Context: an optimization exercise on an open-source flow, tuned for small area. The choices shown serve that exercise and are no tape-out recipe.
Where RTL was checked, it was by simulation tests only, not by an equivalence proof against the original.
The series may have gaps, and a smaller design here may also do less where the tests do not look.
Only the layout flow was run in runs 2, 3 and 5 to 7; the RTL was not checked for function there.

==> flow/design.v <==
module CPU (
    output [6:0] disp0, disp1, disp2, disp3, disp4, disp5, disp6, disp7, disp8, disp9, disp10, disp11, disp12, disp13,
    output [2:0] flags,
    output halted,
    output [5:0] mem_addr,
    output mem_wr,
    output [13:0] mem_wdata,
    input [13:0] mem_rdata,
    input clk, rst);
    reg [2:0] ph;             
    reg [3:0] cnt;            
    reg clr;                  
    reg halt;
    reg mLD, mST;             
    reg [5:0] pc, ma;
    reg [2:0] flg;
    reg [13:0] dv;            
    reg dm;                   
    reg [111:0] rf;           
    reg [13:0] T, U;          
    reg c;                    
    reg z;                    
    reg dT, dU;               
    reg mb;                   
    wire ph0 = (ph == 3'd0);
    wire ph6 = (ph == 3'd6);
    wire msel = mLD | mST;
    wire act = ~clr & ~halt & ~msel;
    assign mem_addr = msel ? ma : pc;
    assign mem_wr = mST & ph0;
    assign mem_wdata = T;
    assign flags = flg;
    assign halted = halt;
    wire [4:0] op = mem_rdata[13:9];
    wire [2:0] fd = mem_rdata[8:6];
    wire [2:0] fa = mem_rdata[5:3];
    wire [2:0] fb = mem_rdata[2:0];
    wire oNOP  = (op == 5'b00000) | (op == 5'b00010);
    wire oEND  = (op == 5'b00001);
    wire oADD  = (op == 5'b00011);
    wire oSUB  = (op == 5'b00100);
    wire oMUL  = (op == 5'b00101);
    wire oDIV  = (op == 5'b00110);
    wire oLT   = (op == 5'b00111);
    wire oGT   = (op == 5'b01000);
    wire oLE   = (op == 5'b01001);
    wire oGE   = (op == 5'b01010);
    wire oEQ   = (op == 5'b01011);
    wire oNE   = (op == 5'b01100);
    wire oCMP  = oLT | oGT | oLE | oGE | oEQ | oNE;
    wire oAND  = (op == 5'b01101);
    wire oOR   = (op == 5'b01110);
    wire oNOT  = (op == 5'b01111);
    wire oXOR  = (op == 5'b10000);
    wire oTWO  = (op == 5'b10001);
    wire oLSLN = (op == 5'b10010);
    wire oLSRN = (op == 5'b10011);
    wire oSHN  = oLSLN | oLSRN;
    wire oSH1  = (op >= 5'b10100) & (op <= 5'b11001);
    wire oROT  = (op == 5'b11000) | (op == 5'b11001);
    wire oDISP = (op == 5'b11010) | (op == 5'b11011);
    wire oMOD  = (op == 5'b11100);
    wire oCPY  = (op == 5'b11101);
    wire oLDR  = (op == 5'b11110);
    wire oSTR  = (op == 5'b11111);
    wire oMD   = oMUL | oDIV;
    wire oLOG  = oAND | oOR | oNOT | oXOR | oCPY;
    wire c0  = (cnt == 4'd0);
    wire c1  = (cnt == 4'd1);
    wire [2:0] asel = oSTR ? fd : fa;
    reg [1:0] av, bv;
    integer i;
    always @(*) begin
        av = 2'b00;
        bv = 2'b00;
        for (i = 0; i < 8; i = i + 1) begin
            if (asel == i) av = rf[14*i +: 2];
            if (fb == i) bv = rf[14*i +: 2];
        end
    end
    wire shLeft = oMD | oLSLN | (oSH1 & ~op[0]);
    wire lin = oROT ? T[13] : (oDIV ? U[13] : 1'b0);
    wire [1:0] shl = {T[0], ph0 ? lin : dT};
    wire [1:0] shr = {(ph6 & ~oROT) ? 1'b0 : T[2], T[1]};
    wire [1:0] sh = shLeft ? shl : shr;
    wire [1:0] ushl = {U[0], ph0 ? (oDIV & ~mb) : dU};
    wire mbx = ph0 ? U[13] : mb;
    wire sub = ~mb;
    reg [1:0] x, y;
    reg yinv, cin0;
    always @(*) begin
        x = av; y = bv; yinv = 1'b1; cin0 = 1'b1;
        if (oADD) begin yinv = 1'b0; cin0 = 1'b0; end
        if (oGT | oLE) begin x = bv; y = av; end
        if (oTWO) begin x = 2'b00; y = av; end
        if (oMUL) begin x = shl; y = {2{mbx}} & bv; yinv = 1'b0; cin0 = 1'b0; end
        if (oDIV) begin x = shl; yinv = sub; cin0 = sub; end
    end
    wire cin = ph0 ? cin0 : c;
    wire [2:0] sum = {1'b0, x} + {1'b0, y ^ {2{yinv}}} + {2'b00, cin};
    wire [1:0] s = sum[1:0];
    wire co = sum[2];
    wire zbase = ph0 ? 1'b0 : z;
    wire big = (|U[13:4]) | (&U[3:1]);
    wire zcmp = zbase | (|(av ^ bv));
    wire zb = zbase | (|bv);
    reg z_n;
    always @(*) begin
        z_n = z;
        if (oEQ | oNE) z_n = zcmp;
        if ((oDIV | oSHN) & c0) z_n = zb;
        if (oSHN & ~c0 & ph0) z_n = big;
        if (oMUL) begin
            if (c0) z_n = 1'b0;
            else z_n = z | (ph6 & (co | T[1])) | ((cnt == 4'd14) & (ph >= 3'd4) & (|s));
        end
    end
    wire fin_act =
          (c0 & (oNOP | oADD | oLOG | oCMP | oMOD | oTWO | oDISP | (oSUB & co) | (oSHN & ~zb)))
        | (c1 & (oSUB | oSH1))
        | ((cnt == 4'd2) & oLDR)
        | ((cnt == 4'd14) & oMUL)
        | ((cnt == 4'd15) & oDIV)
        | (~c0 & oSHN & (z | (U[5:2] == cnt)));
    wire fin = mST | (act & fin_act);
    wire we_act =
          (c0 & (oADD | oSUB | oLOG | oTWO | oSHN))
        | (c1 & (oSUB | oSH1))
        | ((cnt == 4'd2) & oLDR)
        | ((cnt == 4'd14) & oMUL)
        | ((cnt == 4'd15) & oDIV)
        | (~c0 & oSHN);
    wire we = act & we_act;
    reg [1:0] wv;
    always @(*) begin
        wv = s;
        if (oAND) wv = av & bv;
        if (oOR)  wv = av | bv;
        if (oXOR) wv = av ^ bv;
        if (oNOT) wv = ~av;
        if (oCPY) wv = av;
        if (oSUB & c1) wv = 2'b00;
        if (oSH1) wv = sh;
        if (oSHN) wv = c0 ? av : ((ph0 ? big : z) ? 2'b00 : sh);
        if (oDIV) wv = z ? ushl : av;
        if (oLDR) wv = T[1:0];
        if (clr) wv = 2'b00;
    end
    reg [1:0] mbits;
    always @(*) begin
        case (ph)
            3'd0: mbits = mem_rdata[1:0];
            3'd1: mbits = mem_rdata[3:2];
            3'd2: mbits = mem_rdata[5:4];
            3'd3: mbits = mem_rdata[7:6];
            3'd4: mbits = mem_rdata[9:8];
            3'd5: mbits = mem_rdata[11:10];
            default: mbits = mem_rdata[13:12];
        endcase
    end
    reg [1:0] tin, uin;
    always @(*) begin
        tin = T[1:0];
        uin = U[1:0];
        if (mLD) tin = mbits;
        else if (act) begin
            if (c0) begin
                if (oMD) tin = 2'b00;
                else tin = av;
                if (oMD) uin = av;
                if (oSHN) uin = bv;
            end else begin
                if (oMD) begin tin = s; uin = ushl; end
                if (oSHN) tin = sh;
            end
        end
    end
    always @(posedge clk) begin
        for (i = 0; i < 8; i = i + 1)
            rf[14*i +: 14] <= {((we & (fd == i)) | clr) ? wv : rf[14*i +: 2], rf[14*i + 2 +: 12]};
        T <= {tin, T[13:2]};
        U <= {uin, U[13:2]};
        c <= co;
        dT <= T[1];
        dU <= U[1];
        if (act) z <= z_n;
        if (act & oMUL & ph0) mb <= U[13];
        if (act & oDIV & ph6) mb <= c0 ? 1'b0 : (T[1] ^ sub ^ co);
        if (~msel) ma <= mem_rdata[5:0];
    end
    always @(posedge clk or posedge rst) begin
        if (rst) begin
            ph <= 3'd0;
            cnt <= 4'd0;
            clr <= 1'b1;
            halt <= 1'b0;
            mLD <= 1'b0;
            mST <= 1'b0;
            pc <= 6'd0;
            flg <= 3'd0;
            dv <= 14'd0;
            dm <= 1'b0;
        end else begin
            ph <= ph6 ? 3'd0 : ph + 3'd1;
            if (act & oEND) halt <= 1'b1;
            if (ph6) begin
                if (clr) clr <= 1'b0;
                if (fin) begin
                    pc <= pc + 6'd1;
                    cnt <= 4'd0;
                end else if (~clr & ~halt) cnt <= cnt + 4'd1;
                mLD <= act & oLDR & c0;
                mST <= act & oSTR & c0;
            end
            if (act & ph6) begin
                if (c0 & oADD & co) flg <= 3'd3;
                if (c0 & oSUB & ~co) flg <= 3'd4;
                if (c0 & oTWO & ~co) flg <= 3'd3;
                if (c0 & oCMP) flg <= (((oLT | oGT) & ~co) | ((oLE | oGE) & co) | (oEQ & ~zcmp) | (oNE & zcmp)) ? 3'd1 : 3'd2;
                if ((cnt == 4'd14) & oMUL & z_n) flg <= 3'd3;
                if ((cnt == 4'd15) & oDIV & ~z) flg <= 3'd5;
            end
            if (act & ph0 & oMOD) flg <= av[0] ? 3'd7 : 3'd6;
            if (act & ph6 & oDISP) begin
                dv <= {av, T[13:2]};
                dm <= op[0];
            end
        end
    end
    function [6:0] hex7(input [3:0] v);
        case (v)
            4'h0: hex7 = 7'b0000001;
            4'h1: hex7 = 7'b1001111;
            4'h2: hex7 = 7'b0010010;
            4'h3: hex7 = 7'b0000110;
            4'h4: hex7 = 7'b1001100;
            4'h5: hex7 = 7'b0100100;
            4'h6: hex7 = 7'b0100000;
            4'h7: hex7 = 7'b0001111;
            4'h8: hex7 = 7'b0000000;
            4'h9: hex7 = 7'b0001100;
            4'hA: hex7 = 7'b0001000;
            4'hB: hex7 = 7'b1100000;
            4'hC: hex7 = 7'b0110001;
            4'hE: hex7 = 7'b0110000;
            4'hF: hex7 = 7'b0111000;
            default: hex7 = 7'b1111111;
        endcase
    endfunction
    function [6:0] bin7(input b, input h);
        bin7 = {b | h, h, h, b | h, b | h, b | h, 1'b1};
    endfunction
    assign disp0 = dm ? hex7(dv[3:0]) : bin7(dv[0], 1'b0);
    assign disp1 = dm ? hex7(dv[7:4]) : bin7(dv[1], 1'b0);
    assign disp2 = dm ? hex7(dv[11:8]) : bin7(dv[2], 1'b0);
    assign disp3 = dm ? hex7({2'b00, dv[13:12]}) : bin7(dv[3], 1'b0);
    assign disp4 = bin7(dv[4], dm);
    assign disp5 = bin7(dv[5], dm);
    assign disp6 = bin7(dv[6], dm);
    assign disp7 = bin7(dv[7], dm);
    assign disp8 = bin7(dv[8], dm);
    assign disp9 = bin7(dv[9], dm);
    assign disp10 = bin7(dv[10], dm);
    assign disp11 = bin7(dv[11], dm);
    assign disp12 = bin7(dv[12], dm);
    assign disp13 = bin7(dv[13], dm);
endmodule
==> flow/run.sh <==
#!/bin/bash
# synth_recipe.tcl (not shown) runs the flow's synth.tcl, then flattens the netlist and writes it again
# the make line also repeats each setting of config.mk as NAME=value (left out here)
make -C /OpenROAD-flow-scripts/flow DESIGN_CONFIG=/design/flow/config.mk WORK_HOME=/design/flow/orfs CLKGATE_MAP_FILE= SYNTH_SCRIPT=/design/flow/synth_recipe.tcl finish
==> flow/config.mk <==
export PLATFORM = sky130hd
export DESIGN_NAME = CPU
export DESIGN_NICKNAME = CPU
export VERILOG_FILES = /design/flow/design.v
export SDC_FILE = /design/flow/constraint.sdc
export NUM_CORES = 4
export LEC_CHECK = 0
export CAP_MARGIN = 20
export CORE_MARGIN = 2
export CORE_UTILIZATION = 40
export PLACE_DENSITY = 0.6
export SLEW_MARGIN = 20
==> flow/constraint.sdc <==
create_clock -name core_clock -period 30.0 [get_ports {clk}]
set_input_delay 6.0000 -clock core_clock [delete_from_list [all_inputs] [get_ports {clk}]]
set_output_delay 6.0000 -clock core_clock [all_outputs]
set_load 0.01 [all_outputs]
==> flow_summary.toml, run 1 <==
[hold_path]
min_to = "rf[100]$_DFF_P_"
min_from = "rf[102]$_DFF_P_"
hold_depth = 0
min_path_type = "flip-flop to flip-flop"

[timing]
rsz0062_at_grt = "false"
setup-tns-final_ns = 0
relSlewSlack_pct = 29.7
timing.fmax_mhz = 87.2
drv_slew = 0
setup_violations = 0
fin_crit_sh_pct = 38.2
worst_slew_pin_slew_ns = 1.05
fin_worst_skew_ns = 0.0151
fin_crit_ns = 11.47
hold_viol_final = 0

[grt]
gr-total-overflow = 0
track_usage_pct = 19.3
grt_pass1_wl_mm = 34.0
grt_pass1_vias = 6194
antenna_found_initial = 0
grt_max_degree = 60

[clock_network]
clock_latency_ns = 0.44
clockBufferDepth = 2
numCtsBuffers = 17
post_cts_buffers = 0
holdBufCountCts = 0
ctsResizeCount = 0
clock_sinks = 186
htreeDepth = 4
path_clk_slew_ns = 0.07
root_buffer = "clkbuf_16"
cts_tree = "yes"

[critical_path]
worstSetupStartpointType = "input pin"
cp.arrival_ns = 11.78
rr_worst_depth = 13
startpoint = "mem_rdata[10]"
cp_max_fo = 28
r2r_setup_slack_ns = 25.15
r2r_start = "ph[2]$_DFF_PP0_"
rr_endpoint = "pc[1]$_DFFE_PP0P_"
crit_type = "input pin to flip-flop"
critPathCaptureType = "flip-flop"
required_ns = 30.32

[outcome]
status = "finished clean"

[yosys]
synth.distinct_cells = 81
synth-seq-cells = 186
syn_inst = 928
synth_edf_count = 8
syn_avg_cell_area_um2 = 9.37
yosysSeqAreaShare_pct = 45.8
synthArstFlopShare_pct = 18.8
yosysWarnings = 1
syn_area_um2 = 8700
synth_ff_type = "dfxtp_1"

[placed_design]
hpwl_mm = 16.1
place.gp.congestion = 0.914
port_buffers = 127

[routing]
vias = 6873
wl_per_cell_um = 17.6
first_iter_violations = 707
antenna_left = 0
post-route-drc-count = 0
drt_wl_total_mm = 22.3
drt-pass1-iter-count = 5
viasPerCell = 5.44

[die]
io_pins = 139
fp.dieW_um = 151
core_um2 = 21200
initial_core_util_pct = 41.1
num_rows = 53
chipHeight_um = 151
die_area_um2 = 22900

[finish]
antenna_cells = 0
fin_util_pct = 48.9
fin_nets = 1017
area_delta_synth_final_pct = 19.0
drive_gt1_share_pct = 10.5

[flow_run]
maxCapViolCount = 0
## run 1: cells by family (layout without fill, tap and decap cells)
kind of cell	Yosys count	in the layout	share of synthesized area [%]
fa+ha+maj	26	26	3.88
flops	186	186	45.8
simple gates	287	287	16.8
other cells	2	11	0.0863
compound gates	215	215	16.4
buf+inv	149	201	9.51
xor+xnor	19	19	1.91
mux	44	44	5.74
## run 1: cell usage after synthesis (10+ instances only)
library cell,number,area [um2]
mux2i_1,15,150
buf_4,63,473
dfxtp_1,143,2860
nand2b_1,11,68.8
nand3_1,13,65.1
mux2_2,27,304
ha_1,23,288
nor3_1,23,115
dfrtp_1,34,851
o211ai_1,10,75.1
nor2_1,71,267
a31oi_1,14,87.6
a21oi_1,51,255
inv_1,31,116
nor2b_1,18,113
o21ai_0,56,280
nand2_1,72,270
xor2_1,10,87.6
clkbuf_1,40,150
and2_1,12,75.1
or2_2,16,100
## run 1: area by class of cell
| type | instances | area, um2 |
|---|---|---|
| inverter | 33 | 124 |
| clock inverter | 14 | 203 |
| timing repair buffer | 136 | 1340 |
| clock buffer | 18 | 439 |
| tap | 275 | 344 |
| fill | 1966 | 10800 |
| multi-input combinational | 602 | 3930 |
| sequential | 186 | 3980 |
## run 1: registers in the layout, indices dropped and copies added, names as in the netlist, 3 cells and up
signal and cells:
ma 6, ph 3, flg 3, rf 112, dv 14, T 14
pc 6, U 14, cnt 4
## run 1: per-layer routing
layer | vias up | wire, um | GRT usage, %
li1 | 3278 | - | -
met1 | 3200 | 9980 | 26.5
met3 | 44 | 1960 | 3.74
met5 | - | 0 | 0
met4 | 0 | 574 | 8.13
met2 | 351 | 9790 | 29.9
## run 1: worst max-delay path: stages
cell	delay, ns
clkdlybuf4s50_1	0.45
buf_4	0.27
and2_1	0.44
a21boi_0	0.27
o21a_1	0.24
a2111o_1	0.42
a31oi_4	0.44
o22ai_1	0.18
xnor2_1	0.19
fa_1	0.41
fa_1	0.47
or2_2	0.32
a21oi_1	0.15
nor3_1	0.05
o21ai_0	0.22
a221oi_1	0.13
o21bai_1	0.19
nor2b_1	0.52
mux2_2	0.39
## run 1: cell usage in the layout, fill, tap and decap left out, types with 10 or more instances in the layout
cell type,count
dfxtp_1,143
clkdlybuf4s50_1,127
nand2_1,72
nor2_1,71
o21ai_0,56
a21oi_1,51
dfrtp_1,34
inv_1,31
mux2_2,27
nor3_1,23
ha_1,23
nor2b_1,18
clkbuf_16,17
or2_2,16
mux2i_1,15
a31oi_1,14
nand3_1,13
and2_1,12
nand2b_1,11
conb_1,11
o211ai_1,10
xor2_1,10
## run 1: per-stage QoR
step	cells	worst slack, ns	hold WS, ns	area [um2]
finish	1264	18.53	0.326	10400
global route	1264	18.17	0.328	10400
CTS	1264	18.57	0.326	10400
detailed placement	1232	18.14	0.312	9710
global placement	1232	18.20	0.310	9710
floorplan	937	19.64	0.310	8730
## run 1: how the worst max path moves through the flow
stage / slack, ns / end
2_1_floorplan: 19.64 / pc[1]$_DFFE_PP0P_
3_3_place_gp: 18.20 / pc[1]$_DFFE_PP0P_
3_5_place_dp: 18.14 / pc[1]$_DFFE_PP0P_
4_1_cts: 18.57 / pc[1]$_DFFE_PP0P_
5_1_grt: 18.17 / pc[1]$_DFFE_PP0P_
6_report: 18.53 / pc[1]$_DFFE_PP0P_
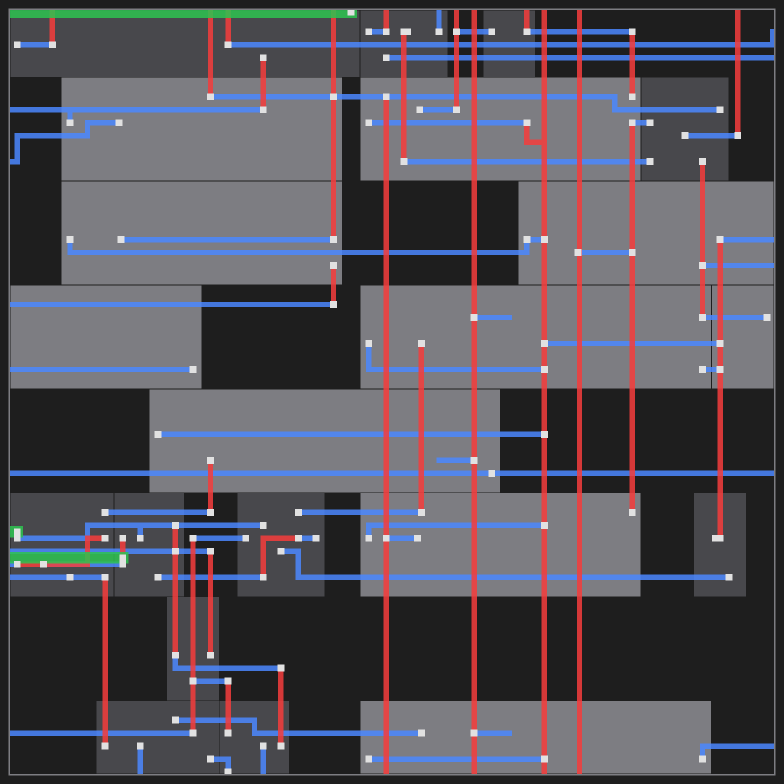
Fig. 1. Close-up of the layout (run 1).
Region (104, 28) to (124, 48) um. Cells in grey, sequential cells in the stronger grey; small squares are vias.
[met1] blue
[met3] green
[met2] red
most frequent: dfxtp_1 (6), dfrtp_1 (3), nor2_1 (2)
cells with their middle in the window: 20
netlist names of flops here include: U (4), flg (3)
sequential cells in the window: 9

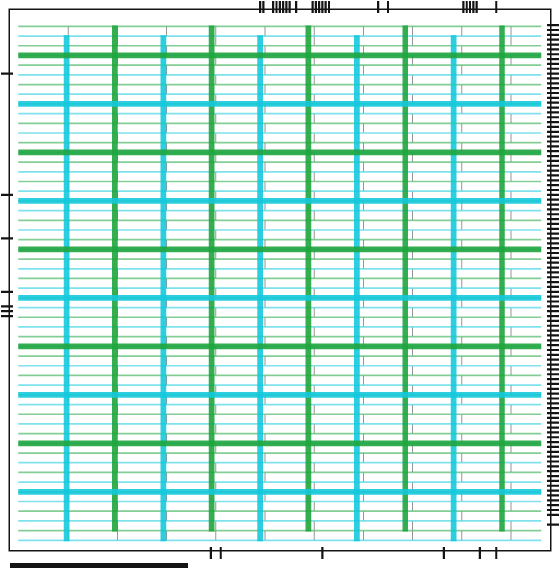
Fig. 2. PDN straps and rails (run 1).
The bar under the picture is 50 um long. Pins as bars on the die edge. Tap cells in grey.
[VSS] cyan
[VDD] green
met5 straps: 10
signal pins: 139
rows: 53
met1 rails: 54

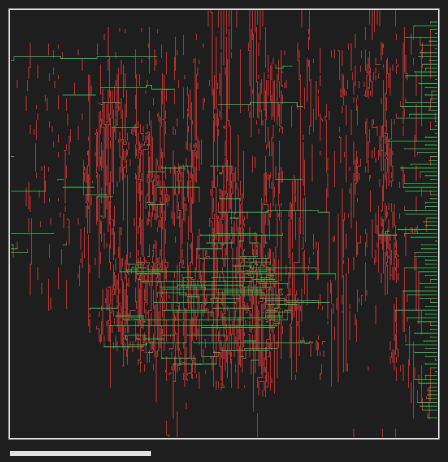
Fig. 3. Routed metal, one colour a layer (run 1).
The bar under the picture is 50 um long. Only two layers are drawn.
[met2] red | wire length: 9790 um
[met3] green | wire length: 1960 um

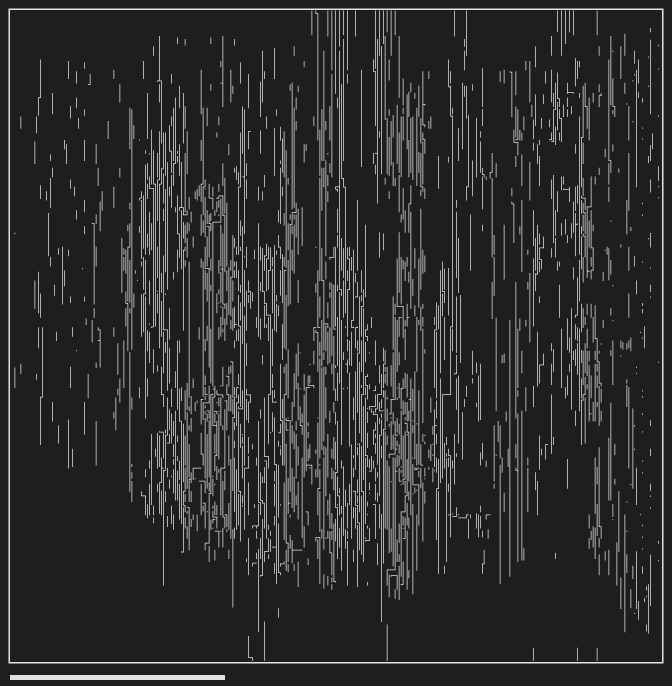
Fig. 4. M2 wires (run 1).
The bar under the picture is 50 um long.
wire length on this layer: 9790 um
main direction: vertical
share of all routed wire: 44%

## Run 2: files that changed since run 1, shown whole
removed: flow/run.sh
==> flow/design.v <==
module CPU (
    output [6:0] disp0, disp1, disp2, disp3, disp4, disp5, disp6, disp7, disp8, disp9, disp10, disp11, disp12, disp13,
    output [2:0] flags,
    output halted,
    output [5:0] mem_addr,
    output mem_wr,
    output [13:0] mem_wdata,
    input [13:0] mem_rdata,
    input clk, rst);
    reg [2:0] ph;             
    reg [3:0] cnt;            
    reg clr;                  
    reg halt;
    reg mLD, mST;             
    reg [5:0] pc, ma;
    reg [2:0] flg;
    reg [13:0] dv;            
    reg dm;                   
    reg [111:0] rf;           
    reg [13:0] T, U;          
    reg c;                    
    reg z;                    
    reg dT, dU;               
    reg mb;                   
    wire ph0 = (ph == 3'd0);
    wire ph6 = (ph == 3'd6);
    wire msel = mLD | mST;
    wire act = ~clr & ~halt & ~msel;
    assign mem_addr = msel ? ma : pc;
    assign mem_wr = mST & ph0;
    assign mem_wdata = T;
    assign flags = flg;
    assign halted = halt;
    wire [4:0] op = mem_rdata[13:9];
    wire [2:0] fd = mem_rdata[8:6];
    wire [2:0] fa = mem_rdata[5:3];
    wire [2:0] fb = mem_rdata[2:0];
    wire oNOP  = (op == 5'b00000) | (op == 5'b00010);
    wire oEND  = (op == 5'b00001);
    wire oADD  = (op == 5'b00011);
    wire oSUB  = (op == 5'b00100);
    wire oMUL  = (op == 5'b00101);
    wire oDIV  = (op == 5'b00110);
    wire oLT   = (op == 5'b00111);
    wire oGT   = (op == 5'b01000);
    wire oLE   = (op == 5'b01001);
    wire oGE   = (op == 5'b01010);
    wire oEQ   = (op == 5'b01011);
    wire oNE   = (op == 5'b01100);
    wire oCMP  = oLT | oGT | oLE | oGE | oEQ | oNE;
    wire oAND  = (op == 5'b01101);
    wire oOR   = (op == 5'b01110);
    wire oNOT  = (op == 5'b01111);
    wire oXOR  = (op == 5'b10000);
    wire oTWO  = (op == 5'b10001);
    wire oLSLN = (op == 5'b10010);
    wire oLSRN = (op == 5'b10011);
    wire oSHN  = oLSLN | oLSRN;
    wire oSH1  = (op >= 5'b10100) & (op <= 5'b11001);
    wire oROT  = (op == 5'b11000) | (op == 5'b11001);
    wire oDISP = (op == 5'b11010) | (op == 5'b11011);
    wire oMOD  = (op == 5'b11100);
    wire oCPY  = (op == 5'b11101);
    wire oLDR  = (op == 5'b11110);
    wire oSTR  = (op == 5'b11111);
    wire oMD   = oMUL | oDIV;
    wire oLOG  = oAND | oOR | oXOR;
    wire c0  = (cnt == 4'd0);
    wire c1  = (cnt == 4'd1);
    wire c2  = (cnt == 4'd2);
    wire c14 = (cnt == 4'd14);
    wire c15 = (cnt == 4'd15);
    wire [2:0] psel = oSTR ? fd : (c0 ? fa : fb);
    reg [1:0] pv;
    integer i;
    always @(*) begin
        pv = 2'b00;
        for (i = 0; i < 8; i = i + 1)
            if (psel == i) pv = rf[14*i +: 2];
    end
    wire [1:0] tv = T[1:0];
    wire shLeft = oMD | oLSLN | (oSH1 & ~op[0]);
    wire lin = oROT ? T[13] : (oDIV ? U[13] : 1'b0);
    wire [1:0] shl = {T[0], ph0 ? lin : dT};
    wire [1:0] shr = {(ph6 & ~oROT) ? 1'b0 : T[2], T[1]};
    wire [1:0] sh = shLeft ? shl : shr;
    wire [1:0] ushl = {U[0], ph0 ? (oDIV & ~mb) : dU};
    wire big = (|U[13:4]) | (&U[3:1]);
    wire zeff = ph0 ? big : z;
    wire mbx = ph0 ? U[13] : mb;
    wire sub = ~mb;
    reg [1:0] x, y;
    reg yinv, cin0;
    always @(*) begin
        x = tv; y = 2'b00; yinv = 1'b0; cin0 = 1'b0;
        if (c0) begin
            x = 2'b00;
            y = oMD ? 2'b00 : pv;
            if (oNOT | oTWO) yinv = 1'b1;
            if (oTWO) cin0 = 1'b1;
        end else begin
            if (oADD | oSUB | oCMP | oLOG) y = pv;
            if (oSUB | oCMP) begin yinv = 1'b1; cin0 = 1'b1; end
            if (oGT | oLE) begin x = pv; y = tv; end
            if (oSUB & c2) begin x = 2'b00; y = 2'b00; yinv = 1'b0; cin0 = 1'b0; end
            if (oSH1) x = sh;
            if (oSHN & ~c1) x = zeff ? 2'b00 : sh;
            if (oMUL) begin x = sh; y = {2{mbx}} & pv; end
            if (oDIV) begin
                if (c15) x = z ? ushl : tv;
                else begin x = sh; y = pv; yinv = sub; cin0 = sub; end
            end
        end
    end
    wire [1:0] yy = y ^ {2{yinv}};
    wire [1:0] p = x ^ yy;
    wire [1:0] g = x & yy;
    wire ci = ph0 ? cin0 : c;
    wire ci1 = g[0] | (p[0] & ci);
    wire co = g[1] | (p[1] & ci1);
    wire [1:0] s = p ^ {ci1, ci};
    wire zbase = ph0 ? 1'b0 : z;
    wire zcmp = zbase | ~(&p);       
    wire zb = zbase | (|pv);
    reg z_n;
    always @(*) begin
        z_n = z;
        if (oEQ | oNE) z_n = zcmp;
        if ((oDIV | oSHN) & c1) z_n = zb;
        if (oSHN & ~c0 & ~c1 & ph0) z_n = big;
        if (oMUL) begin
            if (c0) z_n = 1'b0;
            else z_n = z | (ph6 & (co | T[1])) | (c14 & (ph >= 3'd4) & (|s));
        end
    end
    wire fin_act =
          (c0 & (oNOP | oNOT | oCPY | oMOD | oTWO | oDISP))
        | (c1 & (oADD | oLOG | oCMP | (oSUB & co) | oSH1 | (oSHN & ~zb)))
        | (c2 & (oSUB | oLDR))
        | (c14 & oMUL)
        | (c15 & oDIV)
        | (~c0 & ~c1 & oSHN & (z | (U[5:2] + 4'd1 == cnt)));
    wire fin = mST | (act & fin_act);
    wire we_act =
          (c0 & (oNOT | oCPY | oTWO))
        | (c1 & (oADD | oSUB | oLOG | oSH1 | oSHN))
        | (c2 & (oSUB | oLDR))
        | (c14 & oMUL)
        | (c15 & oDIV)
        | (~c0 & ~c1 & oSHN);
    wire we = act & we_act;
    wire [1:0] wv = clr ? 2'b00 : (oAND ? g : (oOR ? (p | g) : (oXOR ? p : s)));
    reg [1:0] mbits;
    always @(*) begin
        case (ph)
            3'd0: mbits = mem_rdata[1:0];
            3'd1: mbits = mem_rdata[3:2];
            3'd2: mbits = mem_rdata[5:4];
            3'd3: mbits = mem_rdata[7:6];
            3'd4: mbits = mem_rdata[9:8];
            3'd5: mbits = mem_rdata[11:10];
            default: mbits = mem_rdata[13:12];
        endcase
    end
    wire thold = ~act | (oSH1 & c1);
    wire [1:0] tin = mLD ? mbits : (thold ? T[1:0] : s);
    wire uload = act & ((oMD & c0) | (oSHN & c1));
    wire ushift = act & oMD & ~c0;
    wire [1:0] uin = uload ? pv : (ushift ? ushl : U[1:0]);
    always @(posedge clk) begin
        for (i = 0; i < 8; i = i + 1)
            rf[14*i +: 14] <= {((we & (fd == i)) | clr) ? wv : rf[14*i +: 2], rf[14*i + 2 +: 12]};
        T <= {tin, T[13:2]};
        U <= {uin, U[13:2]};
        c <= co;
        dT <= T[1];
        dU <= U[1];
        if (act) z <= z_n;
        if (act & oMUL & ph0) mb <= U[13];
        if (act & oDIV & ph6) mb <= c0 ? 1'b0 : (T[1] ^ sub ^ co);
        if (~msel) ma <= mem_rdata[5:0];
    end
    always @(posedge clk or posedge rst) begin
        if (rst) begin
            ph <= 3'd0;
            cnt <= 4'd0;
            clr <= 1'b1;
            halt <= 1'b0;
            mLD <= 1'b0;
            mST <= 1'b0;
            pc <= 6'd0;
            flg <= 3'd0;
            dv <= 14'd0;
            dm <= 1'b0;
        end else begin
            ph <= ph6 ? 3'd0 : ph + 3'd1;
            if (act & oEND) halt <= 1'b1;
            if (ph6) begin
                if (clr) clr <= 1'b0;
                if (fin) begin
                    pc <= pc + 6'd1;
                    cnt <= 4'd0;
                end else if (~clr & ~halt) cnt <= cnt + 4'd1;
                mLD <= act & oLDR & c0;
                mST <= act & oSTR & c0;
            end
            if (act & ph6) begin
                if (c1 & oADD & co) flg <= 3'd3;
                if (c1 & oSUB & ~co) flg <= 3'd4;
                if (c0 & oTWO & ~co) flg <= 3'd3;
                if (c1 & oCMP) flg <= (((oLT | oGT) & ~co) | ((oLE | oGE) & co) | (oEQ & ~zcmp) | (oNE & zcmp)) ? 3'd1 : 3'd2;
                if (c14 & oMUL & z_n) flg <= 3'd3;
                if (c15 & oDIV & ~z) flg <= 3'd5;
            end
            if (act & ph0 & oMOD) flg <= pv[0] ? 3'd7 : 3'd6;
            if (act & ph6 & oDISP) begin
                dv <= {pv, T[13:2]};
                dm <= op[0];
            end
        end
    end
    function [6:0] hex7(input [3:0] v);
        case (v)
            4'h0: hex7 = 7'b0000001;
            4'h1: hex7 = 7'b1001111;
            4'h2: hex7 = 7'b0010010;
            4'h3: hex7 = 7'b0000110;
            4'h4: hex7 = 7'b1001100;
            4'h5: hex7 = 7'b0100100;
            4'h6: hex7 = 7'b0100000;
            4'h7: hex7 = 7'b0001111;
            4'h8: hex7 = 7'b0000000;
            4'h9: hex7 = 7'b0001100;
            4'hA: hex7 = 7'b0001000;
            4'hB: hex7 = 7'b1100000;
            4'hC: hex7 = 7'b0110001;
            4'hE: hex7 = 7'b0110000;
            4'hF: hex7 = 7'b0111000;
            default: hex7 = 7'b1111111;
        endcase
    endfunction
    function [6:0] bin7(input b, input h);
        bin7 = {b | h, h, h, b | h, b | h, b | h, 1'b1};
    endfunction
    assign disp0 = dm ? hex7(dv[3:0]) : bin7(dv[0], 1'b0);
    assign disp1 = dm ? hex7(dv[7:4]) : bin7(dv[1], 1'b0);
    assign disp2 = dm ? hex7(dv[11:8]) : bin7(dv[2], 1'b0);
    assign disp3 = dm ? hex7({2'b00, dv[13:12]}) : bin7(dv[3], 1'b0);
    assign disp4 = bin7(dv[4], dm);
    assign disp5 = bin7(dv[5], dm);
    assign disp6 = bin7(dv[6], dm);
    assign disp7 = bin7(dv[7], dm);
    assign disp8 = bin7(dv[8], dm);
    assign disp9 = bin7(dv[9], dm);
    assign disp10 = bin7(dv[10], dm);
    assign disp11 = bin7(dv[11], dm);
    assign disp12 = bin7(dv[12], dm);
    assign disp13 = bin7(dv[13], dm);
endmodule
==> flow/flow/run.sh <==
#!/bin/bash
export BUFFER_PORTS_ARGS="-buffer_cell sky130_fd_sc_hd__buf_1"
export CTS_ARGS="-sink_clustering_enable -repair_clock_nets -buf_list {sky130_fd_sc_hd__clkbuf_8} -dont_use_dummy_load"
bash standard.sh > standard.log 2>&1
==> flow/standard.sh <==
#!/bin/bash
# synth_recipe.tcl (not shown) runs the flow's synth.tcl, then flattens the netlist and writes it again
# the make line also repeats each setting of config.mk as NAME=value (left out here)
make -C /OpenROAD-flow-scripts/flow DESIGN_CONFIG=/design/flow/config.mk WORK_HOME=/design/flow/orfs CLKGATE_MAP_FILE= SYNTH_SCRIPT=/design/flow/synth_recipe.tcl "${@:-finish}"
==> flow/config.mk <==
export PLATFORM = sky130hd
export DESIGN_NAME = CPU
export DESIGN_NICKNAME = CPU
export VERILOG_FILES = /design/flow/design.v
export SDC_FILE = /design/flow/constraint.sdc
export NUM_CORES = 4
export LEC_CHECK = 0
export ABC_AREA = 1
export CAP_MARGIN = 20
export CORE_MARGIN = 2
export CORE_UTILIZATION = 40
export PLACE_DENSITY = 0.6
export SLEW_MARGIN = 20
==> run 2 against run 1 <==
Effect of this change:
- largest cell class unchanged
- critical endpoint is now flg[1]$_DFFE_PP0P_
- critical path type unchanged
- count of clock-buffer cells in the layout down 1
- worst hold slack worse by 0.019 ns
- non-clock buffer count down 4
- clock skew up 0.049 ns
- routed wire length down 12%
==> flow_summary.toml, run 2 <==
[outcome]
status = "finished clean"

[grt]
antenna_found_initial = 0
met2_usage_pct = 29.6
busiest_layer = "met2"
use_met3_pct = 3.17
grt_pass1_vias = 5867
use_met1_pct = 24.5
track_usage_pct = 18.3
grt_max_degree = 47

[finish]
final_area_um2 = 8720
final_cell_mix = "nand2_1, dfxtp_1, buf_1, inv_1, o21ai_0"
drive_gt1_share_pct = 4.82
area_delta_synth_final_pct = 7.00
antenna_cells = 0
largest_reg_flops = 112
layout_commonest_cell = "nand2_1"
top_register = "rf"

[clock_network]
post_cts_buffers = 0
path_clk_slew_ns = 0.12
cts_tree = "yes"
clock_sinks = 186
clockBufferDepth = 2
ctsResizeCount = 0
holdBufCountCts = 0

[die]
die_area_um2 = 21500
num_rows = 52
fp.dieW_um = 147
io_pins = 139
core_um2 = 20100
chipHeight_um = 147

[timing]
rsz0062_at_grt = "false"
whs_ns = 0.307
relSlewSlack_pct = 54.8
hold_viol_final = 0
fin_crit_ns = 10.46
setup-tns-final_ns = 0
setup_violations = 0
timing.fmax_mhz = 95.6
fin_worst_skew_ns = 0.0638
drv_slew = 0

[yosys]
synth_ff_type = "dfxtp_1"
synthArstFlopShare_pct = 18.8
yosysWarnings = 1
synth_top_area_cell = "dfxtp_1"
syn_avg_cell_area_um2 = 8.30
synth_top_cells_by_count = "nand2_1, dfxtp_1, inv_1, o21ai_0, nor2_1"
syn_area_um2 = 8150

[placed_design]
place.gp.congestion = 1.01
placed_area_um2 = 8470
port_buffers = 127

[routing]
drt_wl_total_mm = 19.6
vias = 6550
drt-pass1-iter-count = 7

[critical_path]
r2r_start = "cnt[0]$_DFFE_PP0P_"
crit_type = "input pin to flip-flop"
startpoint = "mem_rdata[13]"
cp-endpoint = "flg[1]$_DFFE_PP0P_"
r2r_setup_slack_ns = 24.78

[flow_run]
maxCapViolCount = 0
[run 2: cell types whose count changed in the layout (fill, tap and decap cells not counted), moves of 24 or more]
cell / before / now
buf_1: 0 / 127
clkdlybuf4s50_1: 127 / 0
inv_1: 31 / 107
mux2_2: 27 / 3
nand2_1: 72 / 212
nand3_1: 13 / 56
[run 2: cells by family (layout without fill, tap and decap cells)]
logic type / count (synthesis) / count (layout) / synth area share, %
AO/OA/AOI/OAI: 167 / 167 / 11.8
flip-flops: 186 / 186 / 48.9
AND/OR/NAND/NOR: 393 / 393 / 21.1
other: 2 / 11 / 0.0922
multiplexers: 3 / 3 / 0.415
XOR/XNOR: 12 / 12 / 1.29
adder cells (fa/ha/maj): 28 / 28 / 4.48
buffers and inverters: 191 / 259 / 11.9
[run 2: metal layers]
layer | part of all wire, % | vias to the layer above
li1 | - | 3267
met1 | 46 | 2979
met2 | 45 | 268
met3 | 6.0 | 36
met4 | 2.8 | 0
met5 | 0 | -
[run 2: area by class of cell]
class,instances,area [um2]
Sequential cell,186,3980
Tap cell,270,338
Multi-Input combinational cell,614,3230
Inverter,110,413
Fill cell,2103,11400
Timing Repair Buffer,132,518
Clock buffer,17,234
[run 2: worst min-delay path by stage]
stage,slack (ns),cells past startpoint,to
floorplan,0.31,0,rf[0]$_DFF_P_
global placement,0.31,0,rf[16]$_DFF_P_
detailed placement,0.31,0,rf[81]$_DFF_P_
CTS,0.31,0,rf[29]$_DFF_P_
global route,0.30,0,rf[29]$_DFF_P_
finish,0.31,0,rf[29]$_DFF_P_
[run 2: metrics by stage]
stage	utilization [%]	setup slack, ns
after global placement	42.1	19.31
final	43.4	19.54
after global routing	43.4	19.08
after floorplan	-	20.46
after detailed placement	42.1	19.14
after CTS	43.3	19.59
[run 2: worst max-delay path: stages]
cell	delay, ns
buf_1	0.48
inv_2	0.17
nor2_4	0.20
nand2_4	0.10
a21oi_1	0.55
inv_1	0.19
nand2_1	0.11
inv_1	0.05
nand2_1	0.09
inv_1	0.07
nor3_4	0.31
o21ai_0	0.20
nand3_1	0.12
nand2_1	0.10
fa_1	0.42
fa_1	0.53
inv_1	0.06
o21ai_0	0.19
o21ai_0	0.10
nand2_1	0.06
inv_1	0.05
nand2_1	0.05
nand2_1	0.04
inv_1	0.04
a21oi_1	0.08
nor2_1	0.14
inv_1	0.07
o21a_1	0.17
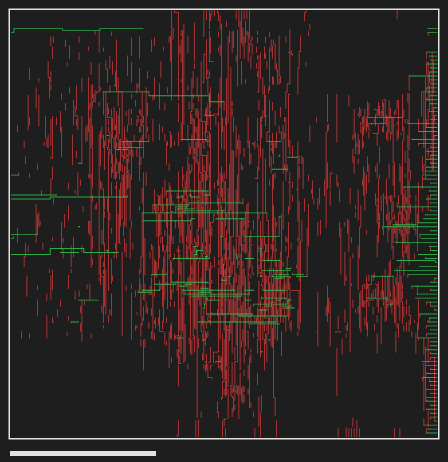
Fig. 5. Routed metal, one colour a layer (run 2).
The bar under the picture is 50 um long. Only two layers are drawn.
[met2] red | wire length: 8870 um
[met3] green | wire length: 1180 um

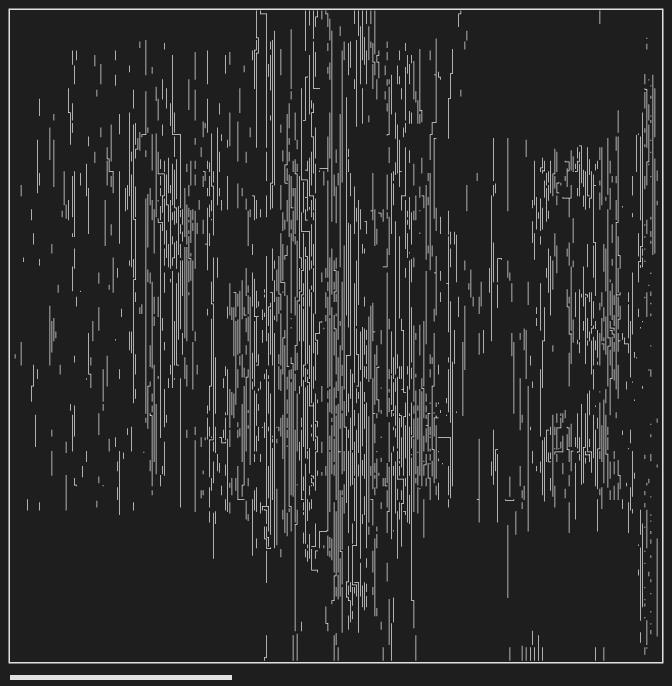
Fig. 6. M2 wires (run 2).
The bar under the picture is 50 um long.
wire length on this layer: 8870 um
main direction: vertical
share of all routed wire: 45%

Fig. 7: run 2, close-up of the layout
Region (100, 27) to (120, 47) um. Cells in grey, sequential cells in the stronger grey; small squares are vias.
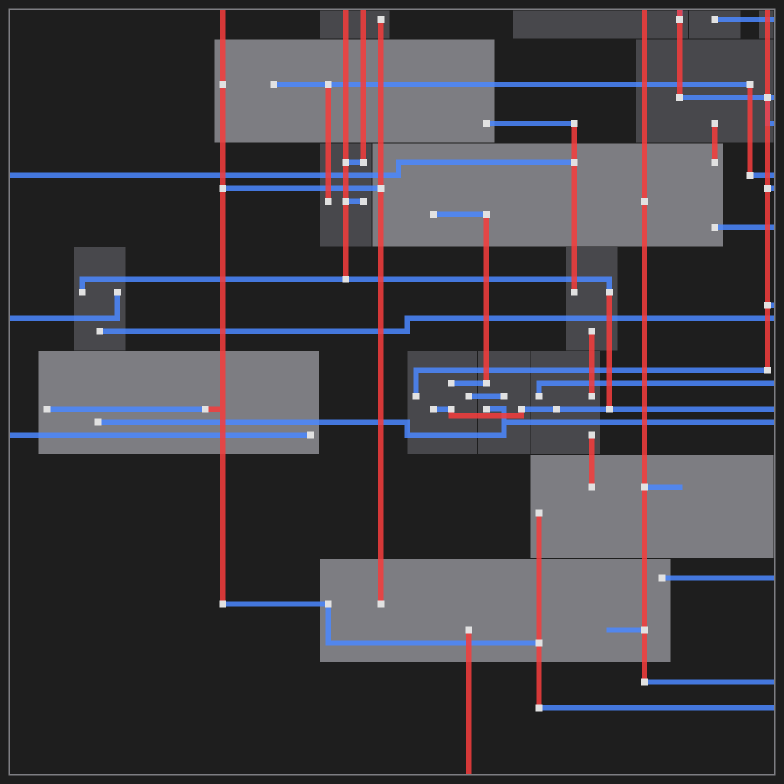

==> inputs of run 3 (changes only) <==
--- a/flow/config.mk
+++ b/flow/config.mk
@@ -9,5 +9,5 @@
 export CAP_MARGIN = 20
 export CORE_MARGIN = 2
-export CORE_UTILIZATION = 40
-export PLACE_DENSITY = 0.6
+export CORE_UTILIZATION = 55
+export PLACE_DENSITY = 0.7
 export SLEW_MARGIN = 20
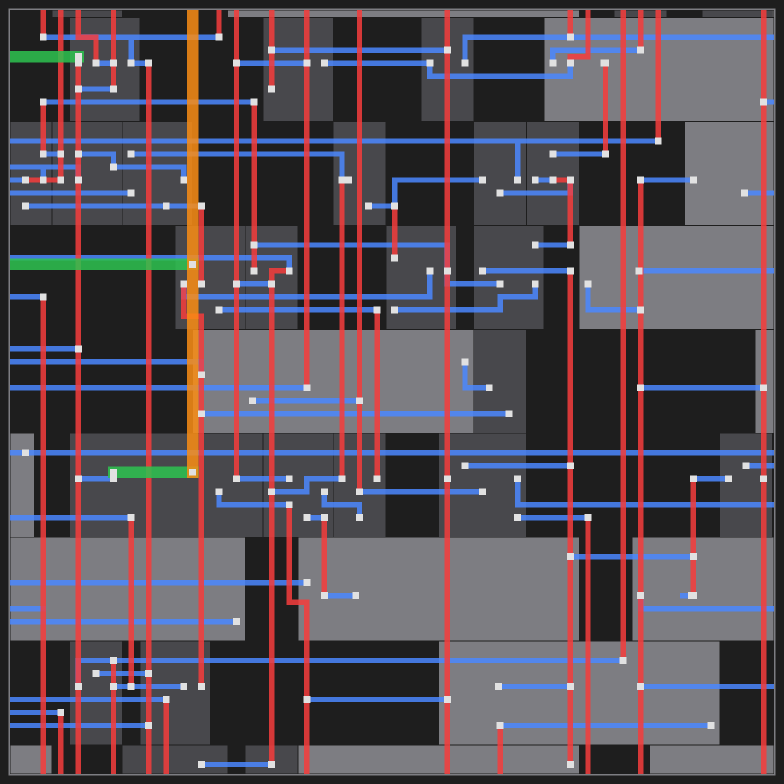
Fig. 8. Close-up of the layout (run 3).
Region (84, 21) to (104, 41) um. Cells in grey, sequential cells in the stronger grey; small squares are vias.
[met1] blue
[met4] orange
[met2] red
[met3] green
sequential cells in the window: 7
cells with their middle in the window: 28
netlist names of flops here include: U (5)
most frequent: dfxtp_1 (6), a21oi_1 (5)

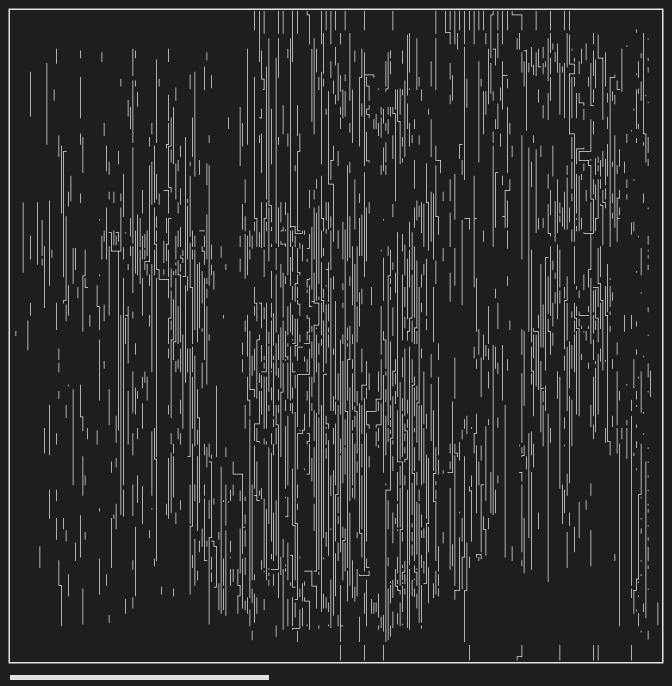
Fig. 9. M2 wires (run 3).
The bar under the picture is 50 um long.
wire length on this layer: 8430 um
main direction: vertical

==> run 3 against run 2 <==
Effect of this change:
- still clean on timing, DRC and antenna
- register-to-register slack improved by 0.02 ns
- first-iteration DRC count rose by 39%
- core utilization rose by 16 points
- synthesized cell count did not move
- non-clock buffer count fell by 1
- via count fell by 0.18%
- cell count fell by 6.5%
- setup slack improved by 0.059 ns
- worst hold slack improved by 0.0071 ns
- global-route usage rose by 5.9 points
- critical path type unchanged
- largest cell class unchanged
==> flow_summary.toml, run 3 <==
[outcome]
status = "finished clean"

[timing]
fin_crit_ns = 10.40
worst_slew_pin_slew_ns = 0.689
rsz0062_at_grt = "false"
timing.fmax_mhz = 96.1
setup-tns-final_ns = 0
fin_crit_sh_pct = 34.7
drv_slew = 0
hold_viol_final = 0
relSlewSlack_pct = 54.1
fin_worst_skew_ns = 0.0506
setup_violations = 0
layout_setup_ws_ns = 19.60

[finish]
top_register = "rf"
area_delta_synth_final_pct = 5.53
final_cell_mix = "nand2_1, dfxtp_1, buf_1, inv_1, o21ai_0"
fin_nets = 1104
largest_reg_flops = 112
fin_cells = 1242
final_area_um2 = 8600
drive_gt1_share_pct = 4.73
antenna_cells = 0
layout_commonest_cell = "nand2_1"
fill_cells = 1352

[clock_network]
root_buffer = "clkbuf_8"
ctsResizeCount = 0
clock_latency_ns = 0.48
holdBufCountCts = 0
numCtsBuffers = 17
post_cts_buffers = 0
clock_sinks = 186
clockBufferDepth = 2
htreeDepth = 4
path_clk_slew_ns = 0.09
cts_tree = "yes"

[yosys]
syn_avg_cell_area_um2 = 8.30
synthArstFlopShare_pct = 18.8
synth_top_area_cell = "dfxtp_1"
yosysWarnings = 1
synth_area_leaders = "dfxtp_1, dfrtp_1, nand2_1"
synth_top_area_share_pct = 35.1
yosysSeqAreaShare_pct = 48.9
yosysMostFrequentCell = "nand2_1"
synth_edf_count = 8
synth.distinct_cells = 52
synth_ff_type = "dfxtp_1"
synth_top_cells_by_count = "nand2_1, dfxtp_1, inv_1, o21ai_0, nor2_1"
synth-seq-cells = 186
syn_inst = 982
syn_area_um2 = 8150

[routing]
drt-pass1-iter-count = 7
vias = 6538
drt_wl_total_mm = 18.6
viasPerCell = 5.26
antenna_left = 0
wl_per_cell_um = 15.0
first_iter_violations = 587
post-route-drc-count = 0

[critical_path]
cp.arrival_ns = 10.75
crit_type = "input pin to flip-flop"
path_depth = 27
critPathSlowestCell = "a21oi_1"
rr_worst_depth = 28
critPathTopFamily = "compound AO/OA/AOI/OAI gates"
worstSetupStartpointType = "input pin"
slowest_delay_ns = 0.58
required_ns = 30.35
crit_top_cell = "inv_1"
path_buf_inv = 9
cp_max_fo = 14
critPathCaptureType = "flip-flop"

[placed_design]
dp.cells = 1225
placed_area_um2 = 8360
hpwl_mm = 14.2
place.gp.congestion = 0.985
port_buffers = 127
dpl_worst_slack_ns = 19.24

[grt]
gr-total-overflow = 0
grt_pass1_wl_mm = 30.2
antenna_found_initial = 0
track_usage_pct = 24.1
grt_pass1_vias = 5919
grt_max_degree = 47

[die]
fp.dieW_um = 126
num_rows = 44
die_area_um2 = 15800
chipHeight_um = 126
initial_core_util_pct = 56.3
core_um2 = 14500
io_pins = 139

[hold_path]
min_path_type = "flip-flop to flip-flop"
hold_depth = 0

[flow_run]
maxCapViolCount = 0
## run 3: cell counts after synthesis
No cell type changed its count.
## run 3: layout make-up
class	count	area, um2	area share [%]
inverters	110	413	4.80
repair buffers	131	507	5.89
clock buffers	17	234	2.72
multi-input cells	614	3230	37.6
flip-flops and latches	186	3980	46.3
well taps	184	230	2.68
## run 3: cells by family (layout without fill, tap and decap cells)
kind of cell / count (synthesis) / after routing / synth area share, %
AND/OR/NAND/NOR: 393 / 393 / 21.1
buffers and inverters: 191 / 258 / 11.9
flip-flops: 186 / 186 / 48.9
AO/OA/AOI/OAI: 167 / 167 / 11.8
adder cells (fa/ha/maj): 28 / 28 / 4.48
XOR/XNOR: 12 / 12 / 1.29
multiplexers: 3 / 3 / 0.415
other: 2 / 11 / 0.0922
## run 3: per-stage QoR
stage / util, % / hold slack [ns]
6_report: 59.4 / 0.315
5_1_grt: 59.4 / 0.320
4_1_cts: 59.4 / 0.319
3_5_place_dp: 57.7 / 0.312
3_3_place_gp: 57.7 / 0.310
2_1_floorplan: - / 0.310
## run 3: worst paths after layout
path                                         start                  to  slack [ns]
max in group asynchronous                      rst      dm$_DFFE_PP0P_       23.99
worst min-delay path                rf[60]$_DFF_P_      rf[58]$_DFF_P_        0.31
worst min register to register      rf[60]$_DFF_P_      rf[58]$_DFF_P_        0.31
worst max-delay path                 mem_rdata[13]  flg[2]$_DFFE_PP0P_       19.60
min in group asynchronous                      rst   pc[4]$_DFFE_PP0P_        5.62
worst max register to register  cnt[0]$_DFFE_PP0P_  flg[2]$_DFFE_PP0P_       24.80
## run 3: worst reg2reg max path, delay by kind of cell (launching register included)
kind,cells,cell delay (ns)
compound gates,6,1.40
fa+ha+maj,3,1.18
buf+inv,8,0.73
flops,1,0.45
simple gates,11,1.34
## run 3: metal layers
layer / share of wire (%) / global-route usage [%] / wire length (um)
met2: 45 / 37.9 / 8430
met1: 44 / 32.5 / 8220
met3: 7.7 / 4.93 / 1430
met4: 3.0 / 10.6 / 555
met5: 0 / 0 / 0
==> inputs of run 4 (changes only) <==
--- a/flow/design.v
+++ b/flow/design.v
@@ -134,4 +134,11 @@
         end
     end
+    wire fset = act & ((ph6 & ((c1 & ((oADD & co) | (oSUB & ~co) | oCMP)) | (c0 & oTWO & ~co)
+                                | (c14 & oMUL & z_n) | (c15 & oDIV & ~z)))
+                       | (ph0 & oMOD));
+    wire cond = ((oLT | oGT | oLE | oGE) & (co ^ (oLT | oGT))) | (oEQ & ~zcmp) | (oNE & zcmp);
+    wire [2:0] fv = {oSUB | oDIV | oMOD,
+                     oADD | oTWO | oMUL | (oCMP & ~cond) | oMOD,
+                     oADD | oTWO | oMUL | oDIV | (oCMP & cond) | (oMOD & pv[0])};
     wire fin_act =
           (c0 & (oNOP | oNOT | oCPY | oMOD | oTWO | oDISP))
@@ -205,13 +212,5 @@
                 mST <= act & oSTR & c0;
             end
-            if (act & ph6) begin
-                if (c1 & oADD & co) flg <= 3'd3;
-                if (c1 & oSUB & ~co) flg <= 3'd4;
-                if (c0 & oTWO & ~co) flg <= 3'd3;
-                if (c1 & oCMP) flg <= (((oLT | oGT) & ~co) | ((oLE | oGE) & co) | (oEQ & ~zcmp) | (oNE & zcmp)) ? 3'd1 : 3'd2;
-                if (c14 & oMUL & z_n) flg <= 3'd3;
-                if (c15 & oDIV & ~z) flg <= 3'd5;
-            end
-            if (act & ph0 & oMOD) flg <= pv[0] ? 3'd7 : 3'd6;
+            if (fset) flg <= fv;
             if (act & ph6 & oDISP) begin
                 dv <= {pv, T[13:2]};
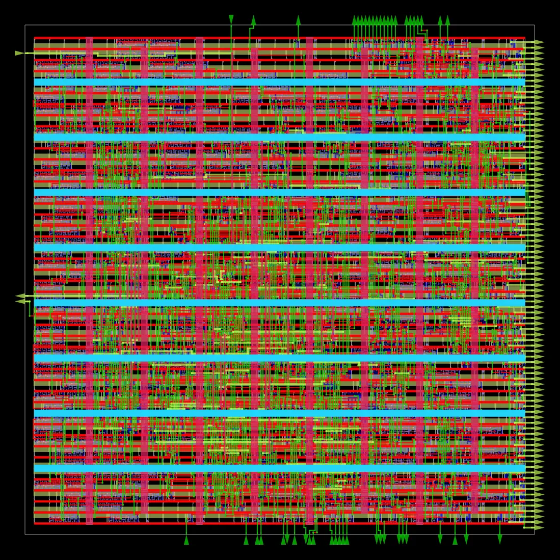
Fig. 10. Full-chip view from the flow's report step (run 4).
Post-Layout Cell Count: 1224
Die Footprint: 15800 um2
fin area: 8590 um2

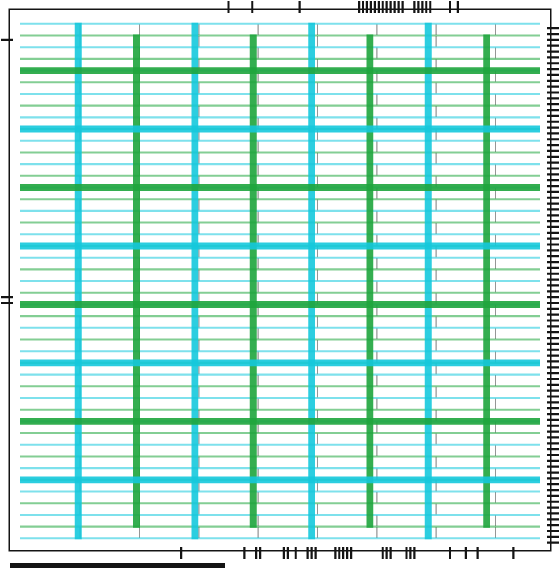
Fig. 11. PDN straps and rails (run 4).
The bar under the picture is 50 um long. Pins as bars on the die edge. Tap cells in grey.
[VSS] cyan
[VDD] green
met4 straps: 8
rows: 44

==> run 4 against run 3 <==
Effect of this change:
- sequential share of layout area barely moved
- area after synthesis fell by 0.15%
- fmax rose by 0.65%
- die area fell by 0.15%
- final area barely moved
- core utilization fell by 0.052 points
- worst hold slack got worse by 0.024 ns
- critical path depth fell by 3
- largest cell class unchanged
==> flow_summary.toml, run 4 <==
[die]
io_pins = 139
num_rows = 44
chipHeight_um = 126
fp.dieW_um = 126
core_um2 = 14500

[yosys]
yosysMostFrequentCell = "nand2_1"
synthArstFlopShare_pct = 18.8
synth_area_leaders = "dfxtp_1, dfrtp_1, nand2_1"
synth_ff_type = "dfxtp_1"
yosysWarnings = 1
syn_inst = 963
synth_top_area_share_pct = 35.2
syn_area_um2 = 8130
synth-seq-cells = 186
synth_top_area_cell = "dfxtp_1"
synth_edf_count = 8
yosysSeqAreaShare_pct = 48.9
synth_top_cells_by_count = "nand2_1, dfxtp_1, inv_1, nor2_1, o21ai_0"
syn_avg_cell_area_um2 = 8.45
synth.distinct_cells = 57

[grt]
antenna_found_initial = 0
gr-total-overflow = 0
grt_max_degree = 45
grt_pass1_wl_mm = 30.7
grt_pass1_vias = 5845
track_usage_pct = 24.8

[critical_path]
crit_type = "input pin to flip-flop"
critPathCaptureType = "flip-flop"
required_ns = 30.34
cp_max_fo = 13
worstSetupStartpointType = "input pin"

[routing]
wl_per_cell_um = 15.7
post-route-drc-count = 0
drt-pass1-iter-count = 5
first_iter_violations = 538
route.met2.wl_mm = 9.04
top_layer_used = "met4"
viasPerCell = 5.23
met1_length_mm = 8.29
antenna_left = 0
drt_wl_total_mm = 19.2
vias = 6404

[placed_design]
port_buffers = 127
dpl_worst_slack_ns = 19.33
hpwl_mm = 14.8
place.gp.congestion = 0.983

[finish]
fin_util_pct = 59.3
final_cell_mix = "nand2_1, dfxtp_1, buf_1, inv_1, nor2_1"
largest_reg_flops = 112
drive_gt1_share_pct = 6.54
area_delta_synth_final_pct = 5.60
layout_commonest_cell = "nand2_1"
antenna_cells = 0
fill_cells = 1374
top_register = "rf"

[timing]
fin_worst_skew_ns = 0.0410
fin_crit_ns = 10.34
whs_ns = 0.290
setup-tns-final_ns = 0
setup_violations = 0
timing.fmax_mhz = 96.7
hold_viol_final = 0
fin_crit_sh_pct = 34.5
relSlewSlack_pct = 41.5
drv_slew = 0
rsz0062_at_grt = "false"

[clock_network]
numCtsBuffers = 17
clock_latency_ns = 0.47
cts_tree = "yes"
ctsResizeCount = 0
clock_sinks = 186
path_clk_slew_ns = 0.11
htreeDepth = 4
holdBufCountCts = 0
clockBufferDepth = 2
post_cts_buffers = 0

[outcome]
status = "finished clean"

[hold_path]
min_path_type = "flip-flop to flip-flop"
==> run 4: changes by cell type in the layout (fill, tap and decap cells not counted), sizes merged, moves of 4 or more <==
cell | before | now
nand3 | 58 | 44
o311ai | 6 | 2
a22oi | 4 | 0
o211ai | 7 | 11
inv | 109 | 118
nor2 | 79 | 90
or2 | 2 | 8
a21oi | 39 | 43
nand2 | 218 | 186
==> run 4: logic make-up after synthesis <==
family,synth area share (%)
adder cells (fa/ha/maj),4.49
AO/OA/AOI/OAI,12.0
multiplexers,0.908
other,0.0923
flip-flops,48.9
buffers and inverters,12.3
XOR/XNOR,1.62
AND/OR/NAND/NOR,19.7
==> run 4: routing by layer <==
metal,vias up,track usage (%)
met1,2904,32.2
met5,-,0
li1,3192,-
met3,49,5.35
met2,259,40.3
met4,0,10.5
==> run 4: final timing paths <==
check | startpoint | end | slack [ns] | depth (start not counted)
setup / recovery | mem_rdata[13] | pc[4]$_DFFE_PP0P_ | 19.66 | 24
setup reg to reg | cnt[0]$_DFFE_PP0P_ | pc[4]$_DFFE_PP0P_ | 24.91 | 29
min in group asynchronous | rst | pc[4]$_DFFE_PP0P_ | 5.62 | 3
hold reg to reg | rf[55]$_DFF_P_ | rf[53]$_DFF_P_ | 0.29 | 0
hold / removal | rf[55]$_DFF_P_ | rf[53]$_DFF_P_ | 0.29 | 0
max in group asynchronous | rst | dv[8]$_DFFE_PP0P_ | 24.02 | 3
==> run 4: worst max-delay path, stage by stage <==
cell,delay (ns)
buf_1,0.16
inv_1,0.33
nand2_1,0.17
nor2_1,0.44
inv_1,0.21
o221ai_1,0.20
o21ai_0,0.10
nand2_1,0.06
o21ai_0,0.15
a2111oi_0,0.48
nand2_1,0.21
fa_1,0.47
fa_1,0.49
inv_1,0.13
a21oi_1,0.06
nand3_1,0.09
nand2_1,0.06
o2111ai_1,0.09
a21oi_1,0.13
o21ai_4,0.15
nand2_4,0.12
nor2_4,0.14
nand3_1,0.09
xor2_1,0.14
==> run 4: metrics by stage <==
step	instance area (um2)	std cells
3_3_place_gp	8350	1207
6_report	8590	1224
2_1_floorplan	8170	972
3_5_place_dp	8350	1207
5_1_grt	8590	1224
4_1_cts	8590	1224
==> run 4: layout make-up <==
type	count	area (um2)	share of cell area, %
clock buffer	17	234	2.72
inverter	119	447	5.20
multi-input combinational	587	3190	37.2
sequential	186	3980	46.3
tap	184	230	2.68
timing repair buffer	131	507	5.90
==> inputs of run 5 (changes only) <==
--- a/flow/design.v
+++ b/flow/design.v
@@ -10,5 +10,4 @@
     reg [2:0] ph;             
     reg [3:0] cnt;            
-    reg clr;                  
     reg halt;
     reg mLD, mST;             
@@ -26,7 +25,9 @@
     wire ph6 = (ph == 3'd6);
     wire msel = mLD | mST;
+    wire clr = mLD & mST;
+    wire stw = mST & ~mLD;    
     wire act = ~clr & ~halt & ~msel;
     assign mem_addr = msel ? ma : pc;
-    assign mem_wr = mST & ph0;
+    assign mem_wr = stw & ph0;
     assign mem_wdata = T;
     assign flags = flg;
@@ -86,6 +87,4 @@
     wire [1:0] sh = shLeft ? shl : shr;
     wire [1:0] ushl = {U[0], ph0 ? (oDIV & ~mb) : dU};
-    wire big = (|U[13:4]) | (&U[3:1]);
-    wire zeff = ph0 ? big : z;
     wire mbx = ph0 ? U[13] : mb;
     wire sub = ~mb;
@@ -102,8 +101,7 @@
             if (oADD | oSUB | oCMP | oLOG) y = pv;
             if (oSUB | oCMP) begin yinv = 1'b1; cin0 = 1'b1; end
-            if (oGT | oLE) begin x = pv; y = tv; end
             if (oSUB & c2) begin x = 2'b00; y = 2'b00; yinv = 1'b0; cin0 = 1'b0; end
             if (oSH1) x = sh;
-            if (oSHN & ~c1) x = zeff ? 2'b00 : sh;
+            if (oSHN & ~c1) x = sh;
             if (oMUL) begin x = sh; y = {2{mbx}} & pv; end
             if (oDIV) begin
@@ -126,7 +124,6 @@
     always @(*) begin
         z_n = z;
-        if (oEQ | oNE) z_n = zcmp;
+        if (oCMP) z_n = zcmp;
         if ((oDIV | oSHN) & c1) z_n = zb;
-        if (oSHN & ~c0 & ~c1 & ph0) z_n = big;
         if (oMUL) begin
             if (c0) z_n = 1'b0;
@@ -135,10 +132,9 @@
     end
     wire fset = act & ((ph6 & ((c1 & ((oADD & co) | (oSUB & ~co) | oCMP)) | (c0 & oTWO & ~co)
-                                | (c14 & oMUL & z_n) | (c15 & oDIV & ~z)))
-                       | (ph0 & oMOD));
-    wire cond = ((oLT | oGT | oLE | oGE) & (co ^ (oLT | oGT))) | (oEQ & ~zcmp) | (oNE & zcmp);
+                                | (c14 & oMUL & z_n) | (c15 & oDIV & ~z) | (c0 & oMOD))));
+    wire cond = (oLT & ~co) | (oGE & co) | (oGT & co & zcmp) | (oLE & ~(co & zcmp)) | (oEQ & ~zcmp) | (oNE & zcmp);
     wire [2:0] fv = {oSUB | oDIV | oMOD,
                      oADD | oTWO | oMUL | (oCMP & ~cond) | oMOD,
-                     oADD | oTWO | oMUL | oDIV | (oCMP & cond) | (oMOD & pv[0])};
+                     oADD | oTWO | oMUL | oDIV | (oCMP & cond) | (oMOD & T[2])};
     wire fin_act =
           (c0 & (oNOP | oNOT | oCPY | oMOD | oTWO | oDISP))
@@ -147,6 +143,8 @@
         | (c14 & oMUL)
         | (c15 & oDIV)
-        | (~c0 & ~c1 & oSHN & (z | (U[5:2] + 4'd1 == cnt)));
-    wire fin = mST | (act & fin_act);
+        | (~c0 & ~c1 & oSHN & (c15 | (~(|{U[13:6], U[1:0]}) & (U[5:2] + 4'd1 == cnt))));
+    wire fin = stw | (act & fin_act);
+    wire [6:0] pcc = {pcc[5:0] & pc, ph6 & fin};
+    wire [4:0] cntc = {cntc[3:0] & cnt, ~clr & ~halt};
     wire we_act =
           (c0 & (oNOT | oCPY | oTWO))
@@ -192,8 +190,7 @@
             ph <= 3'd0;
             cnt <= 4'd0;
-            clr <= 1'b1;
             halt <= 1'b0;
-            mLD <= 1'b0;
-            mST <= 1'b0;
+            mLD <= 1'b1;
+            mST <= 1'b1;
             pc <= 6'd0;
             flg <= 3'd0;
@@ -202,11 +199,9 @@
         end else begin
             ph <= ph6 ? 3'd0 : ph + 3'd1;
+            pc <= pc ^ pcc[5:0];
             if (act & oEND) halt <= 1'b1;
             if (ph6) begin
-                if (clr) clr <= 1'b0;
-                if (fin) begin
-                    pc <= pc + 6'd1;
-                    cnt <= 4'd0;
-                end else if (~clr & ~halt) cnt <= cnt + 4'd1;
+                if (fin) cnt <= 4'd0;
+                else cnt <= cnt ^ cntc[3:0];
                 mLD <= act & oLDR & c0;
                 mST <= act & oSTR & c0;
==> flow/flow/run.sh (replaced) <==
#!/bin/bash
export BUFFER_PORTS_ARGS="-buffer_cell sky130_fd_sc_hd__buf_1"
export CTS_ARGS="-sink_clustering_enable -repair_clock_nets -buf_list {sky130_fd_sc_hd__clkbuf_8} -sink_clustering_size 30 -sink_clustering_max_diameter 200 -dont_use_dummy_load"
bash standard.sh > standard.log 2>&1
==> run 5 against run 4 <==
Effect of this change:
- register-to-register slack about the same
- cell count down 4.8%
- synthesized cell count down 5.7%
- global-route usage down 0.40 points
- worst hold slack better by 0.0063 ns
- via count down 4.6%
- die area down 3.2%
- critical path type unchanged
- non-clock buffer count down 1
- final area down 3.2%
- setup slack worse by 0.12 ns
==> flow_summary.toml, run 5 <==
[critical_path]
r2r_setup_slack_ns = 24.92
critPathCaptureType = "flip-flop"
crit_type = "input pin to flip-flop"
path_buf_inv = 6
path_depth = 30
rr_worst_depth = 29
startpoint = "mem_rdata[12]"
cp_max_fo = 6
critPathSlowestCell = "fa_1"
cp.arrival_ns = 10.78
r2r_start = "cnt[0]$_DFFE_PP0P_"
worstSetupStartpointType = "input pin"
critPathTopFamily = "adder cells"
slowest_delay_ns = 0.48
rr_endpoint = "pc[5]$_DFF_PP0_"
cp-endpoint = "pc[5]$_DFF_PP0_"
required_ns = 30.33

[clock_network]
path_clk_slew_ns = 0.11
htreeDepth = 4
numCtsBuffers = 17
root_buffer = "clkbuf_8"
clock_latency_ns = 0.48
ctsResizeCount = 0
holdBufCountCts = 0
post_cts_buffers = 0
cts_tree = "yes"
clock_sinks = 185
clockBufferDepth = 2

[placed_design]
place.gp.congestion = 1.06
hpwl_mm = 13.7
dp.cells = 1148
port_buffers = 127

[die]
chipHeight_um = 124
initial_core_util_pct = 56.5
fp.dieW_um = 124
io_pins = 139
core_um2 = 13900
die_area_um2 = 15300
num_rows = 43

[yosys]
synth-seq-cells = 185
synth_top_area_cell = "dfxtp_1"
yosysWarnings = 1
synth_top_cells_by_count = "nand2_1, dfxtp_1, inv_1, o21ai_0"
synth_edf_count = 8
yosysSeqAreaShare_pct = 50.3
syn_inst = 908
synth.distinct_cells = 55
synth_ff_type = "dfxtp_1"
syn_avg_cell_area_um2 = 8.66
synthArstFlopShare_pct = 18.4
synth_area_leaders = "dfxtp_1, dfrtp_1, nand2_1"
yosysMostFrequentCell = "nand2_1"
synth_top_area_share_pct = 36.4
syn_area_um2 = 7870

[timing]
setup_violations = 0
fin_crit_sh_pct = 34.8
fin_crit_ns = 10.45
worst_slew_pin_slew_ns = 0.745
setup-tns-final_ns = 0
fin_worst_skew_ns = 0.0485
whs_ns = 0.297
relSlewSlack_pct = 50.1
drv_slew = 0
hold_viol_final = 0
timing.fmax_mhz = 95.7
rsz0062_at_grt = "false"

[hold_path]
min_path_type = "flip-flop to flip-flop"

[routing]
wl_per_cell_um = 15.4
drt-pass1-iter-count = 5
drt_wl_total_mm = 17.9
post-route-drc-count = 0
first_iter_violations = 351
antenna_left = 0
viasPerCell = 5.25
vias = 6111

[flow_run]
maxCapViolCount = 0

[finish]
top_register = "rf"
largest_reg_flops = 112
layout_commonest_cell = "nand2_1"
fin_cells = 1165
fin_nets = 1034
final_cell_mix = "nand2_1, dfxtp_1, buf_1, inv_1, o21ai_0"
area_delta_synth_final_pct = 5.66
antenna_cells = 0
drive_gt1_share_pct = 6.19

[grt]
antenna_found_initial = 0
track_usage_pct = 24.4
grt_pass1_wl_mm = 28.2
gr-total-overflow = 0
grt_max_degree = 35
grt_pass1_vias = 5528

[outcome]
status = "finished clean"
==> run 5: cell types whose count changed after synthesis, sizes merged, moves of 4 or more <==
cell   change
xor2       -4
nand4      +4
mux2       -5
o21ai      -7
a21oi      -5
inv       -16
nor2      -20
==> run 5: routing by layer <==
layer  global-route usage, %  wire length, um  part of all wire (%)  vias to the layer above
met1                    33.1             8200                    46                     2780
met2                    38.9             8100                    45                      243
met4                    9.59              476                   2.7                        0
met3                    4.30             1140                   6.4                       39
met5                       0                0                     0                        -
li1                        -                -                     -                     3049
==> run 5: worst min path at each step <==
stage / start / to / slack (ns) / cells past startpoint
global placement: rf[18]$_DFF_P_ / rf[16]$_DFF_P_ / 0.31 / 0
floorplan: rf[2]$_DFF_P_ / rf[0]$_DFF_P_ / 0.31 / 0
CTS: rf[60]$_DFF_P_ / rf[58]$_DFF_P_ / 0.30 / 0
detailed placement: rf[110]$_DFF_P_ / rf[108]$_DFF_P_ / 0.31 / 0
finish: rf[60]$_DFF_P_ / rf[58]$_DFF_P_ / 0.30 / 0
global route: rf[16]$_DFF_P_ / rf[14]$_DFF_P_ / 0.29 / 0
==> run 5: area by class of cell <==
type,count,area (um2)
Clock buffer,17,234
Timing Repair Buffer,130,507
Inverter,103,392
Fill cell,1297,5620
Sequential cell,185,3960
Tap cell,180,225
Multi-Input combinational cell,550,3000
==> run 5: kinds of logic after synthesis <==
kind of cell               after synthesis  synth area share, %
other                                    2               0.0955
DFF                                    185                 50.3
adders and majority gates               31                 5.12
AOI/OAI and AO/OA                      159                 11.8
and+or+nand+nor                        340                 19.6
buffers and inverters                  182                 12.0
xor gates and xnor gates                 9                 1.00
==> run 5: per-stage QoR <==
step	util, %	worst slack (ns)	instance area [um2]
3_5_place_dp	58.0	19.16	8080
2_1_floorplan	-	20.12	7900
4_1_cts	59.6	19.64	8310
6_report	59.6	19.55	8310
3_3_place_gp	57.9	19.32	8060
5_1_grt	59.6	19.11	8310
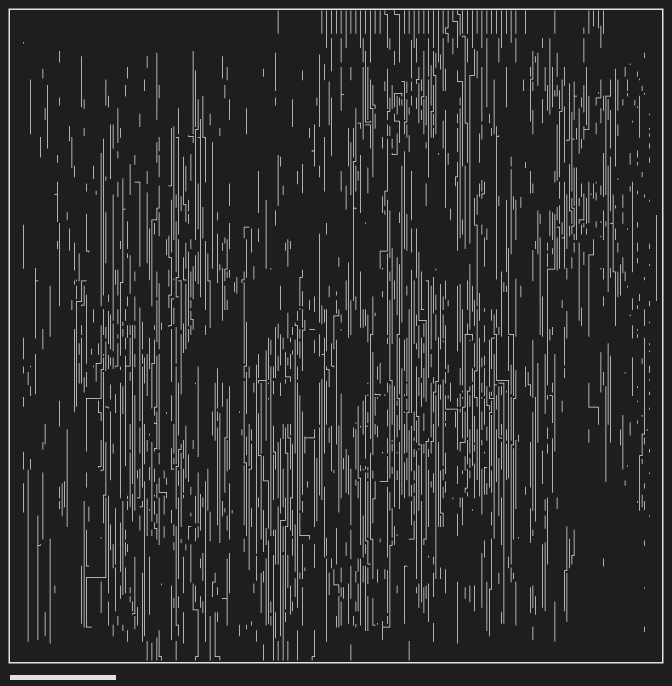
Fig. 12. M2 wires (run 5).
The bar under the picture is 20 um long.
longest straight run: 45.6 um
share of all routed wire: 45%
nets with wire on the layer: 846

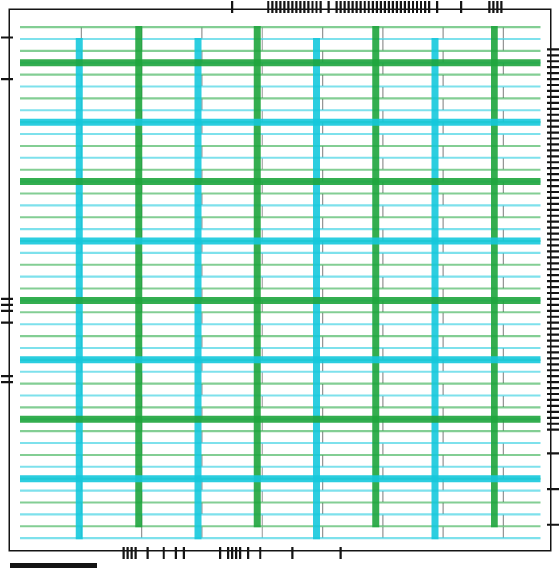
Fig. 13. PDN straps and rails (run 5).
The bar under the picture is 20 um long. Pins as bars on the die edge. Tap cells in grey.
[VSS] cyan
[VDD] green
tap cells: 180
rows: 43
signal pins: 139
met4 straps: 8
met1 rails: 44

Fig. 14: run 5, routed metal, one colour a layer
The bar under the picture is 20 um long. Only two layers are drawn.
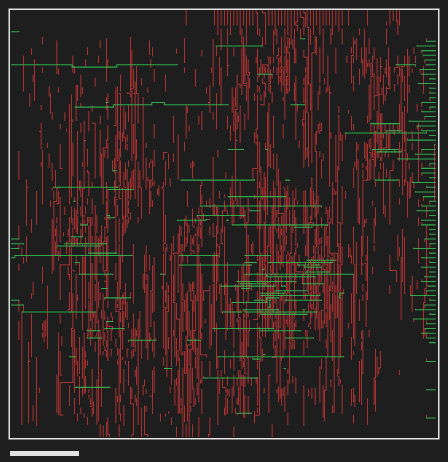

==> inputs of run 6 (changes only) <==
==> flow/flow/run.sh (replaced) <==
#!/bin/bash
export BUFFER_PORTS_ARGS="-buffer_cell sky130_fd_sc_hd__buf_1"
export CTS_ARGS="-sink_clustering_enable -repair_clock_nets -buf_list {sky130_fd_sc_hd__clkbuf_16} -sink_clustering_size 40 -sink_clustering_max_diameter 200 -dont_use_dummy_load"
bash standard.sh > standard.log 2>&1
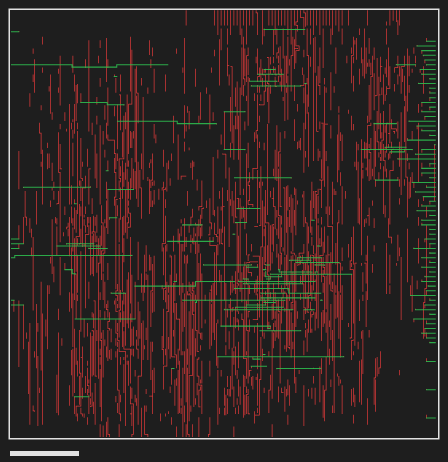
Fig. 15. Routed metal, one colour a layer (run 6).
The bar under the picture is 20 um long. Only two layers are drawn.
[met3] green | wire length: 971 um
[met2] red | wire length: 8340 um

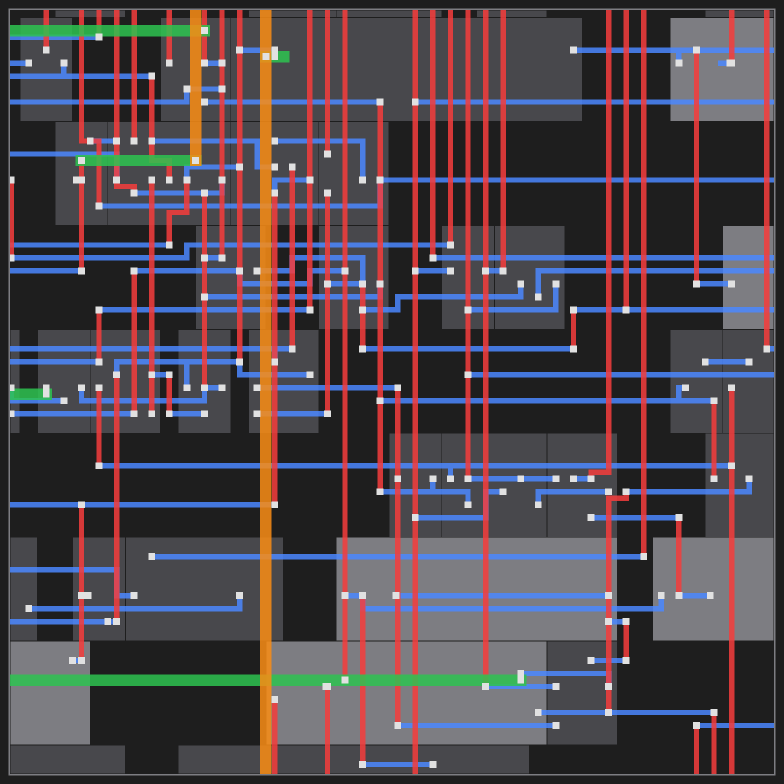
Fig. 16. Close-up of the layout (run 6).
Region (83, 21) to (103, 41) um. Cells in grey, sequential cells in the stronger grey; small squares are vias.
[met2] red
[met1] blue
[met3] green
[met4] orange
netlist names of flops here include: U (1), dU (1)
sequential cells in the window: 2
cells with their middle in the window: 25
most frequent: nand2_1 (5), o21ai_0 (4)

==> run 6 against run 5 <==
Effect of this change:
- worst hold slack gained 0.0084 ns
- sequential share of layout area is 1.1 points lower
- critical endpoint unchanged
- highest routed layer unchanged
==> flow_summary.toml, run 6 <==
[outcome]
status = "finished clean"

[yosys]
yosysWarnings = 1
synth-seq-cells = 185
yosysSeqAreaShare_pct = 50.3
synth_top_area_cell = "dfxtp_1"
synth_top_cells_by_count = "nand2_1, dfxtp_1, inv_1, o21ai_0"
syn_area_um2 = 7870
synth.distinct_cells = 55
syn_avg_cell_area_um2 = 8.66
synth_edf_count = 8
synth_ff_type = "dfxtp_1"
synth_area_leaders = "dfxtp_1, dfrtp_1, nand2_1"

[hold_path]
min_path_type = "flip-flop to flip-flop"

[timing]
drv_slew = 0
fin_crit_sh_pct = 35.0
setup_violations = 0
hold_viol_final = 0
fin_crit_ns = 10.50
worst_slew_pin_slew_ns = 0.758
setup-tns-final_ns = 0
rsz0062_at_grt = "false"

[flow_run]
maxCapViolCount = 0

[critical_path]
slowest_delay_ns = 0.49
crit_type = "input pin to flip-flop"
critPathCaptureType = "flip-flop"
path_buf_inv = 6
cp.arrival_ns = 10.80
worstSetupStartpointType = "input pin"
critPathSlowestCell = "fa_1"

[finish]
final_cell_mix = "nand2_1, dfxtp_1, buf_1, inv_1, o21ai_0"
fill_cells = 1278
layout_commonest_cell = "nand2_1"
drive_gt1_share_pct = 6.19
antenna_cells = 0
area_delta_synth_final_pct = 8.10

[grt]
antenna_found_initial = 0
grt_pass1_wl_mm = 28.5
grt_pass1_vias = 5556

[clock_network]
clock_latency_ns = 0.44
ctsResizeCount = 0
htreeDepth = 4
clock_sinks = 185
path_clk_slew_ns = 0.08
cts_tree = "yes"
clockBufferDepth = 2

[die]
die_area_um2 = 15300
initial_core_util_pct = 56.5
io_pins = 139
chipHeight_um = 124

[routing]
viasPerCell = 5.25
post-route-drc-count = 0
drt-pass1-iter-count = 6
drt_wl_total_mm = 18.2
vias = 6112
wl_per_cell_um = 15.6
first_iter_violations = 350

[placed_design]
placed_area_um2 = 8080
place.gp.congestion = 1.06
port_buffers = 127
## run 6: cell counts after synthesis
Identical to the previous run, type by type.
## run 6: area by class of cell
| type | instances | area (um2) | area share (%) |
|---|---|---|---|
| Sequential cell | 185 | 3960 | 46.5 |
| Multi-Input combinational cell | 550 | 3000 | 35.3 |
| Timing Repair Buffer | 130 | 507 | 5.96 |
| Clock buffer | 17 | 425 | 5.00 |
| Inverter | 103 | 392 | 4.61 |
| Tap cell | 180 | 225 | 2.65 |
## run 6: per-layer routing
layer  global-route usage [%]  vias to the layer above  share of wire (%)
met4                     7.95                        0                2.2
met2                     39.9                      205                 46
met3                     4.81                       36                5.3
met1                     33.6                     2820                 47
met5                        0                        -                  0
li1                         -                     3051                  -
## run 6: path summary, 6_finish.rpt
check                              startpoint                  to  cells past startpoint
setup / recovery                mem_rdata[12]     pc[5]$_DFF_PP0_                     30
hold / removal                 rf[60]$_DFF_P_      rf[58]$_DFF_P_                      0
setup reg to reg           cnt[0]$_DFFE_PP0P_     pc[5]$_DFF_PP0_                     29
hold reg to reg                rf[60]$_DFF_P_      rf[58]$_DFF_P_                      0
max in group asynchronous                 rst  flg[2]$_DFFE_PP0P_                      3
min in group asynchronous                 rst  cnt[2]$_DFFE_PP0P_                      3
## run 6: logic make-up (layout without fill, tap and decap cells)
| group | after synthesis | count (layout) | share of synthesized area, % |
|---|---|---|---|
| buffers and inverters | 182 | 250 | 12.0 |
| AOI/OAI and AO/OA | 159 | 159 | 11.8 |
| adders and majority gates | 31 | 31 | 5.12 |
| DFF | 185 | 185 | 50.3 |
| xor gates and xnor gates | 9 | 9 | 1.00 |
| other | 2 | 11 | 0.0955 |
| and+or+nand+nor | 340 | 340 | 19.6 |
## run 6: worst register-to-register path: cells and delay by family, from the launching register on
| kind | cells | cell delay (ns) |
|---|---|---|
| AOI/OAI and AO/OA | 6 | 0.92 |
| xor gates and xnor gates | 1 | 0.14 |
| adders and majority gates | 7 | 1.67 |
| buffers and inverters | 3 | 0.29 |
| DFF | 1 | 0.47 |
| and+or+nand+nor | 12 | 1.49 |
## run 6: through the flow
stage	utilization [%]	instances	setup WS (ns)	hold slack, ns
floorplan	-	917	20.12	0.310
global placement	57.9	1147	19.32	0.310
detailed placement	58.0	1148	19.16	0.312
CTS	61.0	1165	19.59	0.309
global route	61.0	1165	19.08	0.307
finish	61.0	1165	19.50	0.305
==> inputs of run 7 (changes only) <==
==> flow/flow/run.sh (replaced) <==
#!/bin/bash
set -uo pipefail
export BUFFER_PORTS_ARGS="-buffer_cell sky130_fd_sc_hd__buf_1"
export CTS_ARGS="-sink_clustering_enable -repair_clock_nets -buf_list {sky130_fd_sc_hd__clkbuf_8} -dont_use_dummy_load"
bash standard.sh synth > standard_synth.log 2>&1 || exit 1
R=orfs/results/sky130hd/CPU/base
if bash flow/resyn.sh $R/1_2_yosys.v $PWD/resyn_out.v $PWD/resyn_work > resyn.log 2>&1; then
  cp $R/1_2_yosys.v standard_1_2_yosys.v
  cp resyn_out.v $R/1_2_yosys.v
  rm -f $R/1_synth.odb
fi
bash standard.sh > standard.log 2>&1
==> flow/flow/abc_s2.script (new file) <==
strash
&get -n
&fraig -x
&put
scorr
dc2
strash
&get -n
&dch -f
&nf -R 1000
&put
topo
buffer -c
upsize -c
dnsize -c
==> flow/flow/abc_s4.script (new file) <==
strash
&get -n
&st
&dch -f
&nf -R 1000 -p
&put
==> flow/flow/abc_s5.script (new file) <==
strash
dc2
&get -n
&st
&synch2
&nf -R 1000 -p -F 8 -A 4
&put
==> flow/flow/abc_s6.script (new file) <==
strash
&get -n
&st
&syn2
&dch -f
&nf -R 1000 -p
&put
==> flow/flow/resyn.sh (new file) <==
#!/bin/bash
# Re-map the combinational logic of the standard synthesis netlist with
# stronger ABC scripts (area), keeping every flip-flop instance as it is.
# usage: resyn.sh IN.v OUT.v WORKDIR
# Writes OUT.v only if a candidate is smaller and formally equivalent to IN.v.
set -uo pipefail
IN=$1; OUT=$2; W=$3
HERE=$(cd "$(dirname "$0")" && pwd)
YOSYS=${YOSYS_EXE:-$FLOW_HOME/../tools/install/yosys/bin/yosys}
LIB=$FLOW_HOME/platforms/sky130hd/lib/sky130_fd_sc_hd__tt_025C_1v80.lib
mkdir -p $W
DU=$(sed -n '/export DONT_USE_CELLS += \\/,/[^\\]$/p' $FLOW_HOME/platforms/sky130hd/config.mk | tr -d '\\' | tr ' ' '\n' | grep sky130 | sed 's/^/-dont_use /' | tr '\n' ' ')
SEQ="sky130_fd_sc_hd__df* sky130_fd_sc_hd__edf* sky130_fd_sc_hd__sdf* sky130_fd_sc_hd__sedf* sky130_fd_sc_hd__dl* sky130_fd_sc_hd__sdl* sky130_fd_sc_hd__conb_1"
area() { grep "Chip area" $1 | tail -1 | awk '{print $NF}'; }
best=""; bestarea=""
for s in $HERE/abc_*.script; do
  n=$(basename $s .script)
  cat > $W/$n.ys <<EOS
read_liberty -ignore_miss_func $LIB
blackbox $SEQ
read_verilog $IN
hierarchy -top CPU
flatten
opt_clean
techmap
opt -fast
abc -liberty $LIB $DU -script $s -D 30000
opt_clean -purge
read_liberty -lib -overwrite $LIB
delete t:\$scopeinfo
hilomap -singleton -hicell sky130_fd_sc_hd__conb_1 HI -locell sky130_fd_sc_hd__conb_1 LO
insbuf -buf sky130_fd_sc_hd__buf_4 A X
opt_clean -purge
stat -liberty $LIB
check -assert
write_verilog -noattr -nohex -nodec $W/$n.v
EOS
  if $YOSYS -q -s $W/$n.ys -l $W/$n.log > /dev/null 2>&1; then
    a=$(area $W/$n.log)
    echo "$n: $a"
    if [[ -z "$bestarea" ]] || awk "BEGIN{exit !($a < $bestarea)}"; then best=$n; bestarea=$a; fi
  else
    echo "$n: failed"
  fi
done
# area of the input, measured the same way
cat > $W/in.ys <<EOS
read_liberty -ignore_miss_func $LIB
blackbox $SEQ
read_verilog $IN
hierarchy -top CPU
stat -liberty $LIB
EOS
$YOSYS -q -s $W/in.ys -l $W/in.log > /dev/null 2>&1
inarea=$(area $W/in.log)
echo "input: $inarea; best: $best $bestarea"
[[ -n "$best" ]] || exit 1
awk "BEGIN{exit !($bestarea < $inarea)}" || { echo "no gain"; exit 1; }
# formal equivalence of the candidate with the input (flip-flops modelled
# from the library, so both sides have the same state elements by name)
cat > $W/conb.v <<EOS
module sky130_fd_sc_hd__conb_1 (output HI, output LO);
  assign HI = 1'b1;
  assign LO = 1'b0;
endmodule
EOS
cat > $W/equiv.ys <<EOS
read_liberty -ignore_miss_func $LIB
read_verilog -overwrite $W/conb.v
read_verilog $IN
rename CPU gold
read_verilog $W/$best.v
rename CPU gate
hierarchy -check
flatten gold gate
async2sync
opt_clean
equiv_make gold gate equiv
hierarchy -top equiv
equiv_simple -seq 2
equiv_induct
equiv_status -assert
EOS
if $YOSYS -q -s $W/equiv.ys -l $W/equiv.log > /dev/null 2>&1; then
  echo "equivalent"
  cp $W/$best.v $OUT
  exit 0
fi
echo "equivalence check failed"
exit 1
==> run 7 against run 6 <==
Effect of this change:
- worst hold slack got worse by 0.0045 ns
- area after synthesis fell by 6.5%
- first-iteration DRC count rose by 33%
- final area fell by 8.5%
- global-route usage fell by 0.57 points
- count of clock-buffer cells in the layout did not move
- fmax fell by 7.3%
- largest cell class unchanged
- highest routed layer unchanged
==> flow_summary.toml, run 7 <==
[timing]
relSlewSlack_pct = 35.3
worst_slew_pin_slew_ns = 0.964
fin_worst_skew_ns = 0.0358
rsz0062_at_grt = "false"
setup_violations = 0
fin_crit_sh_pct = 37.8
timing.fmax_mhz = 88.2
drv_slew = 0
layout_setup_ws_ns = 18.66
hold_viol_final = 0

[finish]
drive_gt1_share_pct = 3.50
antenna_cells = 0
final_cell_mix = "dfxtp_1, buf_1, nand2_1, nor2_1, o21ai_0"
layout_commonest_cell = "dfxtp_1"
fin_nets = 846
top_register = "rf"

[die]
die_area_um2 = 14300
chipHeight_um = 120
num_rows = 42
fp.dieW_um = 120

[critical_path]
cp.arrival_ns = 11.64
rr_endpoint = "pc[5]$_DFF_PP0_"
r2r_setup_slack_ns = 24.02
crit_top_cell = "nor2_1"
critPathSlowestCell = "mux4_2"
r2r_start = "cnt[1]$_DFFE_PP0P_"
path_buf_inv = 2
required_ns = 30.31
cp_max_fo = 14
rr_worst_depth = 23
critPathTopFamily = "simple AND/OR/NAND/NOR gates"
crit_chain = "buf_1 > nand2_1 > nor2_1 > nor2_1 > a21oi_1 > mux4_2 > mux2_1 > mux2i_1 > nor2_1 > xor2_1 > nor2b_1 > o21bai_1 > nor2_1 > nor2_1 > a2111oi_0 > o21ai_0 > o21ai_0 > o21ai_0 > buf_4 > nand3_1 > nor2_1 > nand2_1 > xnor2_1"

[yosys]
syn_area_um2 = 7350
syn_inst = 747
syn_avg_cell_area_um2 = 9.84

[clock_network]
ctsResizeCount = 0
numCtsBuffers = 17
post_cts_buffers = 0
clockBufferDepth = 2

[outcome]
status = "finished clean"

[routing]
antenna_left = 0
viasPerCell = 5.56
wl_met3_mm = 1.13
wl_per_cell_um = 17.3
met1_length_mm = 7.90
top_layer_used = "met4"
drt_wl_total_mm = 17.4
vias = 5579

[placed_design]
hpwl_mm = 12.9
place.gp.congestion = 0.944

[grt]
gr-total-overflow = 0
track_usage_pct = 24.1
grt_pass1_wl_mm = 26.5

[flow_run]
maxCapViolCount = 0
## run 7: metrics by stage
| stage | hold WS, ns | instance area (um2) | cells |
|---|---|---|---|
| 2_1_floorplan | 0.310 | 7390 | 756 |
| 3_3_place_gp | 0.310 | 7550 | 987 |
| 3_5_place_dp | 0.312 | 7550 | 987 |
| 4_1_cts | 0.301 | 7780 | 1004 |
| 5_1_grt | 0.299 | 7780 | 1004 |
| 6_report | 0.301 | 7780 | 1004 |
## run 7: worst max path at each step
stage	start	to	slack, ns	cells past startpoint
floorplan	mem_rdata[11]	pc[5]$_DFF_PP0_	19.72	21
detailed placement	mem_rdata[10]	pc[5]$_DFF_PP0_	18.35	23
CTS	mem_rdata[10]	pc[5]$_DFF_PP0_	18.80	23
global route	mem_rdata[10]	pc[5]$_DFF_PP0_	18.17	23
finish	mem_rdata[10]	pc[5]$_DFF_PP0_	18.66	23
global placement	mem_rdata[10]	pc[5]$_DFF_PP0_	18.57	23
## run 7: area by class of cell
| cell class | count | area, um2 |
|---|---|---|
| flip-flops and latches | 185 | 3960 |
| multi-input cells | 478 | 2790 |
| repair buffers | 134 | 529 |
| inverters | 14 | 52.6 |
| well taps | 176 | 220 |
| clock buffers | 17 | 234 |
| fillers | 1150 | 5360 |
## run 7: worst reg2reg max path, delay by kind of cell, from the launching register on
family / cells / cell delay [ns]
AO/OA/AOI/OAI: 6 / 1.42
multiplexers: 4 / 1.44
XOR/XNOR: 2 / 0.29
flip-flops: 1 / 0.47
buffers and inverters: 1 / 0.20
AND/OR/NAND/NOR: 10 / 2.04
## run 7: layer usage
layer / vias to the layer above / GRT usage (%)
met3: 18 / 5.04
met2: 239 / 37.5
met1: 2645 / 33.8
li1: 2677 / -
met5: - / 0
met4: 0 / 8.09
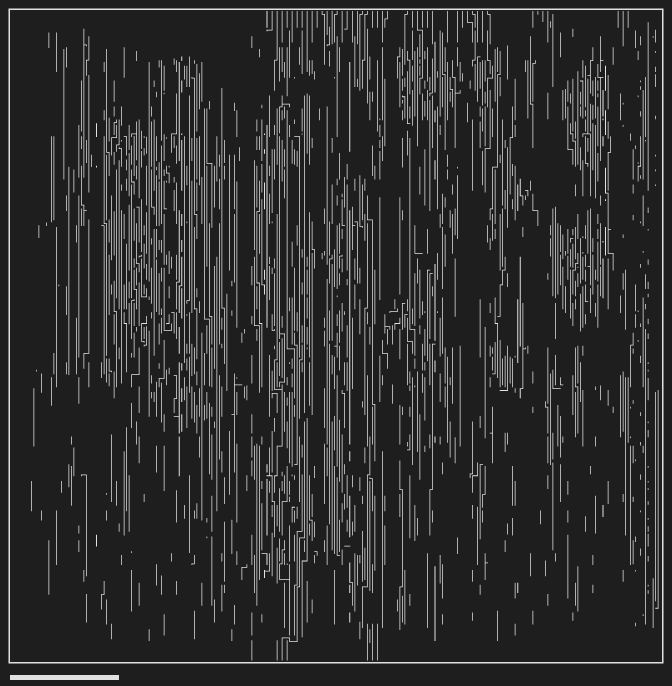
Fig. 17. M2 wires (run 7).
The bar under the picture is 20 um long.
nets with wire on the layer: 731
longest straight run: 58.1 um
wire length on this layer: 8030 um

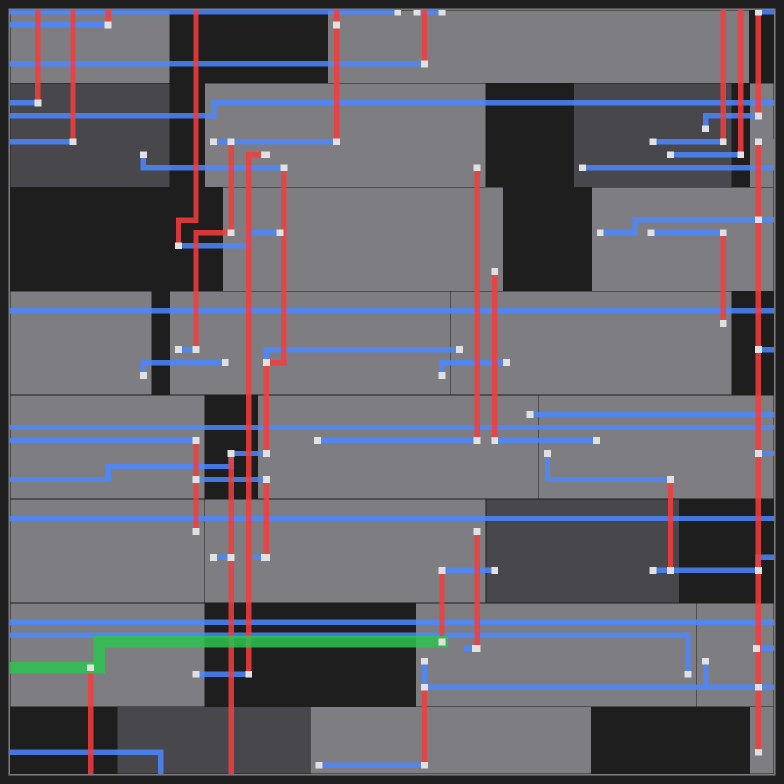
Fig. 18. Close-up of the layout (run 7).
Region (80, 20) to (100, 40) um. Cells in grey, sequential cells in the stronger grey; small squares are vias.
[met2] red
[met3] green
[met1] blue
cells with their middle in the window: 20
sequential cells in the window: 16
netlist names of flops here include: rf (14)
most frequent: dfxtp_1 (15), clkbuf_8 (3)

==> inputs of run 8 (changes only) <==
--- a/flow/design.v
+++ b/flow/design.v
@@ -87,4 +87,6 @@
     wire [1:0] sh = shLeft ? shl : shr;
     wire [1:0] ushl = {U[0], ph0 ? (oDIV & ~mb) : dU};
+    wire big = (|U[13:4]) | (&U[3:1]);
+    wire zeff = ph0 ? big : z;
     wire mbx = ph0 ? U[13] : mb;
     wire sub = ~mb;
@@ -103,5 +105,5 @@
             if (oSUB & c2) begin x = 2'b00; y = 2'b00; yinv = 1'b0; cin0 = 1'b0; end
             if (oSH1) x = sh;
-            if (oSHN & ~c1) x = sh;
+            if (oSHN & ~c1) x = zeff ? 2'b00 : sh;
             if (oMUL) begin x = sh; y = {2{mbx}} & pv; end
             if (oDIV) begin
@@ -126,4 +128,5 @@
         if (oCMP) z_n = zcmp;
         if ((oDIV | oSHN) & c1) z_n = zb;
+        if (oSHN & ~c0 & ~c1 & ph0) z_n = big;
         if (oMUL) begin
             if (c0) z_n = 1'b0;
@@ -143,5 +146,5 @@
         | (c14 & oMUL)
         | (c15 & oDIV)
-        | (~c0 & ~c1 & oSHN & (c15 | (~(|{U[13:6], U[1:0]}) & (U[5:2] + 4'd1 == cnt))));
+        | (~c0 & ~c1 & oSHN & (z | (U[5:2] + 4'd1 == cnt)));
     wire fin = stw | (act & fin_act);
     wire [6:0] pcc = {pcc[5:0] & pc, ph6 & fin};
==> flow/flow/abc_s13.script (new file) <==
strash
dc2
&get -n
&st
&synch2
&nf -R 1000 -p -F 8 -A 4
&put
strash
dc2
&get -n
&st
&synch2
&nf -R 1000 -p -F 8 -A 4
&put
--- a/flow/flow/resyn.sh
+++ b/flow/flow/resyn.sh
@@ -70,6 +70,8 @@
 read_verilog $IN
 rename CPU gold
+rename -hide gold/w:_* gold/c:_*
 read_verilog $W/$best.v
 rename CPU gate
+rename -hide gate/w:_* gate/c:_*
 hierarchy -check
 flatten gold gate
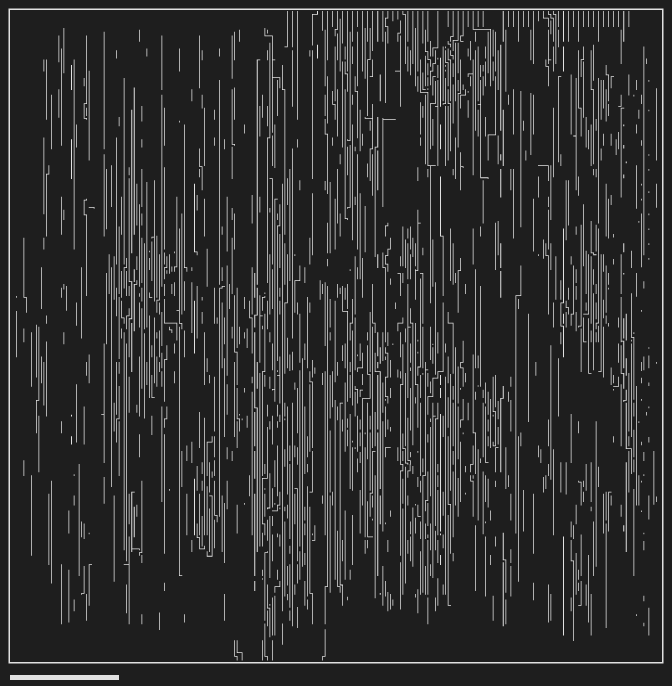
Fig. 19. M2 wires (run 8).
The bar under the picture is 20 um long.
main direction: vertical
longest straight run: 78.2 um
nets with wire on the layer: 721

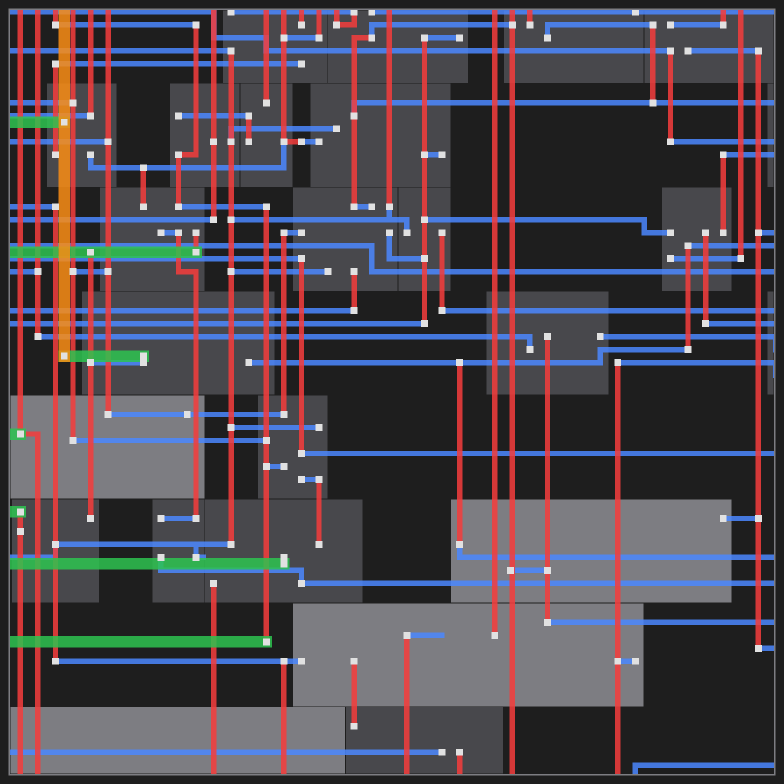
Fig. 20. Close-up of the layout (run 8).
Region (80, 20) to (100, 40) um. Cells in grey, sequential cells in the stronger grey; small squares are vias.
[met2] red
[met1] blue
[met4] orange
[met3] green
netlist names of flops here include: flg (2), U (1)
most frequent: mux2i_1 (4)
cells with their middle in the window: 22
sequential cells in the window: 3

==> run 8 against run 7 <==
Effect of this change:
- count of clock-buffer cells in the layout did not move
- still clean on timing, DRC and antenna
- synthesized cell count fell by 4.4%
- core utilization fell by 0.11 points
- critical endpoint unchanged
- via count fell by 1.7%
- final area fell by 0.19%
- highest routed layer unchanged
==> flow_summary.toml, run 8 <==
[clock_network]
clock_latency_ns = 0.46
cts_tree = "yes"
path_clk_slew_ns = 0.10
holdBufCountCts = 0
clock_sinks = 185
root_buffer = "clkbuf_8"
htreeDepth = 4
ctsResizeCount = 0
clockBufferDepth = 2
post_cts_buffers = 0
numCtsBuffers = 17

[critical_path]
required_ns = 30.32
slowest_delay_ns = 0.56
cp.arrival_ns = 11.09
crit_top_cell = "nand2_1"
critPathTopFamily = "simple AND/OR/NAND/NOR gates"
startpoint = "mem_rdata[9]"
crit_type = "input pin to flip-flop"
critPathSlowestCell = "buf_1"
critPathCaptureType = "flip-flop"
path_buf_inv = 2
worstSetupStartpointType = "input pin"
crit_chain = "buf_1 > nand2_1 > nor2_1 > nand2_1 > o21ai_1 > mux2_1 > o211ai_1 > o21ai_0 > and3_1 > xnor2_1 > and2_0 > nor2_1 > nor2_1 > o21ai_0 > buf_4 > nand2_1 > a41oi_1 > o41ai_1 > a21oi_1 > and3_1 > and3_1 > nand2_1 > xnor2_1"
r2r_start = "cnt[0]$_DFFE_PP0P_"
cp_max_fo = 16

[grt]
antenna_found_initial = 0
grt_pass1_vias = 5204
grt_pass1_wl_mm = 27.5
gr-total-overflow = 0
track_usage_pct = 24.9
grt_max_degree = 45

[finish]
antenna_cells = 0
fin_cells = 971
fin_nets = 813
drive_gt1_share_pct = 3.77
layout_commonest_cell = "dfxtp_1"
largest_reg_flops = 112
fin_util_pct = 59.1
area_delta_synth_final_pct = 5.90
final_cell_mix = "dfxtp_1, buf_1, nand2_1, nor2_1"
top_register = "rf"

[routing]
post-route-drc-count = 0
drt-pass1-iter-count = 5
vias = 5483
wl_per_cell_um = 18.1
first_iter_violations = 476
antenna_left = 0
drt_wl_total_mm = 17.6
viasPerCell = 5.65

[die]
fp.dieW_um = 119
io_pins = 139
core_um2 = 13100
die_area_um2 = 14300
num_rows = 42
chipHeight_um = 119
initial_core_util_pct = 55.8

[yosys]
yosysWarnings = 1
syn_inst = 714
syn_area_um2 = 7330
syn_avg_cell_area_um2 = 10.3

[timing]
fin_worst_skew_ns = 0.0432
drv_slew = 0
relSlewSlack_pct = 38.9
fin_crit_sh_pct = 35.9
fin_crit_ns = 10.77
timing.fmax_mhz = 92.8
worst_slew_pin_slew_ns = 0.917
hold_viol_final = 0
setup-tns-final_ns = 0
setup_violations = 0
rsz0062_at_grt = "false"

[placed_design]
dp.cells = 953
place.gp.congestion = 0.973
port_buffers = 127
hpwl_mm = 13.1

[hold_path]
min_from = "rf[97]$_DFF_P_"
min_path_type = "flip-flop to flip-flop"

[flow_run]
maxCapViolCount = 0

[outcome]
status = "finished clean"
==> run 8: changes by cell type in the layout (fill, tap and decap cells not counted), sizes merged, moves of 7 or more <==
cell	change
nand2	-34
mux2	+10
nor2b	-7
o21ai	-12
nor2	-9
a21oi	+7
==> run 8: final timing paths <==
| path | endpoint | depth (start not counted) | slack [ns] |
|---|---|---|---|
| setup / recovery | pc[5]$_DFF_PP0_ | 23 | 19.23 |
| hold / removal | rf[95]$_DFF_P_ | 0 | 0.31 |
| setup reg to reg | pc[5]$_DFF_PP0_ | 22 | 24.43 |
| hold reg to reg | rf[95]$_DFF_P_ | 0 | 0.31 |
| max in group asynchronous | mLD$_DFFE_PP1P_ | 3 | 23.99 |
| min in group asynchronous | pc[4]$_DFF_PP0_ | 3 | 5.64 |
==> run 8: metal layers <==
metal	routed length, um	GRT usage (%)	vias to the layer above	part of all wire [%]
met5	0	0	-	0
met4	690	11.6	0	3.9
met3	1100	4.45	57	6.3
met2	8460	41.0	239	48
met1	7300	31.9	2594	42
li1	-	-	2593	-
==> run 8: layout make-up <==
cell class | count | area [um2]
clock buffer | 17 | 234
fill | 1157 | 5370
inverter | 12 | 45.0
multi-input combinational | 447 | 2790
sequential | 185 | 3960
tap | 176 | 220
timing repair buffer | 134 | 527
==> run 8: stage by stage <==
stage	area, um2	hold slack (ns)	setup WS [ns]
6_report	7770	0.310	19.23
5_1_grt	7770	0.312	18.78
4_1_cts	7760	0.318	19.31
3_5_place_dp	7530	0.312	18.86
3_3_place_gp	7530	0.311	19.08
2_1_floorplan	7370	0.310	19.60
==> inputs of run 9 (changes only) <==
--- a/flow/design.v
+++ b/flow/design.v
@@ -12,5 +12,5 @@
     reg halt;
     reg mLD, mST;             
-    reg [5:0] pc, ma;
+    reg [5:0] pc;
     reg [2:0] flg;
     reg [13:0] dv;            
@@ -28,5 +28,5 @@
     wire stw = mST & ~mLD;    
     wire act = ~clr & ~halt & ~msel;
-    assign mem_addr = msel ? ma : pc;
+    assign mem_addr = msel ? U[5:0] : pc;
     assign mem_wr = stw & ph0;
     assign mem_wdata = T;
@@ -84,5 +84,5 @@
     wire lin = oROT ? T[13] : (oDIV ? U[13] : 1'b0);
     wire [1:0] shl = {T[0], ph0 ? lin : dT};
-    wire [1:0] shr = {(ph6 & ~oROT) ? 1'b0 : T[2], T[1]};
+    wire [1:0] shr = {ph6 ? (oROT & mb) : T[2], T[1]};
     wire [1:0] sh = shLeft ? shl : shr;
     wire [1:0] ushl = {U[0], ph0 ? (oDIV & ~mb) : dU};
@@ -171,14 +171,14 @@
         endcase
     end
-    wire thold = ~act | (oSH1 & c1);
-    wire [1:0] tin = mLD ? mbits : (thold ? T[1:0] : s);
+    wire [1:0] tin = mLD ? mbits : s;
     wire uload = act & ((oMD & c0) | (oSHN & c1));
     wire ushift = act & oMD & ~c0;
-    wire [1:0] uin = uload ? pv : (ushift ? ushl : U[1:0]);
+    wire usave = act & c0 & (oLDR | oSTR);
+    wire [1:0] uin = uload ? pv : (ushift ? ushl : (usave ? mbits : U[1:0]));
     always @(posedge clk) begin
         for (i = 0; i < 8; i = i + 1)
             rf[14*i +: 14] <= {((we & (fd == i)) | clr) ? wv : rf[14*i +: 2], rf[14*i + 2 +: 12]};
         T <= {tin, T[13:2]};
-        U <= {uin, U[13:2]};
+        U <= {uin, U[13:8], mLD ? U[5:0] : U[7:2]};
         c <= co;
         dT <= T[1];
@@ -186,6 +186,6 @@
         if (act) z <= z_n;
         if (act & oMUL & ph0) mb <= U[13];
+        if (act & oSH1 & ph0) mb <= T[0];
         if (act & oDIV & ph6) mb <= c0 ? 1'b0 : (T[1] ^ sub ^ co);
-        if (~msel) ma <= mem_rdata[5:0];
     end
     always @(posedge clk or posedge rst) begin
==> flow/flow/abc_r4.script (new file) <==
strash
dc2
&get -n
&st
&synch2
&nf -R 1000 -p -F 8 -A 4
&put
strash
dc2
&get -n
&st
&synch2
&nf -R 1000 -p -F 8 -A 4
&put
strash
dc2
&get -n
&st
&synch2
&nf -R 1000 -p -F 8 -A 4
&put
strash
dc2
&get -n
&st
&synch2
&nf -R 1000 -p -F 8 -A 4
&put
==> flow/flow/abc_r6.script (new file) <==
strash
dc2
&get -n
&st
&synch2
&nf -R 1000 -p -F 8 -A 4
&put
strash
dc2
&get -n
&st
&synch2
&nf -R 1000 -p -F 8 -A 4
&put
strash
dc2
&get -n
&st
&synch2
&nf -R 1000 -p -F 8 -A 4
&put
strash
dc2
&get -n
&st
&synch2
&nf -R 1000 -p -F 8 -A 4
&put
strash
dc2
&get -n
&st
&synch2
&nf -R 1000 -p -F 8 -A 4
&put
strash
dc2
&get -n
&st
&synch2
&nf -R 1000 -p -F 8 -A 4
&put
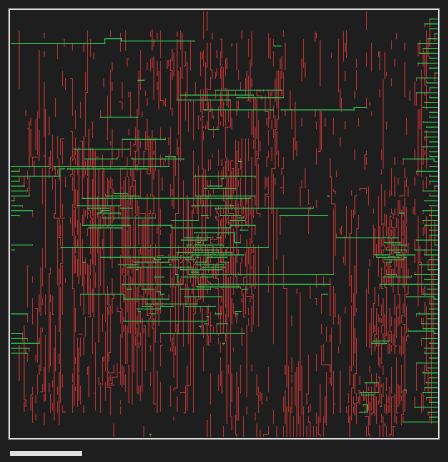
Fig. 21. Routed metal, one colour a layer (run 9).
The bar under the picture is 20 um long. Only two layers are drawn.
[met3] green | wire length: 1560 um
[met2] red | wire length: 7750 um

==> run 9 against run 8 <==
Effect of this change:
- largest cell class unchanged
- worst hold slack got worse by 0.019 ns
- routed wire length rose by 1.1%
- final area shrank 2.0%
- still clean on timing, DRC and antenna
- via count is 4.6% higher
==> flow_summary.toml, run 9 <==
[critical_path]
r2r_start = "cnt[1]$_DFFE_PP0P_"
crit_type = "input pin to flip-flop"
worstSetupStartpointType = "input pin"
r2r_setup_slack_ns = 24.49
required_ns = 30.35
critPathCaptureType = "flip-flop"
rr_worst_depth = 21
rr_endpoint = "pc[5]$_DFF_PP0_"
cp.arrival_ns = 11.40
cp_max_fo = 14

[timing]
setup-tns-final_ns = 0
fin_crit_sh_pct = 36.8
fin_worst_skew_ns = 0.0303
hold_viol_final = 0
fin_crit_ns = 11.05
timing.fmax_mhz = 90.5
relSlewSlack_pct = 43.7
whs_ns = 0.291
setup_violations = 0
drv_slew = 0
worst_slew_pin_slew_ns = 0.840
rsz0062_at_grt = "false"

[hold_path]
min_path_type = "flip-flop to flip-flop"
min_from = "rf[35]$_DFF_P_"
hold_depth = 0
min_to = "rf[33]$_DFF_P_"

[yosys]
syn_area_um2 = 7200
syn_inst = 746
yosysWarnings = 1
syn_avg_cell_area_um2 = 9.65

[routing]
wl_per_cell_um = 17.8
viasPerCell = 5.75
vias = 5737
met1_length_mm = 7.72
drt_wl_total_mm = 17.7
antenna_left = 0
drt-pass1-iter-count = 7
wl_met3_mm = 1.56
first_iter_violations = 553
top_layer_used = "met4"
post-route-drc-count = 0
route.met2.wl_mm = 7.75

[finish]
top_register = "rf"
final_cell_mix = "dfxtp_1, buf_1, nand2_1, nor2_1, o21ai_0"
largest_reg_flops = 112
fill_cells = 1126
drive_gt1_share_pct = 3.39
final_area_um2 = 7610
fin_nets = 843
antenna_cells = 0
layout_commonest_cell = "dfxtp_1"
area_delta_synth_final_pct = 5.72

[clock_network]
path_clk_slew_ns = 0.09
ctsResizeCount = 0
clock_latency_ns = 0.45
htreeDepth = 4
numCtsBuffers = 17
clockBufferDepth = 2
holdBufCountCts = 0
root_buffer = "clkbuf_8"
post_cts_buffers = 0
clock_sinks = 179
cts_tree = "yes"

[die]
core_um2 = 12700
initial_core_util_pct = 56.6
chipHeight_um = 118
num_rows = 41
die_area_um2 = 14000
fp.dieW_um = 118
io_pins = 139

[grt]
track_usage_pct = 25.4
antenna_found_initial = 0
grt_pass1_vias = 5218
gr-total-overflow = 0
grt_max_degree = 48
grt_pass1_wl_mm = 27.6

[placed_design]
hpwl_mm = 13.2
place.gp.congestion = 1.08
placed_area_um2 = 7380
port_buffers = 127

[flow_run]
maxCapViolCount = 0

[outcome]
status = "finished clean"
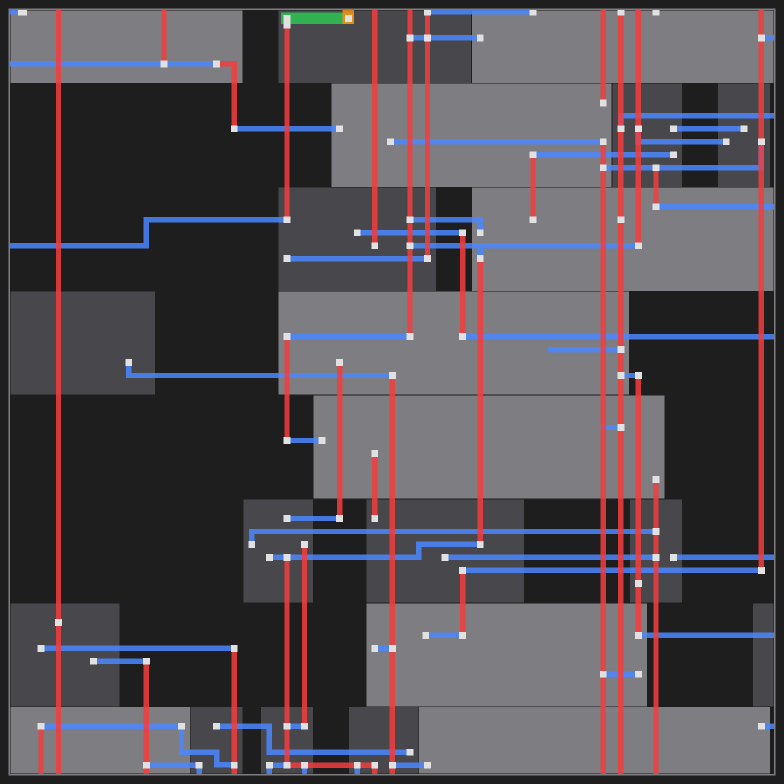
Fig. 22. Close-up of the layout (run 9).
Region (79, 20) to (99, 40) um. Cells in grey, sequential cells in the stronger grey; small squares are vias.
[met3] green
[met4] orange
[met2] red
[met1] blue
sequential cells in the window: 9
most frequent: dfrtp_1 (5), dfxtp_1 (4)
netlist names of flops here include: dv (5), T (4)
cells with their middle in the window: 21

==> run 9: changes by cell type in the layout (fill, tap and decap cells not counted), sizes merged, moves of 4 or more <==
cell / delta
a32o: -9
clkinv: +6
nand3: +8
a21oi: -7
mux2: -16
nor3: -4
nor2: +26
and2: -5
o21ai: +11
nand2: +22
a31oi: +4
dfxtp: -6
==> run 9: worst max path at each step <==
stage                         end  cells after the start  slack [ns]           from
4_1_cts           pc[5]$_DFF_PP0_                     22       19.08  mem_rdata[13]
3_5_place_dp      pc[5]$_DFF_PP0_                     22       18.64  mem_rdata[13]
2_1_floorplan     pc[5]$_DFF_PP0_                     22       20.07  mem_rdata[12]
6_report          pc[5]$_DFF_PP0_                     22       18.95  mem_rdata[13]
3_3_place_gp   flg[1]$_DFFE_PP0P_                     23       18.98  mem_rdata[13]
5_1_grt           pc[5]$_DFF_PP0_                     22       18.42  mem_rdata[13]
==> run 9: per-stage QoR <==
stage	instances	setup WS [ns]	utilization (%)
after floorplan	755	20.07	-
after global placement	980	18.98	58.0
after detailed placement	980	18.64	58.0
after CTS	997	19.08	59.8
after global routing	997	18.42	59.8
final	997	18.95	59.8
==> run 9: layout make-up <==
| class | instances | area [um2] | share of cell area (%) |
|---|---|---|---|
| multi-input cells | 479 | 2740 | 36.0 |
| inverters | 18 | 67.6 | 0.888 |
| well taps | 172 | 215 | 2.83 |
| repair buffers | 132 | 514 | 6.76 |
| flip-flops and latches | 179 | 3840 | 50.4 |
| clock buffers | 17 | 234 | 3.07 |
==> run 9: layer usage <==
layer	vias up	track usage, %
met5	-	0
li1	2673	-
met4	0	11.7
met2	323	39.2
met1	2682	33.9
met3	59	6.08
==> run 9: critical path, stage by stage <==
cell	delay, ns
buf_1	0.41
nand2_1	0.26
nor2_1	0.36
nand2_1	0.18
a31oi_1	0.68
a21oi_1	0.07
a22oi_1	0.19
nor2_1	0.06
a31oi_1	0.34
nand2_1	0.11
xor2_1	0.16
or2_0	0.29
a21boi_0	0.33
a21oi_1	0.33
a211oi_1	0.31
nor2_1	0.07
o31ai_1	0.25
o31ai_1	0.25
and3_1	0.30
and3_1	0.23
nand2_1	0.09
xnor2_1	0.13

## Gallery

Full-chip view from the flow's report step.
Plate I
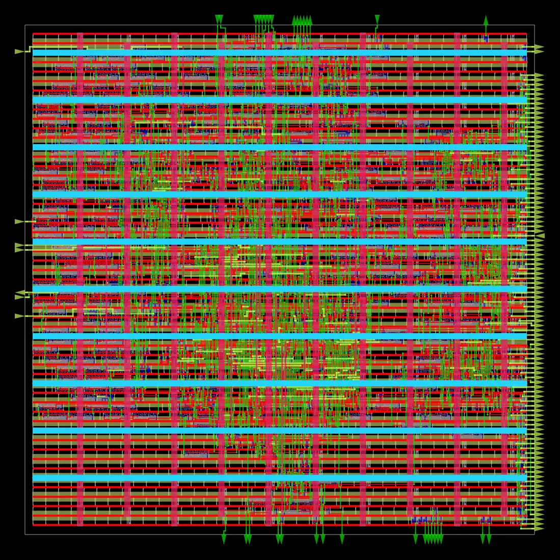
Plate II
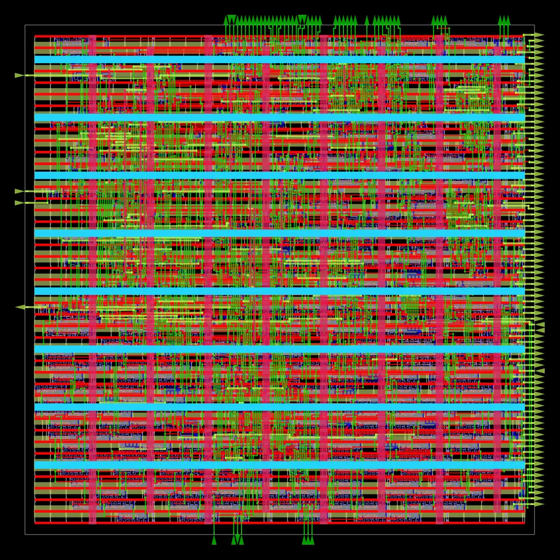
Plate II is run 7.
Plate I is run 2.
- most cells: Plate I
- largest die: Plate I

==> separate check: timing with driven ports <==
Ports are ideal in the flow. The routed layouts listed here were re-timed in OpenROAD.
Step 1 sets driving cells, clkbuf_16 on the clock port and buf_2 on the other inputs (assumed; they add their load-dependent delay and slew).
Step 2 moves the port delays by t, midway between the first and last clock arrival at a register: inputs arrive t later, outputs are due t later. That takes back most of the time a late clock gives input paths.
Three values: ideal ports, drivers, drivers and shift; two values: the first two.
run | t, ns | setup slack, ns | hold WS [ns]
run 1 | 0.470 | 18.533 / 18.544 / 18.075 | 0.326 / 0.326 / 0.326
run 2 | 0.481 | 19.537 / 19.525 / 19.044 | 0.307 / 0.307 / 0.307
run 3 | 0.491 | 19.596 / 19.585 / 19.095 | 0.315 / 0.315 / 0.315
run 4 | 0.482 | 19.663 / 19.678 / 19.196 | 0.290 / 0.290 / 0.290
run 5 | 0.490 | 19.548 / 19.546 / 19.057 | 0.297 / 0.297 / 0.297
run 6 | 0.461 | 19.497 / 19.502 / 19.041 | 0.305 / 0.305 / 0.305
run 7 | 0.459 | 18.664 / 18.676 / 18.217 | 0.301 / 0.301 / 0.301
run 8 | 0.468 | 19.229 / 19.237 / 18.769 | 0.310 / 0.310 / 0.310
run 9 | 0.475 | 18.946 / 18.959 / 18.485 | 0.291 / 0.291 / 0.291
After both steps every run listed still meets setup and hold. For run 3, which loses most, drivers alone change the setup slack by -0.011 ns; drivers and shift together by -0.501 ns.
